This design comes from an exercise in tuning for small area, a short achievable clock period and few clock cycles per item on the open sky130 flow, not from production work. In this exercise RTL edits were held to simulation tests only and were not proved equivalent to the original. Not every run is shown, and edits may drop behaviour that the tests do not exercise.

## flow/run.sh

```bash
#!/bin/bash
# synth_recipe.tcl (not shown) runs the flow's synth.tcl, then flattens the netlist and writes it again
# the make line also repeats each setting of config.mk as NAME=value (left out here)
make -C /OpenROAD-flow-scripts/flow DESIGN_CONFIG=/design/flow/config.mk WORK_HOME=/design/flow/orfs CLKGATE_MAP_FILE= SYNTH_SCRIPT=/design/flow/synth_recipe.tcl finish
```

## flow/config.mk

```make
export PLATFORM = sky130hd
export DESIGN_NAME = matrix_multiply_10x10_pipelined
export DESIGN_NICKNAME = matrix_multiply_10x10_pipelined
export VERILOG_FILES = /design/flow/design.v
export SDC_FILE = /design/flow/constraint.sdc
export NUM_CORES = 4
export LEC_CHECK = 0
export CAP_MARGIN = 20
export CORE_AREA = 10 10 830 830
export DIE_AREA = 0 0 840 840
export SLEW_MARGIN = 20
```

## flow/constraint.sdc

```tcl
create_clock -name core_clock -period 12.0 [get_ports {clk}]
set_input_delay 2.4000 -clock core_clock [delete_from_list [all_inputs] [get_ports {clk}]]
set_output_delay 2.4000 -clock core_clock [all_outputs]
set_load 0.01 [all_outputs]
```

## flow/design.v

```verilog
`timescale 1ns / 1ps
`timescale 1ns / 1ps
module matrix_multiply_10x10_pipelined(
    input wire clk,
    input wire reset,
    input wire start,
    input wire [799:0] A,   
    input wire [799:0] B,   
    output reg [799:0] C,  
    output reg done
);
    localparam IDLE = 2'b00;
    localparam MULTIPLY = 2'b01;
    localparam ACCUMULATE = 2'b10;
    reg [1:0] state;
    reg [4:0] i, j, k;   
    reg [15:0] temp_sum;
    wire [7:0] A_matrix [99:0];   
    wire [7:0] B_matrix [99:0];   
    reg [8:0] mult_result;
    generate
        genvar idx;
        for (idx = 0; idx < 100; idx = idx + 1) begin : matrix_unpack
            assign A_matrix[idx] = A[8*idx +: 8];
            assign B_matrix[idx] = B[8*idx +: 8];
        end
    endgenerate
    always @(posedge clk or posedge reset) begin
        if (reset) begin
            state <= IDLE;
            i <= 0;
            j <= 0;
            k <= 0;
            temp_sum <= 0;
            done <= 0;
            C <= 0;
            mult_result <= 0;
        end
        else begin
            case (state)
                IDLE: begin
                    if (start) begin
                        state <= MULTIPLY;
                        i <= 0;
                        j <= 0;
                        k <= 0;
                        temp_sum <= 0;
                        done <= 0;
                    end
                end
                MULTIPLY: begin
                    mult_result <= A_matrix[i*10 + k] * B_matrix[k*10 + j];   
                    state <= ACCUMULATE;
                end
                ACCUMULATE: begin
                    if (k == 0)
                        temp_sum <= mult_result;
                    else
                        temp_sum <= temp_sum + mult_result;
                    if (k == 9) begin   
                        C[8*(i*10 + j) +: 8] <= temp_sum + mult_result;   
                        if (i == 9 && j == 9) begin   
                            state <= IDLE;
                            done <= 1;
                        end
                        else if (j == 9) begin   
                            j <= 0;
                            i <= i + 1;
                            k <= 0;
                            state <= MULTIPLY;
                        end
                        else begin
                            j <= j + 1;
                            k <= 0;
                            state <= MULTIPLY;
                        end
                    end
                    else begin
                        k <= k + 1;
                        state <= MULTIPLY;
                    end
                end
            endcase
        end
    end
endmodule
```

Figure 1. Power grid (run 1).
Bar = 200 µm. Pins as bars on the die edge. Tap cells in grey.
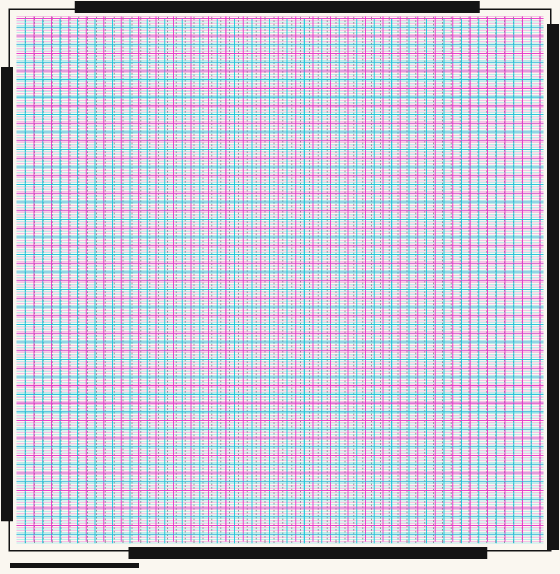
net	colour
VSS	cyan
VDD	magenta
met4 straps	60
tap cells	8,938
met5 straps	60

Figure 2. Placement density heat map (run 1).
Bar = 200 µm. The die is cut into 21 by 21 equal tiles; white is low, dark blue is high, 0 to 100% covered.
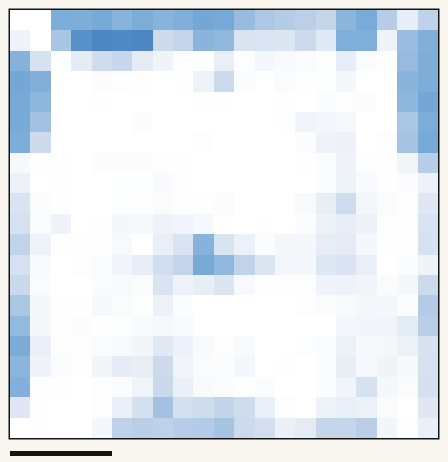
fullest tile	65%
densest ninth of the die	upper left
emptiest ninth of the die	middle left
mean over tiles	11%

==> impl_results.md, run 1 <==
- Setup ws final: approximately 1.1 ns
- Via count: 57,600
- Element type at the critical path start: register
- Footprint of the multi-input gates: 24,800 µm²
- Adder-cell share of the synthesized area: around 2.2%
- Period utilisation layout: slightly above 90%
- Regs by FF count: C (800), mult_result (8), temp_sum (8)
- Most common cell after layout, fill and taps aside: clkdlybuf4s50_1
- Fin crit period: 10.92 ns
- Synth Area in Compound Gates: 20.3%
- Tap cells: 8,938
- Fillers: 76,400
- Fin Hold WS: ~0.48 ns
- Mux cell area share after synthesis: 13.2%
- CP arrival: between 10 and 15 ns
- Clk cell area share: 3.82%
- Max reg flops: 800
- Multi-input logic portion of the cell area: about 28%
- Total nets after synthesis: between 6,000 and 7,000
- CP max stage delay: roughly 1.2 ns
- Yosys Warn Count: 1
- Vias in the first global route: 56,000
- R2R Setup Slk: 1.08 ns
- Slowest cell on crit path: fa_4
- WL per Instance: approximately 42 µm
- CP Class: reg2reg
- Synth Flop Type: dfrtp_1
- Initial Utilization: 6.90%
- Simple-gate share of the synthesized area: 13.9%
- Antenna violations before repair: 563
- DIE HEIGHT: 840 µm
- Worst slew pin tran: about 1.4 ns
- Multi-input gates: 3,505
- Crit path max fanout: 28
- IO buf count: 2,403
- Mapped Area: 46,300 µm²
- Status: finished clean
- Post-DRT Antenna Nets: 0
- Final net count: 8,877
- Synth async-reset ratio: 100%
- Boundary Pins: 2,404
- Placer Congestion: 0.960
- Initial DRC count: about 5,900
- Largest family of logic cells by synthesized area: compound AO/OA/AOI/OAI gates
- Clock latency (worst-skew pair): between 0.8 and 0.9 ns
- Fin cells: roughly 16,000
Testbench counts for the RTL of run 1, summed over its fixed seeds: cycles 96,048, items 48.
Figure 3. Cells coloured by class (run 1).
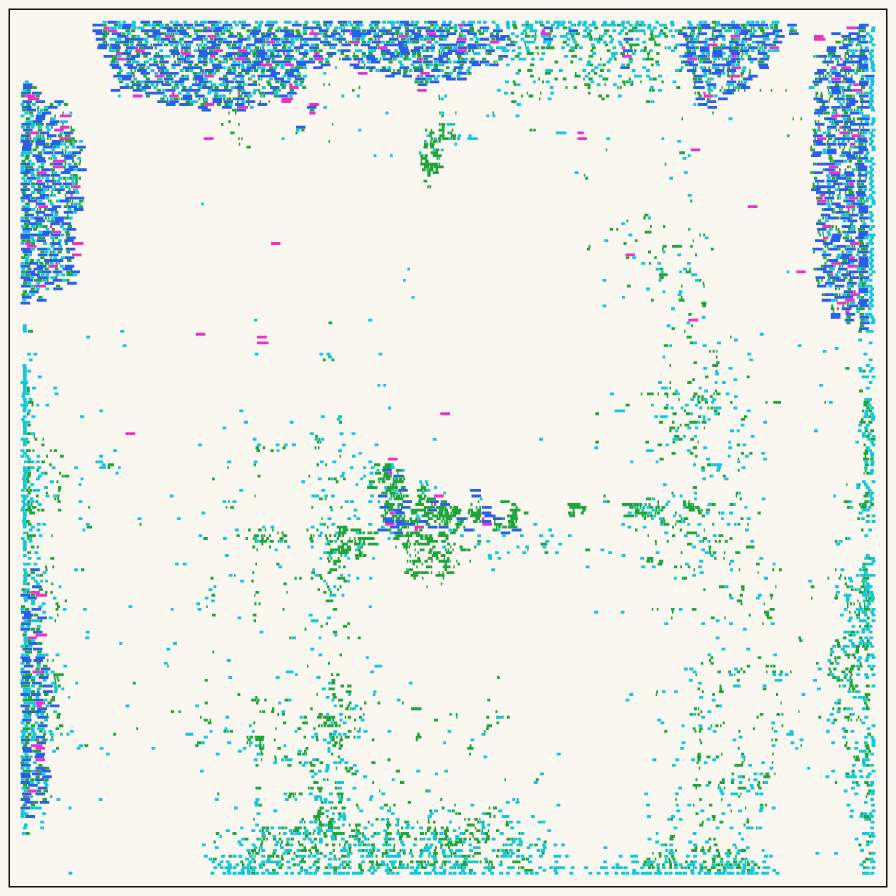
class	colour	cells
remaining logic cells	green	3,547
remaining buffers and delay cells	cyan	2,721
registers	blue	834
clock drivers and dummy loads	magenta	174
post-layout util: 13.1%
Final Cell Area: 87,700 µm²

run 1: synth_stat cells, drive strengths merged, types with 42 or more instances:
cell | n | share of area, %
dfrtp | 834 | 45
nand2 | 634 | 5.1
mux2 | 468 | 11
o21ai | 376 | 4.1
nor2 | 317 | 2.6
clkbuf | 271 | 2.2
a21oi | 252 | 2.7
a22oi | 233 | 3.8
nand3 | 172 | 1.9
buf | 118 | 1.2
a221oi | 84 | 1.6
mux2i | 84 | 1.8
a22o | 73 | 1.4
nand4 | 64 | 0.89
and3 | 57 | 0.77
nor3 | 55 | 0.66
ha | 54 | 1.5
a222oi | 49 | 1.1
a31oi | 48 | 0.65
inv | 42 | 0.34
run 1: path summary, 6_finish.rpt:
kind / startpoint / end / cells after the start
max: j[1] / mult_result[7] / 28
min: C[36] / C[36] / 2
max reg2reg: j[1] / mult_result[7] / 28
min reg2reg: C[36] / C[36] / 2
max in group asynchronous: reset / j[0] / 4
min in group asynchronous: reset / C[753] / 2
run 1: layer usage:
layer / GRT usage [%] / routed length (µm)
met1: 20.7 / 259000
met2: 33.2 / 343000
met3: 5.88 / 57300
met4: 7.29 / 34800
met5: 0 / 1590
Figure 4. Final layout (run 1).
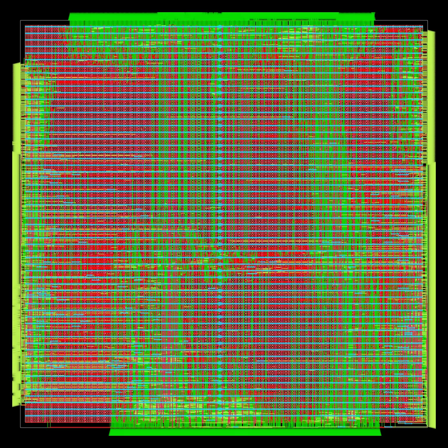

--- run 2: outline of the changes from run 1 ---
flow/design.v: 86 -> 912 lines; modules unchanged: 0
  matrix_multiply_10x10_pipelined: edited, 84 -> 893 lines
  mm10_fa: new, 5 lines
  mm10_ha: new, 5 lines
  mm10_han: new, 5 lines
  mm10_xor: new, 3 lines
==> module mm10_ha as of run 2 <==
module mm10_ha #(parameter W = 1) (input wire [W-1:0] a, input wire [W-1:0] b,
                                   output wire [W-1:0] s, output wire [W-1:0] co);
    assign s = a ^ b;
    assign co = a & b;
endmodule
==> module mm10_fa as of run 2 <==
module mm10_fa #(parameter W = 1) (input wire [W-1:0] a, input wire [W-1:0] b, input wire [W-1:0] c,
                                   output wire [W-1:0] s, output wire [W-1:0] co);
    assign s = a ^ b ^ c;
    assign co = (a & b) | (a & c) | (b & c);
endmodule
==> module mm10_han as of run 2 <==
module mm10_han #(parameter W = 1) (input wire [W-1:0] a, input wire [W-1:0] b,
                                    output wire [W-1:0] s, output wire [W-1:0] co);
    assign s = a ^ b;
    assign co = ~(a | b);
endmodule
==> module mm10_xor as of run 2 <==
module mm10_xor #(parameter W = 1) (input wire [W-1:0] a, input wire [W-1:0] b, output wire [W-1:0] y);
    assign y = a ^ b;
endmodule
==> flow/flow/run.sh (new file) <==
#!/bin/bash
set -euo pipefail
bash standard.sh SETUP_SLACK_MARGIN=8.5 finish > standard.log 2>&1
==> flow/standard.sh (new file) <==
#!/bin/bash
# synth_recipe.tcl (not shown) runs the flow's synth.tcl, then flattens the netlist and writes it again
# the make line also repeats each setting of config.mk as NAME=value (left out here)
make -C /OpenROAD-flow-scripts/flow DESIGN_CONFIG=/design/flow/config.mk WORK_HOME=/design/flow/orfs CLKGATE_MAP_FILE= SYNTH_SCRIPT=/design/flow/synth_recipe.tcl "${@:-finish}"
--- a/flow/config.mk
+++ b/flow/config.mk
@@ -10,2 +10,3 @@
 export DIE_AREA = 0 0 840 840
 export SLEW_MARGIN = 20
+export SYNTH_HIERARCHICAL = 1
removed: flow/run.sh
Figure 5. Final layout (run 2).
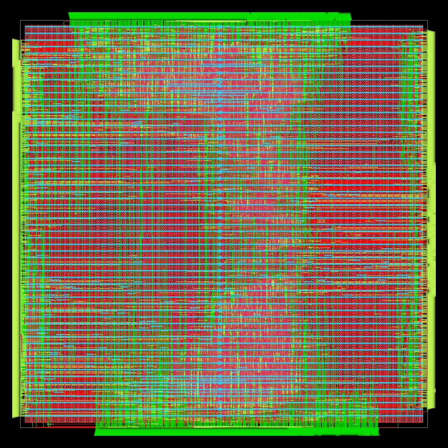
FP Rows: 301
post-layout util: 27.2%
Final Cell Area: 183,000 µm²

Figure 6. Power grid (run 2).
Bar = 200 µm. Pins as bars on the die edge. Tap cells in grey.
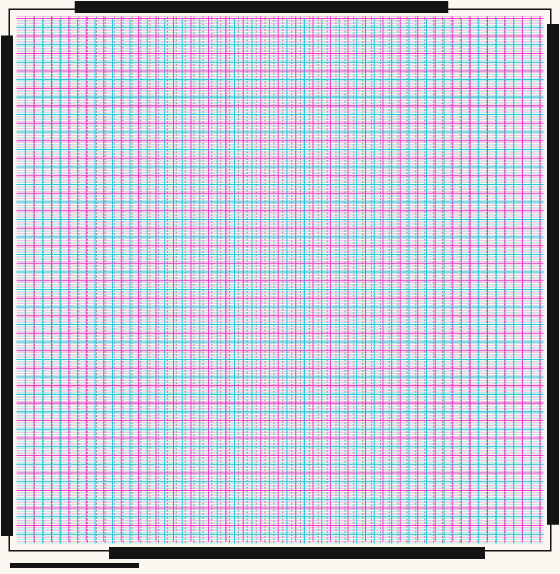
DIE HEIGHT: 840 µm
Core ar.: 671,000 µm²
die width: 840 µm

==> run 2 against run 1 <==
Against the previous run: register-to-register slack better by 7.1 ns; critical path type is now reg2out; critical endpoint is now C[406]; non-clock buffer count rose by 560; still clean; highest routed layer unchanged; cell count rose by 40%; routed wire length is 46% higher; via count is 90% higher.
==> impl_results.md, run 2 <==
- Most frequent cell after synthesis: nand2_1 (was dfrtp_1)
- Synth Area in Compound Gates: 2.89% (was 20.3%)
- Element type at the critical path start: register (unchanged)
- Placer Congestion: 1.00 (was 0.960)
- Initial Utilization: 18.7% (was 6.90%)
- Status: finished clean (unchanged)
- Synth async-reset ratio: 1.51% (was 100%)
- Cell taking the most area after synthesis: fa_1 (was dfrtp_1)
- Synth Flop Type: dfxtp_1 (was dfrtp_1)
- Highest metal used: met5 (unchanged)
- Global Route met1 Usage: 29.2% (was 20.7%)
- IO buf count: 2,403 (unchanged)
- Post-DRT Antenna Nets: 0 (unchanged)
- R2R Setup Slk: 8.23 ns (was 1.08 ns)
- Post-synth top cells: 3,600 x nand2_1, 2,130 x fa_1, 1,390 x xor2_1 (was 834 x dfrtp_1, 632 x nand2_1, 466 x mux2_2)
- Final net count: 17,200 (was 8,877)
- Mux cell area share after synthesis: 0.0719% (was 13.2%)
- Share of layout cells above drive strength 1: 23.6% (was 15.9%)
- Initial DRC count: 15,300 (was 5,863)
- Fin cells: 23,100 (was 16,500)
- Simple-gate share of the synthesized area: 11.2% (was 13.9%)
- Met2 routed wirelength: 410 mm (was 343 mm)
- Total gr overflow: 0 (unchanged)
- Worst reg2reg path startpoint: arow[40] (was j[1])
- Adder-cell share of the synthesized area: 34.5% (was 2.24%)
- Antenna violations before repair: 561 (was 563)
- RR Endpoint: r_n650[1] (was mult_result[7])
- WL per Instance: 44.0 µm (was 42.2 µm)
- Slowest cell on crit path: edfxtp_1 (was fa_4)
- Hold endpoint: tag_r[0] (was C[36])
- Most Crowded Layer GR: met2 (unchanged)
- Crit path max fanout: 1 (was 28)
- Most common cell after layout, fill and taps aside: nand2_1 (was clkdlybuf4s50_1)
- Wire length on met3: 149 mm (was 57.3 mm)
- Met3 Use GR: 14.6% (was 5.88%)
- M2 GR Usage: 37.9% (was 33.2%)
- Regs by FF count: C (800), breg (800), arow (80) (was C (800), mult_result (8), temp_sum (8))
- Metal-1 WL: 338 mm (was 259 mm)
- R2R cell count: 12 (was 28)
- Worst slew pin tran: 1.18 ns (was 1.39 ns)
- Post-synth top area share: 34.0% (was 45.0%)
- Vias in the first global route: 107,000 (was 56,000)
- Hold Crit Depth: 0 (was 2)
- CP Class: reg2out (was reg2reg)
- Synth area leaders: fa_1 34%, dfxtp_1 19%, edfxtp_1 19% (was dfrtp_1 45%, mux2_2 11%, nand2_1 5.1%)
- Fin crit period: 3.97 ns (was 10.92 ns)
- CP arrival: 1.57 ns (was 11.64 ns)
- CP max stage delay: 0.43 ns (was 1.15 ns)
- Total nets after synthesis: 14,200 (was 6,445)
- HP Start: tag_a[0] (was C[36])
- Sink Count: 2,051 (was 834)
- P&R area growth vs syn: 45.7% (was 89.2%)
- Largest family of logic cells by synthesized area: adder cells (was compound AO/OA/AOI/OAI gates)
- Via count: 109,000 (was 57,600)
- Yosys Warn Count: 7 (was 1)
- Mapped Area: 125,000 µm² (was 46,300 µm²)
- Period utilisation layout: 33.1% (was 91.0%)
- Fin Hold WS: 0.344 ns (was 0.476 ns)
Testbench counts for the RTL of run 2, summed over its fixed seeds: cycles 576, items 48.
Figure 7. Cells coloured by class (run 2).
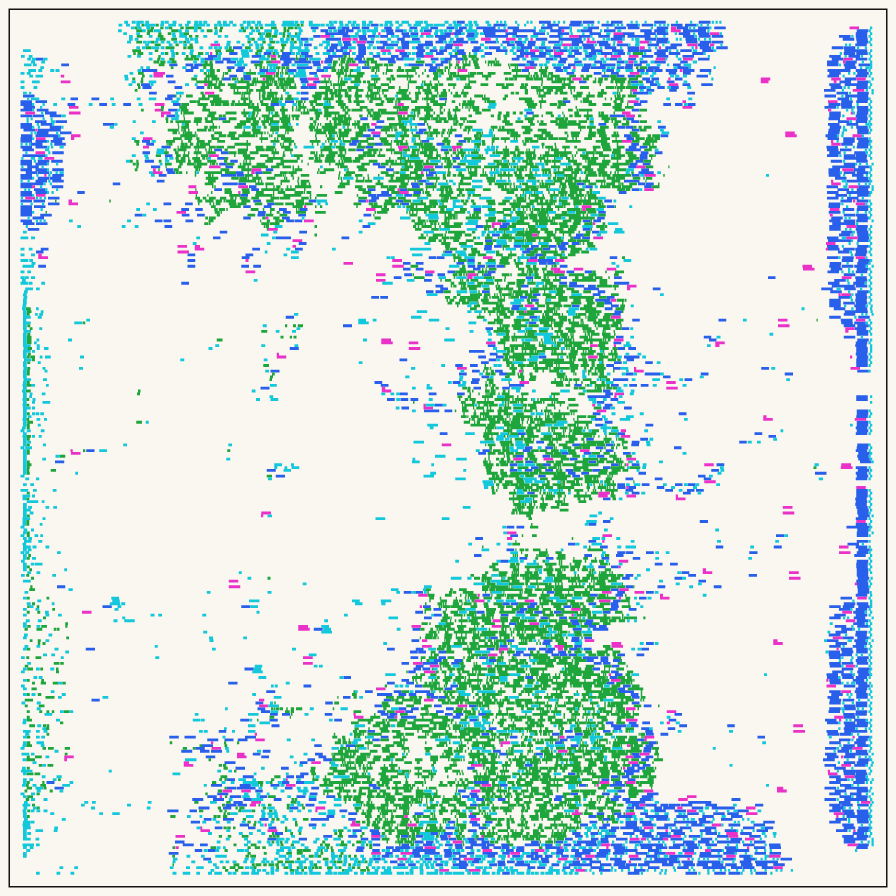
class	colour	cells
remaining logic cells	green	7,804
registers	blue	2,051
remaining buffers and delay cells	cyan	3,281
clock drivers and dummy loads	magenta	467

## run 2: timing repair
action                                   CTS  global route
gates resized for setup                 4150           698
endpoints found under the setup margin  1230           981
pin swaps                                351           617
gates cloned                              89            17
setup buffers                            394           173
## run 2: worst max-delay path by stage
stage	depth (start not counted)	slack, ns	from	end
floorplan	8	8.68	arow[40]	r_n650[9]
finish	1	8.03	C[406]	C[406]
global route	1	7.95	C[39]	C[39]
detailed placement	3	6.86	A[105]	arow[25]
global placement	3	6.86	A[105]	arow[25]
CTS	1	7.89	C[39]	C[39]
## run 2: area by class of cell
| class | count | area, µm² |
|---|---|---|
| antenna | 539 | 1350 |
| inverter | 131 | 520 |
| sequential | 2051 | 49600 |
| tap | 8938 | 11200 |
| clock buffer | 330 | 7140 |
| timing repair buffer | 3281 | 34100 |
| clock inverter | 137 | 1880 |
| fill | 69500 | 488000 |
| multi-input combinational | 7673 | 76900 |
Figure 8. Placement density heat map (run 2).
Bar = 200 µm. The die is cut into 21 by 21 equal tiles; white is low, dark blue is high, 0 to 100% covered.
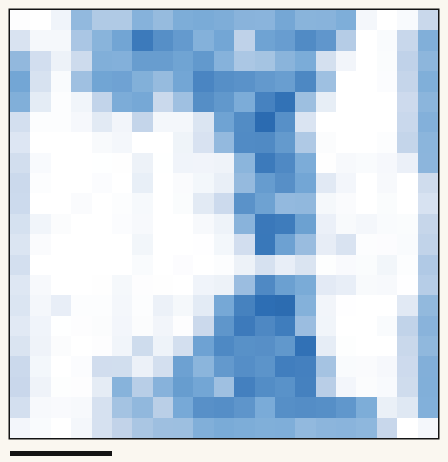

==> run 3: changes to the inputs <==
==> flow/run.sh (new file) <==
#!/bin/bash
# synth_recipe.tcl (not shown) runs the flow's synth.tcl, then flattens the netlist and writes it again
# the make line also repeats each setting of config.mk as NAME=value (left out here)
make -C /OpenROAD-flow-scripts/flow DESIGN_CONFIG=/design/flow/config.mk WORK_HOME=/design/flow/orfs CLKGATE_MAP_FILE= SYNTH_SCRIPT=/design/flow/synth_recipe.tcl finish
removed: flow/flow/run.sh
removed: flow/standard.sh
Figure 9. Placement density heat map (run 3).
Bar = 200 µm. The die is cut into 21 by 21 equal tiles; white is low, dark blue is high, 0 to 100% covered.
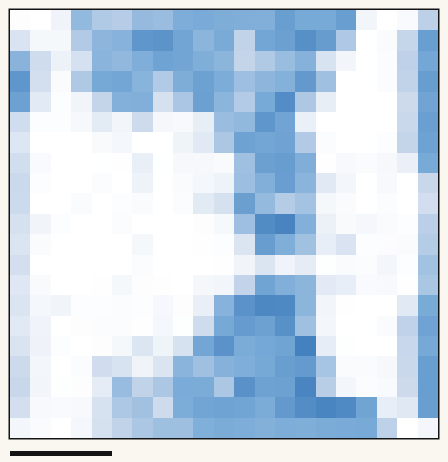
Initial Utilization: 18.7%
post-layout util: 25.4%

Figure 10. Final layout (run 3).
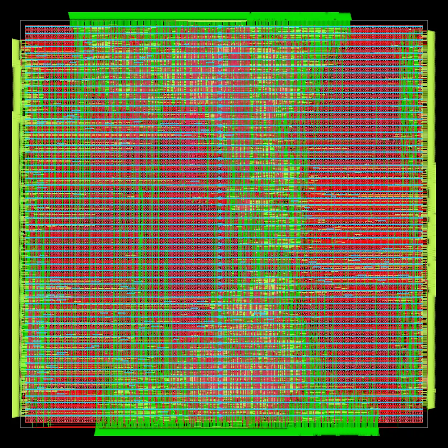
Boundary Pins: 2,404
fin cells: 22,300
total die area: 706,000 µm²
DRT Wirelength: 881 mm
Final Cell Area: 170,000 µm²

==> run 3 against run 2 <==
Against the previous run: now fails the layout checks on antenna violations; hold slack about the same; maximum frequency decreased by 21%; die area stayed put; sequential share of layout area grew 1.9 points; synthesized cell count is the same; via count decreased by 8.9%; sequential cell count stayed put; largest cell class unchanged.
==> impl_results.md, run 3 <==
- Vias in the first global route: 101,000 (was 107,000)
- Seq. cell area: 49,500 µm² (was 49,600 µm²)
- FP Rows: 301 (unchanged)
- DIE HEIGHT: 840 µm (unchanged)
- Post-CTS setup buffers: 0 (was 394)
- Synth Area in Compound Gates: 2.89% (unchanged)
- Crit path max fanout: 32 (was 1)
- Footprint of the multi-input gates: 73,300 µm² (was 76,900 µm²)
- Layout check failures: antenna violations
- Most frequent cell after synthesis: nand2_1 (unchanged)
- Fillers: 70,500 (was 69,500)
- Element type at the critical path start: register (unchanged)
- Post-DRT Antenna Nets: 1 (was 0)
- Global Route met1 Usage: 27.7% (was 29.2%)
- Setup ws final: 6.98 ns (was 8.03 ns)
- Total gr overflow: 0 (unchanged)
- Die width: 840 µm (unchanged)
- Sink Count: 2,051 (unchanged)
- Most Crowded Layer GR: met2 (unchanged)
- Adder-cell share of the synthesized area: 34.5% (unchanged)
- Synth area leaders: fa_1 34%, dfxtp_1 19%, edfxtp_1 19% (unchanged)
- Hold endpoint: tag_r[0] (unchanged)
- Worst reg2reg path startpoint: arow[0] (was arow[40])
- Status: failed layout checks (was finished clean)
- Initial DRC count: 12,600 (was 15,300)
- Highest metal used: met5 (unchanged)
- Wire length on met3: 111 mm (was 149 mm)
Figure 11. Cells coloured by class (run 3).
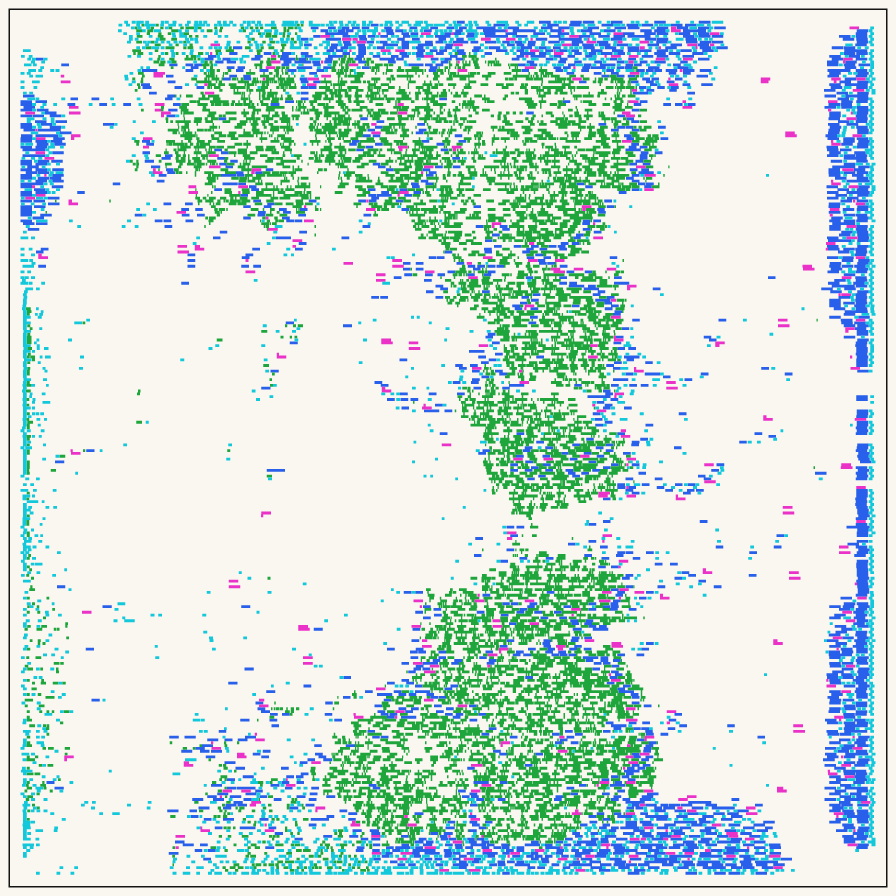
sequential cell area share: 29.1%

==> run 3: worst max path at each step <==
| stage | start | to | slack [ns] | cells after the start |
|---|---|---|---|---|
| 2_1_floorplan | arow[40] | r_n650[9] | 8.68 | 8 |
| 3_3_place_gp | A[105] | arow[25] | 6.86 | 3 |
| 3_5_place_dp | A[105] | arow[25] | 6.86 | 3 |
| 4_1_cts | C[39] | C[39] | 7.02 | 1 |
| 5_1_grt | arow[0] | r_n885[7] | 7.00 | 14 |
| 6_report | arow[0] | r_n885[7] | 6.98 | 14 |
==> run 3: critical path, stage by stage (launching register included) <==
cell	delay (ns)
dfxtp_4	0.61
buf_4	0.61
buf_4	0.69
nand2_1	0.14
xor2_1	0.21
xor2_1	0.19
xor2_1	0.34
xor2_1	0.46
xor2_1	0.21
xor2_1	0.20
xor2_1	0.28
xor2_1	0.20
xor2_1	0.21
xor2_1	0.23
xor2_1	0.19
==> run 3: layout make-up <==
type / count / share of cell area, %
clock buffer: 330 / 4.19
sequential: 2051 / 29.1
tap: 8938 / 6.57
timing repair buffer: 2608 / 15.1
clock inverter: 137 / 1.11
inverter: 131 / 0.289
multi-input combinational: 7673 / 43.1
antenna: 411 / 0.604
==> run 4: changes to the inputs <==
--- a/flow/design.v
+++ b/flow/design.v
@@ -12,7 +12,6 @@
     reg  [9:0] tag_a;     
     reg  [9:0] tag_r;     
     reg  [79:0] arow;     
-    reg  [799:0] breg;    
     wire [79:0] amux;
     wire [9:0] bv [0:79];
     wire [9:0] pw [0:7];
@@ -27,7 +26,7 @@
                 end
                 assign amux[8*k + p] = |(acol & sel);
                 for (j = 0; j < 10; j = j + 1) begin : jj
-                    assign bv[8*k + p][j] = breg[8*(10*k + j) + p];
+                    assign bv[8*k + p][j] = B[8*(10*k + j) + p];
                 end
             end
         end
@@ -51,7 +50,6 @@
     end
     always @(posedge clk) begin
         arow <= amux;
-        breg <= B;
     end
     wire [9:0] n1, n2, n3, n4, n5, n6, n7, n8, n9, n10, n11, n12, n13, n14, n15, n16;
     wire [9:0] n17, n18, n19, n20, n21, n22, n23, n24, n25, n26, n27, n28, n29, n30, n31, n32;
--- a/flow/config.mk
+++ b/flow/config.mk
@@ -6,7 +6,7 @@
 export NUM_CORES = 4
 export LEC_CHECK = 0
 export CAP_MARGIN = 20
-export CORE_AREA = 10 10 830 830
-export DIE_AREA = 0 0 840 840
+export CORE_AREA = 10 10 490 490
+export DIE_AREA = 0 0 500 500
 export SLEW_MARGIN = 20
 export SYNTH_HIERARCHICAL = 1
==> run 4 against run 3 <==
Against the previous run: synthesized area is 13% lower; synthesized cell count is 7.7% lower; the flow now stops in 3_2_place_iop.
==> impl_results.md, run 4 <==
- Syn_area_per_cell: 11.3 µm² (was 12.0 µm²)
- Yosys Warn Count: 7 (unchanged)
- Register area share after synthesis: 30.4% (was 39.3%)
- Mapped Area: 109,000 µm² (was 125,000 µm²)
- Cells after Synth: 9,647 (was 10,400)
- Status: stopped before the end (was failed layout checks)
- Failing step: 3_2_place_iop
- Cell taking the most area after synthesis: fa_1 (unchanged)
- Yosys reg bits: 1,251 (was 2,051)
- Die width: 500 µm (was 840 µm)
- Initial Utilization: 47.6% (was 18.7%)
- FP Rows: 176 (was 301)
- EDFF count, synth: 800 (unchanged)
- Synth Flop Type: edfxtp_1 (was dfxtp_1)
- Post-synth top cells: 3,600 x nand2_1, 2,130 x fa_1, 1,390 x xor2_1 (unchanged)
- Total nets after synthesis: 13,400 (was 14,200)
- Most frequent cell after synthesis: nand2_1 (unchanged)
- Synth unique cells: 23 (unchanged)
- Synth async-reset ratio: 2.48% (was 1.51%)
- Synth area leaders: fa_1 39%, edfxtp_1 22%, nand2_1 12% (was fa_1 34%, dfxtp_1 19%, edfxtp_1 19%)
- DIE HEIGHT: 500 µm (was 840 µm)
- Post-synth top area share: 39.0% (was 34.0%)
- Error msg: [ERROR PPL-0024] Number of IO pins (2404) exceeds maximum number of available positions (1812). Increase the die perimeter from 2000.00um to 3269.44um.
Testbench counts for the RTL of run 4, summed over its fixed seeds: cycles 576, items 48.
-- run 4: cell types whose count changed after synthesis --
cell,delta
dfxtp_1,-800
-- run 4: kinds of logic after synthesis --
| logic type | count (synthesis) | synth area share [%] |
|---|---|---|
| compound gates | 401 | 3.31 |
| mux | 8 | 0.0824 |
| xor+xnor | 1390 | 11.1 |
| buf+inv | 723 | 2.62 |
| fa+ha+maj | 2180 | 39.6 |
| simple gates | 3694 | 12.9 |
| flops | 1251 | 30.4 |
==> run 5: changes to the inputs <==
==> flow/flow/run.sh (new file) <==
#!/bin/bash
set -euo pipefail
bash standard.sh SETUP_SLACK_MARGIN=8.5 finish > standard.log 2>&1
==> flow/standard.sh (new file) <==
#!/bin/bash
# synth_recipe.tcl (not shown) runs the flow's synth.tcl, then flattens the netlist and writes it again
# the make line also repeats each setting of config.mk as NAME=value (left out here)
make -C /OpenROAD-flow-scripts/flow DESIGN_CONFIG=/design/flow/config.mk WORK_HOME=/design/flow/orfs CLKGATE_MAP_FILE= SYNTH_SCRIPT=/design/flow/synth_recipe.tcl "${@:-finish}"
removed: flow/run.sh
==> run 5 against run 4 <==
Against the previous run: the flow again stops in 3_2_place_iop; synthesized area stayed put; synthesized cell count stayed put.
==> impl_results.md, run 5 <==
- Cell taking the most area after synthesis: fa_1 (unchanged)
- Mux cell area share after synthesis: 0.0824% (unchanged)
- Initial Utilization: 47.6% (unchanged)
- Cells after Synth: 9,647 (unchanged)
- Register area share after synthesis: 30.4% (unchanged)
- Most frequent cell after synthesis: nand2_1 (unchanged)
- Post-synth top area share: 39.0% (unchanged)
- Post-synth top cells: 3,600 x nand2_1, 2,130 x fa_1, 1,390 x xor2_1 (unchanged)
- Simple-gate share of the synthesized area: 12.9% (unchanged)
- Total nets after synthesis: 13,400 (unchanged)
- Mapped Area: 109,000 µm² (unchanged)
- FP Rows: 176 (unchanged)
- XOR/XNOR share of the synthesized area: 11.1% (unchanged)
- Error msg: [ERROR PPL-0024] Number of IO pins (2404) exceeds maximum number of available positions (1812). Increase the die perimeter from 2000.00um to 3269.44um. (unchanged)
- Largest family of logic cells by synthesized area: adder cells (unchanged)
- Yosys reg bits: 1,251 (unchanged)
- Synth Flop Type: edfxtp_1 (unchanged)
- Yosys Warn Count: 7 (unchanged)
- Synth async-reset ratio: 2.48% (unchanged)
- Die width: 500 µm (unchanged)
- Adder-cell share of the synthesized area: 39.6% (unchanged)
- Syn_area_per_cell: 11.3 µm² (unchanged)
- Synth area leaders: fa_1 39%, edfxtp_1 22%, nand2_1 12% (unchanged)
- EDFF count, synth: 800 (unchanged)
- Status: stopped before the end (unchanged)
- Synth Area in Compound Gates: 3.31% (unchanged)
- Failing step: 3_2_place_iop (unchanged)
- Synth unique cells: 23 (unchanged)
- DIE HEIGHT: 500 µm (unchanged)
[run 5: cell counts after synthesis]
No cell type changed its count.
[run 5: logic make-up after synthesis]
kind of cell | after synthesis
AO/OA/AOI/OAI | 401
XOR/XNOR | 1390
AND/OR/NAND/NOR | 3694
buffers and inverters | 723
multiplexers | 8
flip-flops | 1251
adder cells (fa/ha/maj) | 2180
--- run 6: outline of the changes from run 5 ---
flow/design.v: 910 -> 924 lines; modules unchanged: 4
  matrix_multiply_10x10_pipelined: edited, 891 -> 905 lines
==> flow/flow/run.sh (replaced) <==
#!/bin/bash
# The standard layout (standard.sh, all its steps), with:
#  - the port buffers that every port gets made buf_2 cells.
# make's full output goes to standard.log.
set -euo pipefail
bash standard.sh SETUP_SLACK_MARGIN=7.9 \
  "BUFFER_PORTS_ARGS=-buffer_cell sky130_fd_sc_hd__buf_2" \
  finish > standard.log 2>&1
--- a/flow/config.mk
+++ b/flow/config.mk
@@ -7,6 +7,6 @@
 export LEC_CHECK = 0
 export CAP_MARGIN = 20
-export CORE_AREA = 10 10 490 490
-export DIE_AREA = 0 0 500 500
+export CORE_AREA = 130 130 710 710
+export DIE_AREA = 0 0 840 840
 export SLEW_MARGIN = 20
 export SYNTH_HIERARCHICAL = 1
Figure 12. Final layout (run 6).
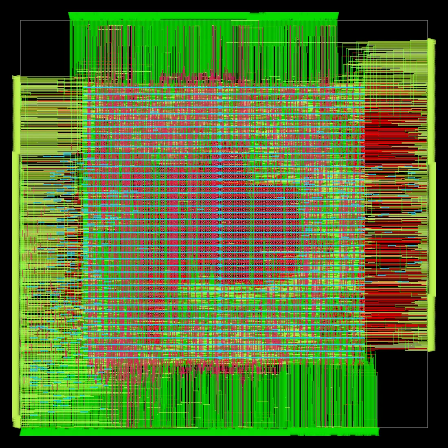
post-layout util: 41.9%
Final Cell Area: 141,000 µm²

Figure 13. Cells coloured by class (run 6).
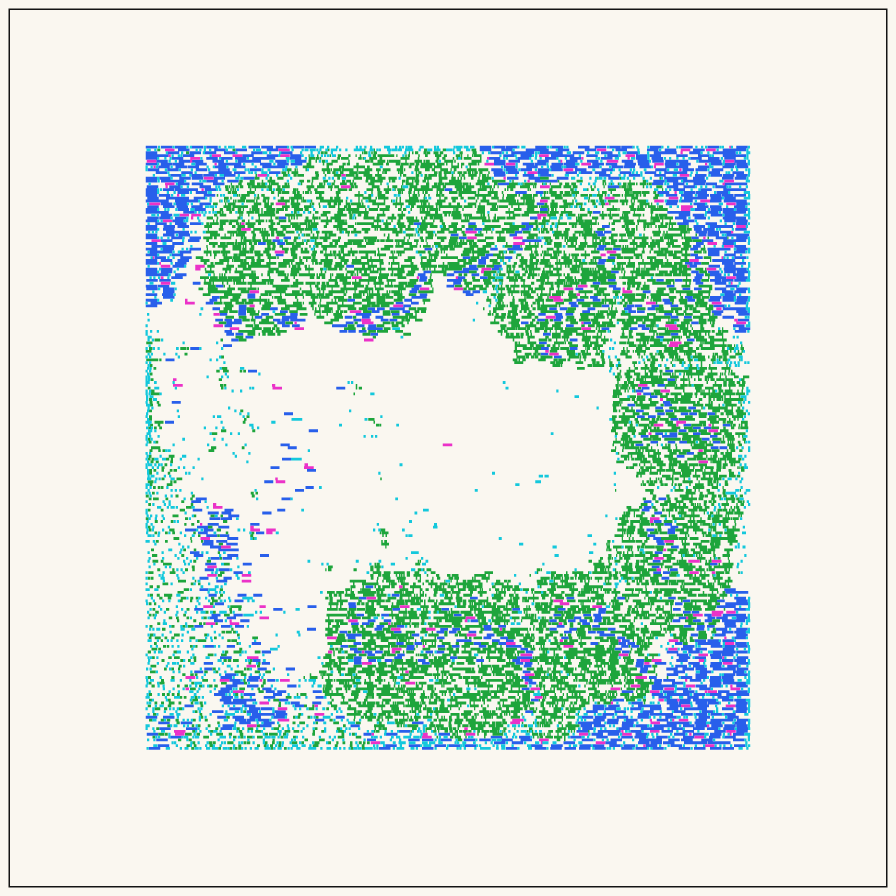
class	colour	cells
remaining buffers and delay cells	cyan	2,549
registers	blue	1,351
clock drivers and dummy loads	magenta	296
remaining logic cells	green	7,804

==> run 6 against run 5 <==
Against the previous run: the run now finishes clean; synthesized cell count grew 1.0%; synthesized area grew 1.8%.
==> impl_results.md, run 6 <==
- Max reg flops: 800
- Metal-1 WL: 283 mm
- Worst slew pin tran: 1.16 ns
- Total gr overflow: 0
- Tap cells: between 4,000 and 5,000
- Fin Hold WS: 0.327 ns
- Worst Path Buf+Inv: 1
- WL per Instance: 58.4 µm
- Yosys reg bits: 1,351 (was 1,251)
- # diodes: 1,108
- Regs by FF count: C (800), arow (80)
- Sink Count: 1,351
- Period utilisation layout: 34.4%
- Syn_area_per_cell: 11.4 µm² (was 11.3 µm²)
- Placer Congestion: 0.982
- Most common cell after layout, fill and taps aside: nand2_1
- Initial DRC count: 11,900
- Cells after Synth: 9,747 (was 9,647)
- Die width: 840 µm (was 500 µm)
- XOR/XNOR share of the synthesized area: 10.9% (was 11.1%)
- Wire length on met3: 152 mm
- Total die area: 706,000 µm²
- Post-synth top area share: 38.3% (was 39.0%)
- Mapped Area: 111,000 µm² (was 109,000 µm²)
- Fin cells: 17,500
- Cell taking the most area after synthesis: fa_1 (unchanged)
- Status: finished clean (was stopped before the end)
Testbench counts for the RTL of run 6, summed over its fixed seeds: cycles 576, items 48.
Figure 14. Power grid (run 6).
Bar = 200 µm. Pins as bars on the die edge. Tap cells in grey.
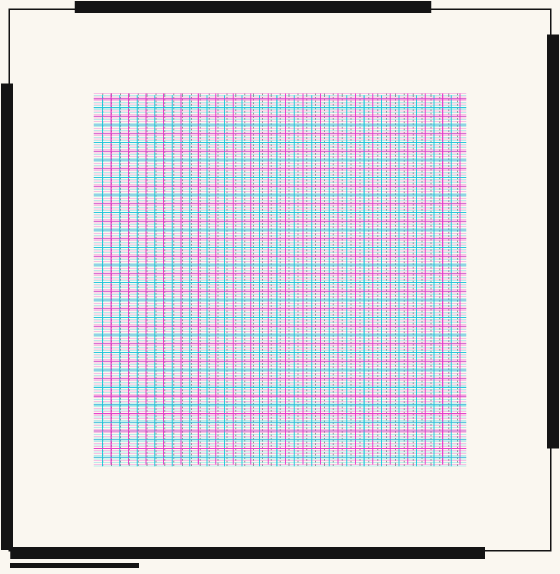
net	colour
VDD	magenta
VSS	cyan
tap cells	4,407
met1 rails	214
signal pins	2,404
rows	213
met4 straps	42
Core ar.: 336,000 µm²

==> run 6: changes by cell type after synthesis, sizes merged <==
cell   previous run  this run
dfxtp           420       520
==> run 6: final timing paths <==
kind,from,endpoint,slack [ns],cells after the start
worst min-delay path,tag_a[1],tag_r[1],0.33,0
min in group asynchronous,reset,sel[7],1.66,3
worst max register to register,arow[73],r_n868[7],7.92,11
worst max-delay path,B[289],r_n869[6],7.87,9
worst min register to register,tag_a[1],tag_r[1],0.33,0
max in group asynchronous,reset,sel[3],9.97,3
==> run 6: through the flow <==
stage,setup slack (ns)
2_1_floorplan,7.38
3_5_place_dp,6.84
6_report,7.87
3_3_place_gp,6.83
4_1_cts,7.86
5_1_grt,7.83
==> run 6: cell families (layout without fill, tap and decap cells) <==
kind of cell	count (synthesis)	after routing
other	0	1108
AOI/OAI and AO/OA	401	401
adders and majority gates	2180	2180
buffers and inverters	723	2976
muxes	8	8
and+or+nand+nor	3694	3694
xor gates and xnor gates	1390	1390
DFF	1351	1351
Figure 15. Placement density heat map (run 6).
Bar = 200 µm. The die is cut into 21 by 21 equal tiles; white is low, dark blue is high, 0 to 100% covered.
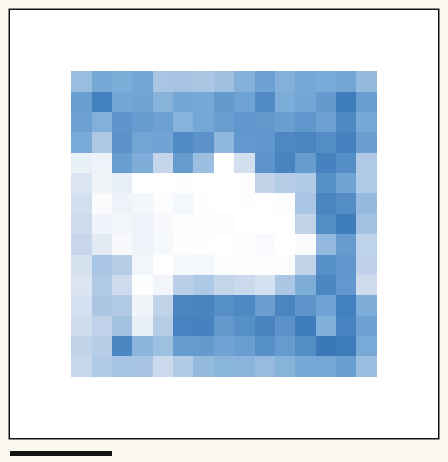

==> run 7: changes to the inputs <==
==> flow/flow/run.sh (replaced) <==
#!/bin/bash
# The standard layout (standard.sh, all its steps), with:
#  - the port buffers that every port gets made buf_2 cells.
# make's full output goes to standard.log.
set -euo pipefail
bash standard.sh SETUP_SLACK_MARGIN=8.5 \
  "BUFFER_PORTS_ARGS=-buffer_cell sky130_fd_sc_hd__buf_2" \
  finish > standard.log 2>&1
Figure 16. Placement density heat map (run 7).
Bar = 200 µm. The die is cut into 21 by 21 equal tiles; white is low, dark blue is high, 0 to 100% covered.
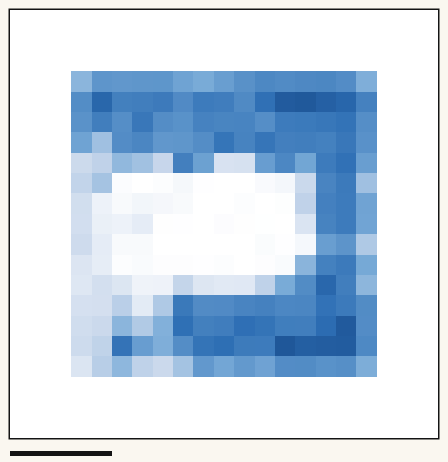
post-layout util: 47.8%
Initial Utilization: 33.2%

Figure 17. Cells coloured by class (run 7).
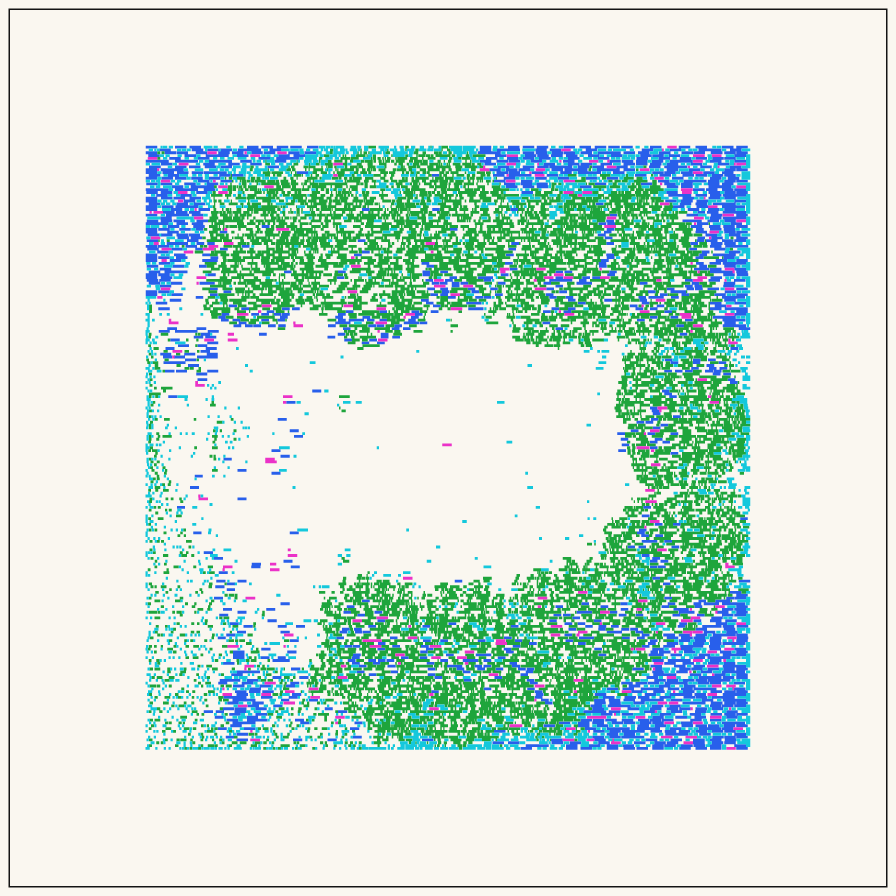
FP Rows: 213
Final Cell Area: 161,000 µm²
sequential cell area share: 22.1%

==> run 7 against run 6 <==
Against the previous run: register-to-register slack better by 0.08 ns; count of clock-buffer cells in the layout stayed put; synthesized area stayed put; hold slack better by 0.018 ns; final area is 14% higher; synthesized cell count stayed put; utilization is 5.9 points higher; via count is 0.11% higher; critical endpoint is now r_n870[4]; largest cell class unchanged; highest routed layer unchanged.
==> impl_results.md, run 7 <==
- DRT Wirelength: 1030 mm (was 1020 mm)
- Yosys Warn Count: 7 (unchanged)
- Crit path max fanout: 3 (was 7)
- Total nets after synthesis: 13,500 (unchanged)
- Place WS: 6.86 ns (was 6.84 ns)
- Post-synth top area share: 38.3% (unchanged)
- Adder-cell share of the synthesized area: 38.9% (unchanged)
- Cells after Synth: 9,747 (unchanged)
- Syn_area_per_cell: 11.4 µm² (unchanged)
- Wire length on met3: 164 mm (was 152 mm)
- Via count: 99,800 (was 99,700)
- Mapped Area: 111,000 µm² (unchanged)
- CP max stage delay: 0.35 ns (was 0.50 ns)
- Total gr overflow: 0 (unchanged)
- Critical path cell sequence: buf_6 > nand2_2 > xor2_2 > xor2_1 > xor2_1 > xor2_1 > xor2_1 > xor2_1 > xor2_1 > xor2_1 > xor2_1 > xor2_1 (was clkbuf_4 > nand2_1 > fa_1 > fa_1 > xor2_2 > xor2_1 > xor2_1 > xor2_1 > xor2_1)
- Core ar.: 336,000 µm² (unchanged)
- Footprint of the multi-input gates: 85,300 µm² (was 77,200 µm²)
- Simple-gate share of the synthesized area: 12.7% (unchanged)
- M2 GR Usage: 42.4% (was 42.0%)
- Register area share after synthesis: 31.6% (unchanged)
- CP arrival: 4.79 ns (was 4.90 ns)
- R2R Setup Slk: 8.00 ns (was 7.92 ns)
- Synth unique cells: 23 (unchanged)
- Worst slew pin tran: 1.17 ns (was 1.16 ns)
- Met3 Use GR: 17.3% (was 16.2%)
- Seq. cell area: 35,600 µm² (about the same)
- XOR/XNOR share of the synthesized area: 10.9% (unchanged)
- Synth Flop Type: edfxtp_1 (unchanged)
- Synth Area in Compound Gates: 3.25% (unchanged)
- Final net count: 15,900 (was 15,700)
- Global Route met1 Usage: 21.2% (about the same)
- Vias in the first global route: 97,200 (was 95,100)
- Worst Path Buf+Inv: 1 (unchanged)
- Sink Count: 1,351 (unchanged)
- EDFF count, synth: 800 (unchanged)
- Post-DRT Antenna Nets: 0 (unchanged)
- Mux cell area share after synthesis: 0.0809% (unchanged)
- Post-synth top cells: 3,600 x nand2_1, 2,130 x fa_1, 1,390 x xor2_1 (unchanged)
- DIE HEIGHT: 840 µm (unchanged)
- Setup ws final: 7.99 ns (was 7.87 ns)
- Regs by FF count: C (800), arow (80) (unchanged)
- Most Crowded Layer GR: met2 (unchanged)
- Fin crit period: 4.01 ns (was 4.13 ns)
- Status: finished clean (unchanged)
- Share of layout cells above drive strength 1: 52.8% (was 35.8%)
- Element type at the critical path start: input pin (unchanged)
- P&R area growth vs syn: 44.3% (was 26.4%)
- Cell taking the most area after synthesis: fa_1 (unchanged)
- Yosys reg bits: 1,351 (unchanged)
- WL per Instance: 59.8 µm (was 58.4 µm)
- Clock latency (worst-skew pair): 0.91 ns (was 0.93 ns)
- Synth async-reset ratio: 2.29% (unchanged)
Figure 18. Power grid (run 7).
Bar = 200 µm. Pins as bars on the die edge. Tap cells in grey.
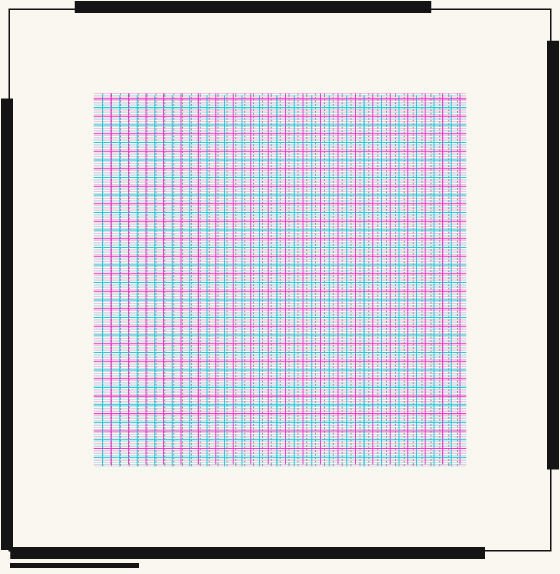
net	colour
VDD	magenta
VSS	cyan
tap cells	4,407
rows	213
met5 straps	42

## run 7: cell counts after synthesis
No cell type changed its count.
## run 7: final timing paths
check / startpoint / to / depth (start not counted)
max: B[117] / r_n870[4] / 12
min: tag_a[0] / tag_r[0] / 0
max reg2reg: arow[10] / r_n870[4] / 12
min reg2reg: tag_a[0] / tag_r[0] / 0
max in group asynchronous: reset / tag_r[5] / 3
min in group asynchronous: reset / done / 3
## run 7: cell type report
class	instances	share of cell area [%]
Clock buffer	202	2.70
Sequential cell	1351	22.1
Inverter	131	0.322
Tap cell	4407	3.43
Clock inverter	91	0.763
Antenna cell	598	0.931
Timing Repair inverter	5	0.0234
Timing Repair Buffer	2743	16.6
Multi-Input combinational cell	7673	53.1
## run 7: kinds of logic after synthesis
| kind of cell | count (synthesis) |
|---|---|
| buf+inv | 723 |
| mux | 8 |
| compound gates | 401 |
| fa+ha+maj | 2180 |
| simple gates | 3694 |
| xor+xnor | 1390 |
| flops | 1351 |
## run 7: repair_timing
item | in CTS | in global routing
pin swaps | 1759 | 1084
endpoints found under the setup margin | 1429 | 1276
hold buffers | 0 | 0
setup buffers | 96 | 106
gates cloned | 2 | 4
gates resized for setup | 4731 | 1065
Figure 19. Final layout (run 7).
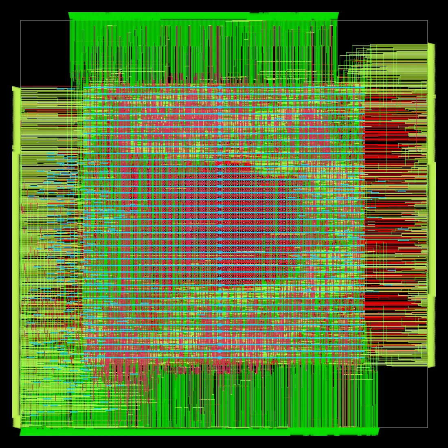

==> run 8: changes to the inputs <==
--- a/flow/design.v
+++ b/flow/design.v
@@ -114,7 +114,7 @@
     wire [9:0] n929, n930, n931, n932, n933, n934, n935, n936, n937, n938, n939;
     reg [9:0] r_n369, r_n394, r_n428, r_n430, r_n395, r_n432, r_n480, r_n482, r_n433, r_n484, r_n486, r_n548, r_n550, r_n485, r_n487, r_n552;
     reg [9:0] r_n554, r_n556, r_n632, r_n634, r_n553, r_n555, r_n557, r_n636, r_n638, r_n640, r_n642, r_n732, r_n734, r_n637, r_n639, r_n641;
-    reg [9:0] r_n643, r_n736, r_n738, r_n740, r_n742, r_n744, r_n741, r_n743, r_n745, r_n868, r_n869, r_n870;
+    reg [9:0] r_n643, r_n736, r_n738, r_n740, r_n742, r_n744, r_n864, r_n865, r_n741, r_n743, r_n745, r_n866, r_n867, r_n868;
     assign n1 = ~(av[0] & bv[0]);
     assign n2 = ~(av[8] & bv[8]);
     assign n3 = ~(av[16] & bv[16]);
@@ -728,28 +728,28 @@
     mm10_xor #(10) x57 (.a(n780), .b(n781), .y(n803));
     mm10_xor #(10) x58 (.a(n782), .b(n783), .y(n804));
     mm10_xor #(10) x59 (.a(n784), .b(n785), .y(n805));
-    mm10_xor #(10) x60 (.a(n786), .b(n787), .y(n806));
-    mm10_xor #(10) x61 (.a(n788), .b(n789), .y(n807));
-    mm10_xor #(10) x62 (.a(n790), .b(n791), .y(n808));
-    mm10_xor #(10) x63 (.a(n792), .b(n793), .y(n809));
-    mm10_xor #(10) x64 (.a(n794), .b(n795), .y(n810));
-    mm10_xor #(10) x65 (.a(n796), .b(n797), .y(n811));
-    mm10_xor #(10) x66 (.a(n798), .b(n799), .y(n812));
-    mm10_xor #(10) x67 (.a(n800), .b(n801), .y(n813));
-    mm10_xor #(10) x68 (.a(n802), .b(n803), .y(n814));
-    mm10_xor #(10) x69 (.a(n804), .b(n805), .y(n815));
-    mm10_xor #(10) x70 (.a(n645), .b(n647), .y(n816));
-    mm10_xor #(10) x71 (.a(n649), .b(n651), .y(n817));
-    mm10_xor #(10) x72 (.a(n653), .b(n655), .y(n818));
-    mm10_xor #(10) x73 (.a(n657), .b(n659), .y(n819));
-    mm10_xor #(10) x74 (.a(n661), .b(n663), .y(n820));
-    mm10_xor #(10) x75 (.a(n665), .b(n667), .y(n821));
-    mm10_xor #(10) x76 (.a(n669), .b(n671), .y(n822));
-    mm10_xor #(10) x77 (.a(n673), .b(n675), .y(n823));
-    mm10_xor #(10) x78 (.a(n677), .b(n679), .y(n824));
-    mm10_xor #(10) x79 (.a(n681), .b(n683), .y(n825));
-    mm10_xor #(10) x80 (.a(n685), .b(n687), .y(n826));
-    mm10_xor #(10) x81 (.a(n689), .b(n806), .y(n827));
+    mm10_xor #(10) x60 (.a(n645), .b(n647), .y(n806));
+    mm10_xor #(10) x61 (.a(n649), .b(n651), .y(n807));
+    mm10_xor #(10) x62 (.a(n653), .b(n655), .y(n808));
+    mm10_xor #(10) x63 (.a(n657), .b(n659), .y(n809));
+    mm10_xor #(10) x64 (.a(n661), .b(n663), .y(n810));
+    mm10_xor #(10) x65 (.a(n665), .b(n667), .y(n811));
+    mm10_xor #(10) x66 (.a(n669), .b(n671), .y(n812));
+    mm10_xor #(10) x67 (.a(n673), .b(n675), .y(n813));
+    mm10_xor #(10) x68 (.a(n677), .b(n679), .y(n814));
+    mm10_xor #(10) x69 (.a(n681), .b(n683), .y(n815));
+    mm10_xor #(10) x70 (.a(n685), .b(n687), .y(n816));
+    mm10_xor #(10) x71 (.a(n689), .b(n786), .y(n817));
+    mm10_xor #(10) x72 (.a(n787), .b(n788), .y(n818));
+    mm10_xor #(10) x73 (.a(n789), .b(n790), .y(n819));
+    mm10_xor #(10) x74 (.a(n791), .b(n792), .y(n820));
+    mm10_xor #(10) x75 (.a(n793), .b(n794), .y(n821));
+    mm10_xor #(10) x76 (.a(n795), .b(n796), .y(n822));
+    mm10_xor #(10) x77 (.a(n797), .b(n798), .y(n823));
+    mm10_xor #(10) x78 (.a(n799), .b(n800), .y(n824));
+    mm10_xor #(10) x79 (.a(n801), .b(n802), .y(n825));
+    mm10_xor #(10) x80 (.a(n803), .b(n804), .y(n826));
+    mm10_xor #(10) x81 (.a(n805), .b(n806), .y(n827));
     mm10_xor #(10) x82 (.a(n807), .b(n808), .y(n828));
     mm10_xor #(10) x83 (.a(n809), .b(n810), .y(n829));
     mm10_xor #(10) x84 (.a(n811), .b(n812), .y(n830));
@@ -760,82 +760,82 @@
     mm10_xor #(10) x89 (.a(n821), .b(n822), .y(n835));
     mm10_xor #(10) x90 (.a(n823), .b(n824), .y(n836));
     mm10_xor #(10) x91 (.a(n825), .b(n826), .y(n837));
-    mm10_xor #(10) x92 (.a(n827), .b(n828), .y(n838));
-    mm10_xor #(10) x93 (.a(n829), .b(n830), .y(n839));
-    mm10_xor #(10) x94 (.a(n831), .b(n832), .y(n840));
-    mm10_xor #(10) x95 (.a(n833), .b(n834), .y(n841));
-    mm10_xor #(10) x96 (.a(n835), .b(n836), .y(n842));
-    mm10_xor #(10) x97 (.a(n837), .b(n691), .y(n843));
-    mm10_xor #(10) x98 (.a(n693), .b(n695), .y(n844));
-    mm10_xor #(10) x99 (.a(n697), .b(n699), .y(n845));
-    mm10_xor #(10) x100 (.a(n701), .b(n703), .y(n846));
-    mm10_xor #(10) x101 (.a(n705), .b(n707), .y(n847));
-    mm10_xor #(10) x102 (.a(n709), .b(n711), .y(n848));
-    mm10_xor #(10) x103 (.a(n713), .b(n715), .y(n849));
-    mm10_xor #(10) x104 (.a(n717), .b(n838), .y(n850));
+    mm10_xor #(10) x92 (.a(n691), .b(n693), .y(n838));
+    mm10_xor #(10) x93 (.a(n695), .b(n697), .y(n839));
+    mm10_xor #(10) x94 (.a(n699), .b(n701), .y(n840));
+    mm10_xor #(10) x95 (.a(n703), .b(n827), .y(n841));
+    mm10_xor #(10) x96 (.a(n828), .b(n829), .y(n842));
+    mm10_xor #(10) x97 (.a(n830), .b(n831), .y(n843));
+    mm10_xor #(10) x98 (.a(n832), .b(n705), .y(n844));
+    mm10_xor #(10) x99 (.a(n707), .b(n709), .y(n845));
+    mm10_xor #(10) x100 (.a(n711), .b(n713), .y(n846));
+    mm10_xor #(10) x101 (.a(n715), .b(n717), .y(n847));
+    mm10_xor #(10) x102 (.a(n833), .b(n834), .y(n848));
+    mm10_xor #(10) x103 (.a(n835), .b(n836), .y(n849));
+    mm10_xor #(10) x104 (.a(n837), .b(n838), .y(n850));
     mm10_xor #(10) x105 (.a(n839), .b(n840), .y(n851));
     mm10_xor #(10) x106 (.a(n841), .b(n842), .y(n852));
     mm10_xor #(10) x107 (.a(n843), .b(n844), .y(n853));
     mm10_xor #(10) x108 (.a(n845), .b(n846), .y(n854));
     mm10_xor #(10) x109 (.a(n847), .b(n848), .y(n855));
-    mm10_xor #(10) x110 (.a(n849), .b(n850), .y(n856));
-    mm10_xor #(10) x111 (.a(n851), .b(n852), .y(n857));
-    mm10_xor #(10) x112 (.a(n853), .b(n854), .y(n858));
-    mm10_xor #(10) x113 (.a(n719), .b(n721), .y(n859));
-    mm10_xor #(10) x114 (.a(n855), .b(n723), .y(n860));
-    mm10_xor #(10) x115 (.a(n725), .b(n727), .y(n861));
-    mm10_xor #(10) x116 (.a(n729), .b(n731), .y(n862));
-    mm10_xor #(10) x117 (.a(n856), .b(n733), .y(n863));
-    mm10_xor #(10) x118 (.a(n735), .b(n857), .y(n864));
+    mm10_xor #(10) x110 (.a(n849), .b(n719), .y(n856));
+    mm10_xor #(10) x111 (.a(n721), .b(n850), .y(n857));
+    mm10_xor #(10) x112 (.a(n851), .b(n723), .y(n858));
+    mm10_xor #(10) x113 (.a(n725), .b(n727), .y(n859));
+    mm10_xor #(10) x114 (.a(n729), .b(n731), .y(n860));
+    mm10_xor #(10) x115 (.a(n852), .b(n853), .y(n861));
+    mm10_xor #(10) x116 (.a(n854), .b(n855), .y(n862));
+    mm10_xor #(10) x117 (.a(n733), .b(n735), .y(n863));
+    mm10_xor #(10) x118 (.a(n856), .b(n857), .y(n864));
     mm10_xor #(10) x119 (.a(n858), .b(n859), .y(n865));
     mm10_xor #(10) x120 (.a(n860), .b(n861), .y(n866));
     mm10_xor #(10) x121 (.a(n862), .b(n863), .y(n867));
-    mm10_xor #(10) x122 (.a(n864), .b(n865), .y(n868));
-    mm10_xor #(10) x123 (.a(n866), .b(n737), .y(n869));
-    mm10_xor #(10) x124 (.a(n739), .b(n867), .y(n870));
-    mm10_fa #(10) f191 (.a(r_n395), .b(r_n428), .c(r_n430), .s(n871), .co(n872));
-    mm10_han #(10) h1 (.a(r_n432), .b(n871), .s(n873), .co(n874));
-    mm10_fa #(10) f192 (.a(r_n433), .b(r_n480), .c(r_n482), .s(n875), .co(n876));
-    mm10_fa #(10) f193 (.a(r_n484), .b(r_n486), .c(n872), .s(n877), .co(n878));
-    assign n879 = ~n874;
-    mm10_fa #(10) f194 (.a(n875), .b(n879), .c(n877), .s(n880), .co(n881));
-    mm10_fa #(10) f195 (.a(r_n485), .b(r_n487), .c(r_n548), .s(n882), .co(n883));
-    mm10_fa #(10) f196 (.a(r_n550), .b(r_n552), .c(r_n554), .s(n884), .co(n885));
-    mm10_fa #(10) f197 (.a(r_n556), .b(n876), .c(n882), .s(n886), .co(n887));
-    mm10_fa #(10) f198 (.a(n884), .b(n878), .c(n886), .s(n888), .co(n889));
-    mm10_han #(10) h2 (.a(n881), .b(n888), .s(n890), .co(n891));
-    mm10_fa #(10) f199 (.a(r_n553), .b(r_n555), .c(r_n557), .s(n892), .co(n893));
-    mm10_fa #(10) f200 (.a(r_n632), .b(r_n634), .c(r_n636), .s(n894), .co(n895));
-    mm10_fa #(10) f201 (.a(r_n638), .b(r_n640), .c(r_n642), .s(n896), .co(n897));
-    mm10_fa #(10) f202 (.a(n883), .b(n885), .c(n892), .s(n898), .co(n899));
-    mm10_fa #(10) f203 (.a(n894), .b(n896), .c(n887), .s(n900), .co(n901));
-    mm10_fa #(10) f204 (.a(n898), .b(n889), .c(n900), .s(n902), .co(n903));
-    assign n906 = ~n902;
-    mm10_ha #(10) h3 (.a(n891), .b(n906), .s(n904), .co(n905));
-    mm10_fa #(10) f205 (.a(r_n637), .b(r_n639), .c(r_n641), .s(n907), .co(n908));
-    mm10_fa #(10) f206 (.a(r_n643), .b(r_n732), .c(r_n734), .s(n909), .co(n910));
-    mm10_fa #(10) f207 (.a(r_n736), .b(r_n738), .c(r_n740), .s(n911), .co(n912));
-    mm10_fa #(10) f208 (.a(r_n742), .b(r_n744), .c(n893), .s(n913), .co(n914));
-    mm10_fa #(10) f209 (.a(n895), .b(n897), .c(n907), .s(n915), .co(n916));
-    mm10_fa #(10) f210 (.a(n909), .b(n911), .c(n899), .s(n917), .co(n918));
-    mm10_fa #(10) f211 (.a(n913), .b(n915), .c(n901), .s(n919), .co(n920));
-    mm10_fa #(10) f212 (.a(n917), .b(n903), .c(n919), .s(n921), .co(n922));
-    assign n925 = ~n921;
-    mm10_ha #(10) h4 (.a(n905), .b(n925), .s(n923), .co(n924));
-    mm10_xor #(10) x125 (.a(r_n741), .b(r_n743), .y(n926));
-    mm10_xor #(10) x126 (.a(r_n745), .b(r_n868), .y(n927));
-    mm10_xor #(10) x127 (.a(r_n869), .b(r_n870), .y(n928));
+    mm10_xor #(10) x122 (.a(n737), .b(n739), .y(n868));
+    mm10_fa #(10) f191 (.a(r_n395), .b(r_n428), .c(r_n430), .s(n869), .co(n870));
+    mm10_han #(10) h1 (.a(r_n432), .b(n869), .s(n871), .co(n872));
+    mm10_fa #(10) f192 (.a(r_n433), .b(r_n480), .c(r_n482), .s(n873), .co(n874));
+    mm10_fa #(10) f193 (.a(r_n484), .b(r_n486), .c(n870), .s(n875), .co(n876));
+    assign n877 = ~n872;
+    mm10_fa #(10) f194 (.a(n873), .b(n877), .c(n875), .s(n878), .co(n879));
+    mm10_fa #(10) f195 (.a(r_n485), .b(r_n487), .c(r_n548), .s(n880), .co(n881));
+    mm10_fa #(10) f196 (.a(r_n550), .b(r_n552), .c(r_n554), .s(n882), .co(n883));
+    mm10_fa #(10) f197 (.a(r_n556), .b(n874), .c(n880), .s(n884), .co(n885));
+    mm10_fa #(10) f198 (.a(n882), .b(n876), .c(n884), .s(n886), .co(n887));
+    mm10_han #(10) h2 (.a(n879), .b(n886), .s(n888), .co(n889));
+    mm10_fa #(10) f199 (.a(r_n553), .b(r_n555), .c(r_n557), .s(n890), .co(n891));
+    mm10_fa #(10) f200 (.a(r_n632), .b(r_n634), .c(r_n636), .s(n892), .co(n893));
+    mm10_fa #(10) f201 (.a(r_n638), .b(r_n640), .c(r_n642), .s(n894), .co(n895));
+    mm10_fa #(10) f202 (.a(n881), .b(n883), .c(n890), .s(n896), .co(n897));
+    mm10_fa #(10) f203 (.a(n892), .b(n894), .c(n885), .s(n898), .co(n899));
+    mm10_fa #(10) f204 (.a(n896), .b(n887), .c(n898), .s(n900), .co(n901));
+    assign n904 = ~n900;
+    mm10_ha #(10) h3 (.a(n889), .b(n904), .s(n902), .co(n903));
+    mm10_fa #(10) f205 (.a(r_n637), .b(r_n639), .c(r_n641), .s(n905), .co(n906));
+    mm10_fa #(10) f206 (.a(r_n643), .b(r_n732), .c(r_n734), .s(n907), .co(n908));
+    mm10_fa #(10) f207 (.a(r_n736), .b(r_n738), .c(r_n740), .s(n909), .co(n910));
+    mm10_fa #(10) f208 (.a(r_n742), .b(r_n744), .c(n891), .s(n911), .co(n912));
+    mm10_fa #(10) f209 (.a(n893), .b(n895), .c(n905), .s(n913), .co(n914));
+    mm10_fa #(10) f210 (.a(n907), .b(n909), .c(n897), .s(n915), .co(n916));
+    mm10_fa #(10) f211 (.a(n911), .b(n913), .c(n899), .s(n917), .co(n918));
+    mm10_fa #(10) f212 (.a(n915), .b(n901), .c(n917), .s(n919), .co(n920));
+    assign n923 = ~n919;
+    mm10_ha #(10) h4 (.a(n903), .b(n923), .s(n921), .co(n922));
+    mm10_xor #(10) x123 (.a(r_n741), .b(r_n743), .y(n924));
+    mm10_xor #(10) x124 (.a(r_n745), .b(r_n864), .y(n925));
+    mm10_xor #(10) x125 (.a(r_n865), .b(r_n866), .y(n926));
+    mm10_xor #(10) x126 (.a(r_n867), .b(r_n868), .y(n927));
+    mm10_xor #(10) x127 (.a(n924), .b(n925), .y(n928));
     mm10_xor #(10) x128 (.a(n926), .b(n927), .y(n929));
-    mm10_xor #(10) x129 (.a(n928), .b(n929), .y(n930));
-    mm10_xor #(10) x130 (.a(n908), .b(n910), .y(n931));
-    mm10_xor #(10) x131 (.a(n912), .b(n930), .y(n932));
-    mm10_xor #(10) x132 (.a(n931), .b(n932), .y(n933));
-    mm10_xor #(10) x133 (.a(n914), .b(n916), .y(n934));
+    mm10_xor #(10) x129 (.a(n906), .b(n908), .y(n930));
+    mm10_xor #(10) x130 (.a(n910), .b(n928), .y(n931));
+    mm10_xor #(10) x131 (.a(n929), .b(n930), .y(n932));
+    mm10_xor #(10) x132 (.a(n931), .b(n912), .y(n933));
+    mm10_xor #(10) x133 (.a(n932), .b(n914), .y(n934));
     mm10_xor #(10) x134 (.a(n933), .b(n934), .y(n935));
-    mm10_xor #(10) x135 (.a(n935), .b(n918), .y(n936));
-    mm10_xor #(10) x136 (.a(n936), .b(n920), .y(n937));
-    mm10_xor #(10) x137 (.a(n937), .b(n922), .y(n938));
-    mm10_xor #(10) x138 (.a(n938), .b(n924), .y(n939));
+    mm10_xor #(10) x135 (.a(n916), .b(n935), .y(n936));
+    mm10_xor #(10) x136 (.a(n936), .b(n918), .y(n937));
+    mm10_xor #(10) x137 (.a(n937), .b(n920), .y(n938));
+    mm10_xor #(10) x138 (.a(n938), .b(n922), .y(n939));
     always @(posedge clk) begin
         r_n369 <= n369;
         r_n394 <= n394;
@@ -875,20 +875,22 @@
         r_n740 <= n740;
         r_n742 <= n742;
         r_n744 <= n744;
+        r_n864 <= n864;
+        r_n865 <= n865;
         r_n741 <= n741;
         r_n743 <= n743;
         r_n745 <= n745;
+        r_n866 <= n866;
+        r_n867 <= n867;
         r_n868 <= n868;
-        r_n869 <= n869;
-        r_n870 <= n870;
     end
     assign pw[0] = r_n369;
     assign pw[1] = ~r_n394;
-    assign pw[2] = n873;
-    assign pw[3] = ~n880;
-    assign pw[4] = n890;
-    assign pw[5] = n904;
-    assign pw[6] = n923;
+    assign pw[2] = n871;
+    assign pw[3] = ~n878;
+    assign pw[4] = n888;
+    assign pw[5] = n902;
+    assign pw[6] = n921;
     assign pw[7] = ~n939;
     generate
         for (g = 0; g < 1; g = g + 1) begin : cg
==> flow/flow/run.sh (replaced) <==
#!/bin/bash
# The standard layout (standard.sh, all its steps), with:
#  - the port buffers that every port gets made buf_2 cells.
# make's full output goes to standard.log.
set -euo pipefail
bash standard.sh SETUP_SLACK_MARGIN=7.9 \
  "BUFFER_PORTS_ARGS=-buffer_cell sky130_fd_sc_hd__buf_2" \
  finish > standard.log 2>&1
Figure 20. Final layout (run 8).
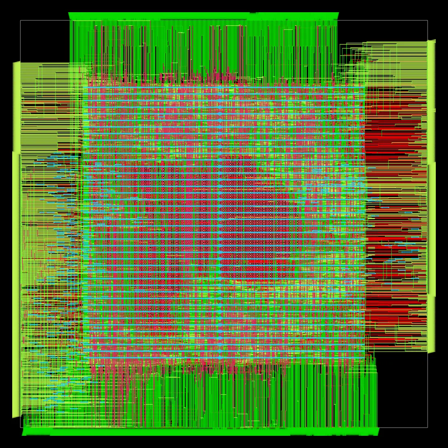
post-layout util: 42.0%
fin cells: 17,600
Final Cell Area: 141,000 µm²
DRT Wirelength: 1010 mm

Figure 21. Cells coloured by class (run 8).
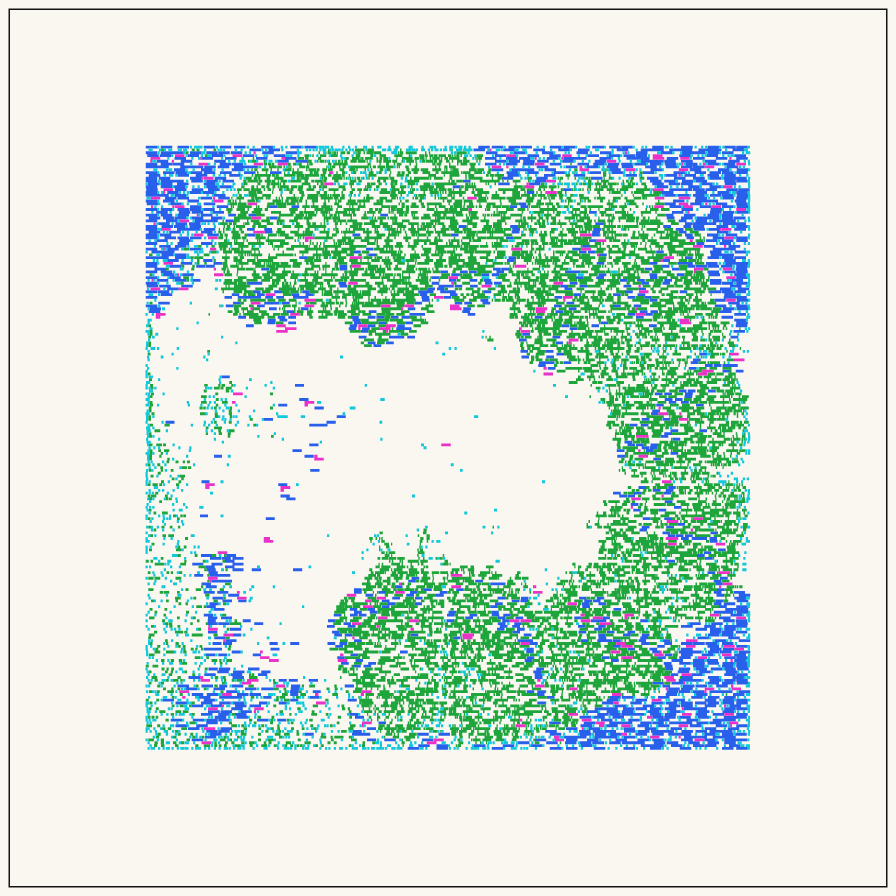
sequential cell area share: 25.5%

==> run 8 against run 7 <==
Against the previous run: still clean on timing, DRC and antenna; first-iteration DRC count rose by 2.5%; synthesized cell count rose by 0.21%; setup slack got worse by 0.14 ns; maximum frequency fell by 3.3%; count of clock-buffer cells in the layout fell by 7; final area fell by 12%; synthesized area rose by 0.36%; routed wire length fell by 1.7%; sequential share of layout area rose by 3.4 points; clock skew rose by 0.025 ns; register-to-register slack got worse by 0.15 ns.
==> impl_results.md, run 8 <==
- Status: finished clean (unchanged)
- Top cell category: multi-input gates (unchanged)
- Synth area leaders: fa_1 38%, edfxtp_1 22%, nand2_1 12% (unchanged)
- Mux cell area share after synthesis: 0.0806% (was 0.0809%)
- Seq Cell Count: 1,371 (was 1,351)
- Initial Utilization: 33.3% (was 33.2%)
- Clock latency (worst-skew pair): 0.92 ns (was 0.91 ns)
- Wire length on met3: 151 mm (was 164 mm)
- Met3 Use GR: 15.4% (was 17.3%)
- M2 GR Usage: 41.1% (was 42.4%)
- Global Route met1 Usage: 21.9% (was 21.2%)
- Seq. cell area: 35,900 µm² (was 35,600 µm²)
- Core ar.: 336,000 µm² (unchanged)
- Regs by FF count: C (800), arow (80) (unchanged)
- Die width: 840 µm (unchanged)
- Worst Path Buf+Inv: 2 (was 1)
- Element type at the critical path start: register (was input pin)
- Non-Clock Buffer Area Fraction: 9.34% (was 16.6%)
- Share of layout cells above drive strength 1: 35.5% (was 52.8%)
- WL per Instance: 57.3 µm (was 59.8 µm)
- Synth Area in Compound Gates: 3.24% (was 3.25%)
- Initial DRC count: 12,300 (was 12,000)
- Clk_buf instances: 195 (was 202)
- Mapped Area: 112,000 µm² (was 111,000 µm²)
- Total die area: 706,000 µm² (unchanged)
- Critical path cell sequence: buf_4 > buf_4 > nand2_1 > fa_2 > fa_1 > fa_2 > fa_2 (was buf_6 > nand2_2 > xor2_2 > xor2_1 > xor2_1 > xor2_1 > xor2_1 > xor2_1 > xor2_1 > xor2_1 > xor2_1 > xor2_1)
- R2R cell count: 7 (was 12)
- Register area share after synthesis: 31.9% (was 31.6%)
- Met2 routed wirelength: 481 mm (was 493 mm)
- Boundary Pins: 2,404 (unchanged)
Testbench counts for the RTL of run 8, summed over its fixed seeds: cycles 576, items 48.
Figure 22. Power grid (run 8).
Bar = 200 µm. Pins as bars on the die edge. Tap cells in grey.
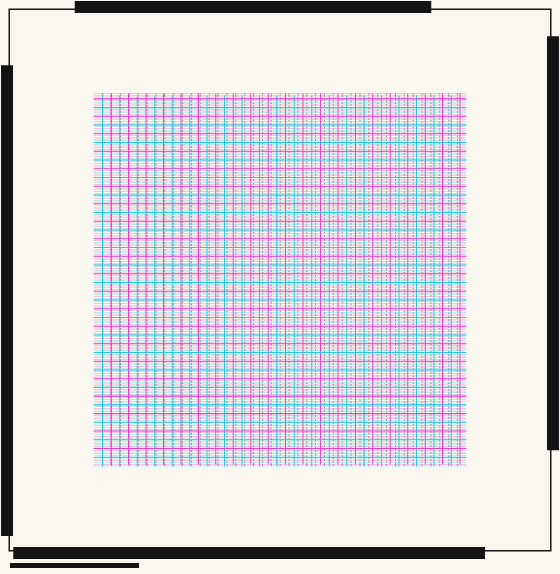
net	colour
VDD	magenta
VSS	cyan
rows	213
met5 straps	42
tap cells	4,407
met4 straps	42
met1 rails	214

## run 8: worst max-delay path by stage
stage | start | to
finish | arow[2] | r_n642[9]
global route | arow[11] | r_n744[3]
CTS | arow[64] | r_n743[5]
detailed placement | B[311] | r_n867[8]
global placement | B[311] | r_n867[8]
floorplan | B[400] | r_n394[0]
## run 8: what timing repair did
item	4_1_cts	5_1_grt
gates cloned	0	0
gates resized for setup	19	18
hold buffers	0	0
setup buffers	1	1
setup endpoints to repair	157	31
## run 8: stage by stage
step	area [µm²]	std cells	utilization [%]	setup slack (ns)	hold slack (ns)
after global placement	132000	16100	39.3	7.01	0.332
after floorplan	117000	9767	-	7.38	0.331
after global routing	140000	17400	41.8	7.86	0.337
after CTS	138000	16400	41.0	7.90	0.329
after detailed placement	132000	16100	39.3	6.99	0.335
final	141000	17600	42.0	7.85	0.339
Figure 23. Placement density heat map (run 8).
Bar = 200 µm. The die is cut into 21 by 21 equal tiles; white is low, dark blue is high, 0 to 100% covered.
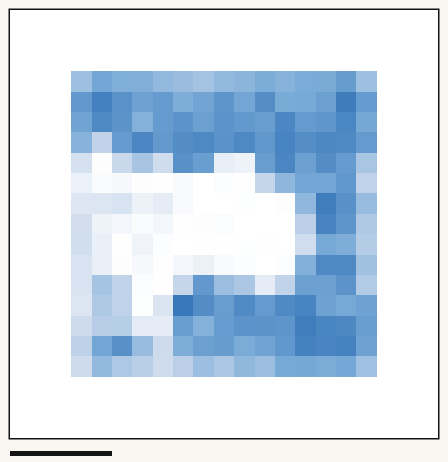

==> run 9: changes to the inputs <==
==> flow/flow/run.sh (replaced) <==
#!/bin/bash
# The standard layout (standard.sh, all its steps), with:
#  - the port buffers that every port gets made buf_2 cells.
# make's full output goes to standard.log.
set -euo pipefail
bash standard.sh SETUP_SLACK_MARGIN=8.1 \
  "BUFFER_PORTS_ARGS=-buffer_cell sky130_fd_sc_hd__buf_2" \
  finish > standard.log 2>&1
Figure 24. Placement density heat map (run 9).
Bar = 200 µm. The die is cut into 21 by 21 equal tiles; white is low, dark blue is high, 0 to 100% covered.
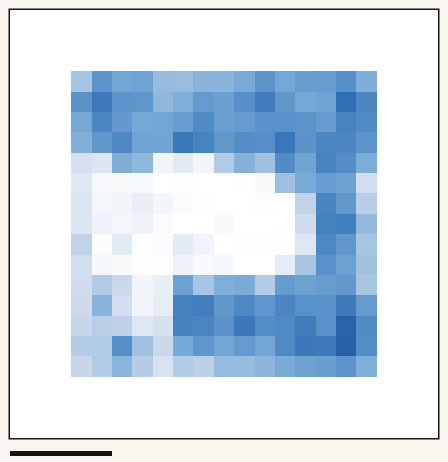
Initial Utilization: 33.3%
post-layout util: 43.7%

Figure 25. Power grid (run 9).
Bar = 200 µm. Pins as bars on the die edge. Tap cells in grey.
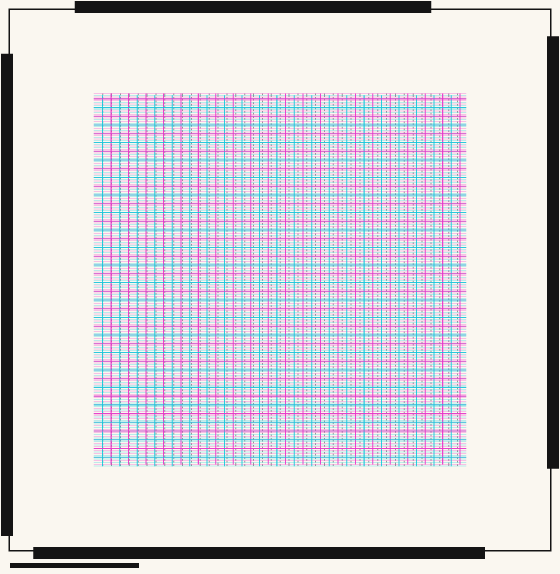
net	colour
VSS	cyan
VDD	magenta
tap cells	4,407
met5 straps	42

==> run 9 against run 8 <==
Against the previous run: routed wire length grew 0.76%; maximum frequency grew 4.1%; non-clock buffer count up 18; first-iteration DRC count is 3.0% lower; die area did not move; setup slack improved by 0.16 ns; final area up 4.2%.
==> impl_results.md, run 9 <==
- Status: finished clean (unchanged)
- DRT Wirelength: 1020 mm (was 1010 mm)
- Initial DRC count: 11,900 (was 12,300)
- Crit path top cell by count: fa_2 (unchanged)
- Synth unique cells: 23 (unchanged)
- Total gr overflow: 0 (unchanged)
- Crit path max fanout: 42 (was 30)
- Crit. Startpoint: arow[0] (was arow[2])
- RR Endpoint: r_n740[5] (was r_n642[9])
- Vias in the first global route: 95,100 (was 95,300)
- Worst Path Buf+Inv: 1 (was 2)
- Final Cell Area: 147,000 µm² (was 141,000 µm²)
- Footprint of the multi-input gates: 78,100 µm² (was 77,000 µm²)
- P&R area growth vs syn: 31.4% (was 26.1%)
- Placed Area: 132,000 µm² (about the same)
- Fin cells: 17,600 (about the same)
- FP Rows: 213 (unchanged)
- Regs by FF count: C (800), arow (80) (unchanged)
- Post-DRT Antenna Nets: 0 (unchanged)
- Setup ws final: 8.02 ns (was 7.85 ns)
- Share of layout cells above drive strength 1: 38.5% (was 35.5%)
- Via count: 100,000 (was 99,900)
- Clk cell area share: 3.71% (was 4.07%)
- Cells after Synth: 9,767 (unchanged)
- Critical path cell sequence: buf_6 > nand2_1 > fa_2 > fa_2 > fa_2 > fa_2 (was buf_4 > buf_4 > nand2_1 > fa_2 > fa_1 > fa_2 > fa_2)
- Boundary Pins: 2,404 (unchanged)
- Hold Crit Depth: 0 (unchanged)
- Worst reg2reg path startpoint: arow[0] (was arow[2])
- Max reg flops: 800 (unchanged)
- Clk_buf instances: 202 (was 195)
- Worst slew pin tran: 1.27 ns (was 1.21 ns)
- # diodes: 1,154 (was 1,213)
- Number of non-clock inverters in the layout: 131 (unchanged)
- Fin Hold WS: 0.348 ns (was 0.339 ns)
- CP max stage delay: 0.84 ns (was 0.71 ns)
- Synth area leaders: fa_1 38%, edfxtp_1 22%, nand2_1 12% (unchanged)
Figure 26. Cells coloured by class (run 9).
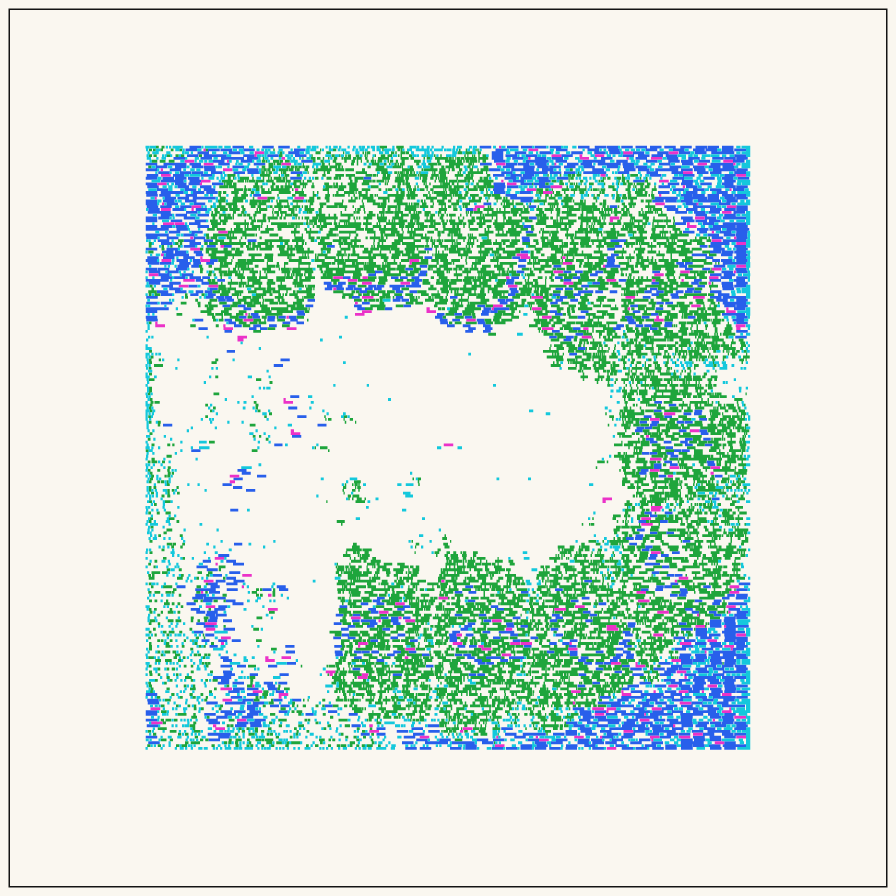
class	colour	cells
clock drivers and dummy loads	magenta	295
registers	blue	1,371
remaining buffers and delay cells	cyan	2,555
remaining logic cells	green	7,804

==> run 9: cell counts after synthesis <==
Identical to the previous run, type by type.
==> run 9: worst max path at each step <==
stage,endpoint,slack (ns)
after floorplan,r_n394[0],7.38
after global placement,r_n394[4],6.91
after detailed placement,r_n394[4],6.92
after CTS,C[21],7.97
after global routing,C[21],8.00
final,r_n740[5],8.02
==> run 9: routing by layer <==
layer / wire, µm / global-route usage, % / up-vias
li1: - / - / 36300
met1: 279000 / 21.3 / 49500
met2: 486000 / 41.8 / 9698
met3: 155000 / 16.3 / 3936
met4: 95400 / 19.6 / 582
met5: 3740 / 0.0399 / -
==> run 9: kinds of logic after synthesis <==
logic type / Yosys count / synth area share [%]
buffers and inverters: 723 / 2.57
flip-flops: 1371 / 31.9
adder cells (fa/ha/maj): 2180 / 38.7
AO/OA/AOI/OAI: 401 / 3.24
multiplexers: 8 / 0.0806
AND/OR/NAND/NOR: 3694 / 12.6
XOR/XNOR: 1390 / 10.9

[port drivers added, routing unchanged]
The results above use ideal ports. As a check the final layouts listed here were re-extracted and re-timed, cells and wires unchanged.
Step 1 (the two cells are an assumption about what drives the block):
set clk [get_ports {clk}]
set_driving_cell -lib_cell sky130_fd_sc_hd__clkbuf_16 $clk
set_driving_cell -lib_cell sky130_fd_sc_hd__buf_2 [delete_from_list [all_inputs] $clk]
Step 2 also shifts input and output timing later by t, the mid clock arrival at the registers, as if the neighbouring blocks saw the same clock.
Three values: ideal ports, drivers, drivers and shift; two values: the first two.
run	shift t [ns]	slack for setup (ns)	hold slack, ns	clock arrival spread, ns	worst slew at a driven data input, ns
run 1	0.897	1.082 / 1.082 / 1.082	0.476 / 0.476 / 0.476	0.182 / 0.181	0.72
run 2	1.115	8.029 / 7.897 / 7.555	0.344 / 0.344 / 0.344	0.075 / 0.075	0.88
run 3	1.071	6.978 / 6.978 / 6.978	0.344 / 0.344 / 0.344	0.080 / 0.080	0.82
run 6	1.006	7.872 / 7.623 / 6.617	0.327 / 0.327 / 0.327	0.109 / 0.110	0.51
run 7	0.999	7.989 / 7.773 / 6.774	0.345 / 0.345 / 0.345	0.080 / 0.080	0.57
run 8	0.982	7.854 / 7.666 / 6.684	0.339 / 0.339 / 0.339	0.127 / 0.127	0.53
run 9	1.004	8.018 / 7.786 / 6.781	0.348 / 0.348 / 0.348	0.110 / 0.111	0.61
For run 6, which loses most, drivers alone change the setup slack by -0.249 ns; drivers and shift together by -1.255 ns.
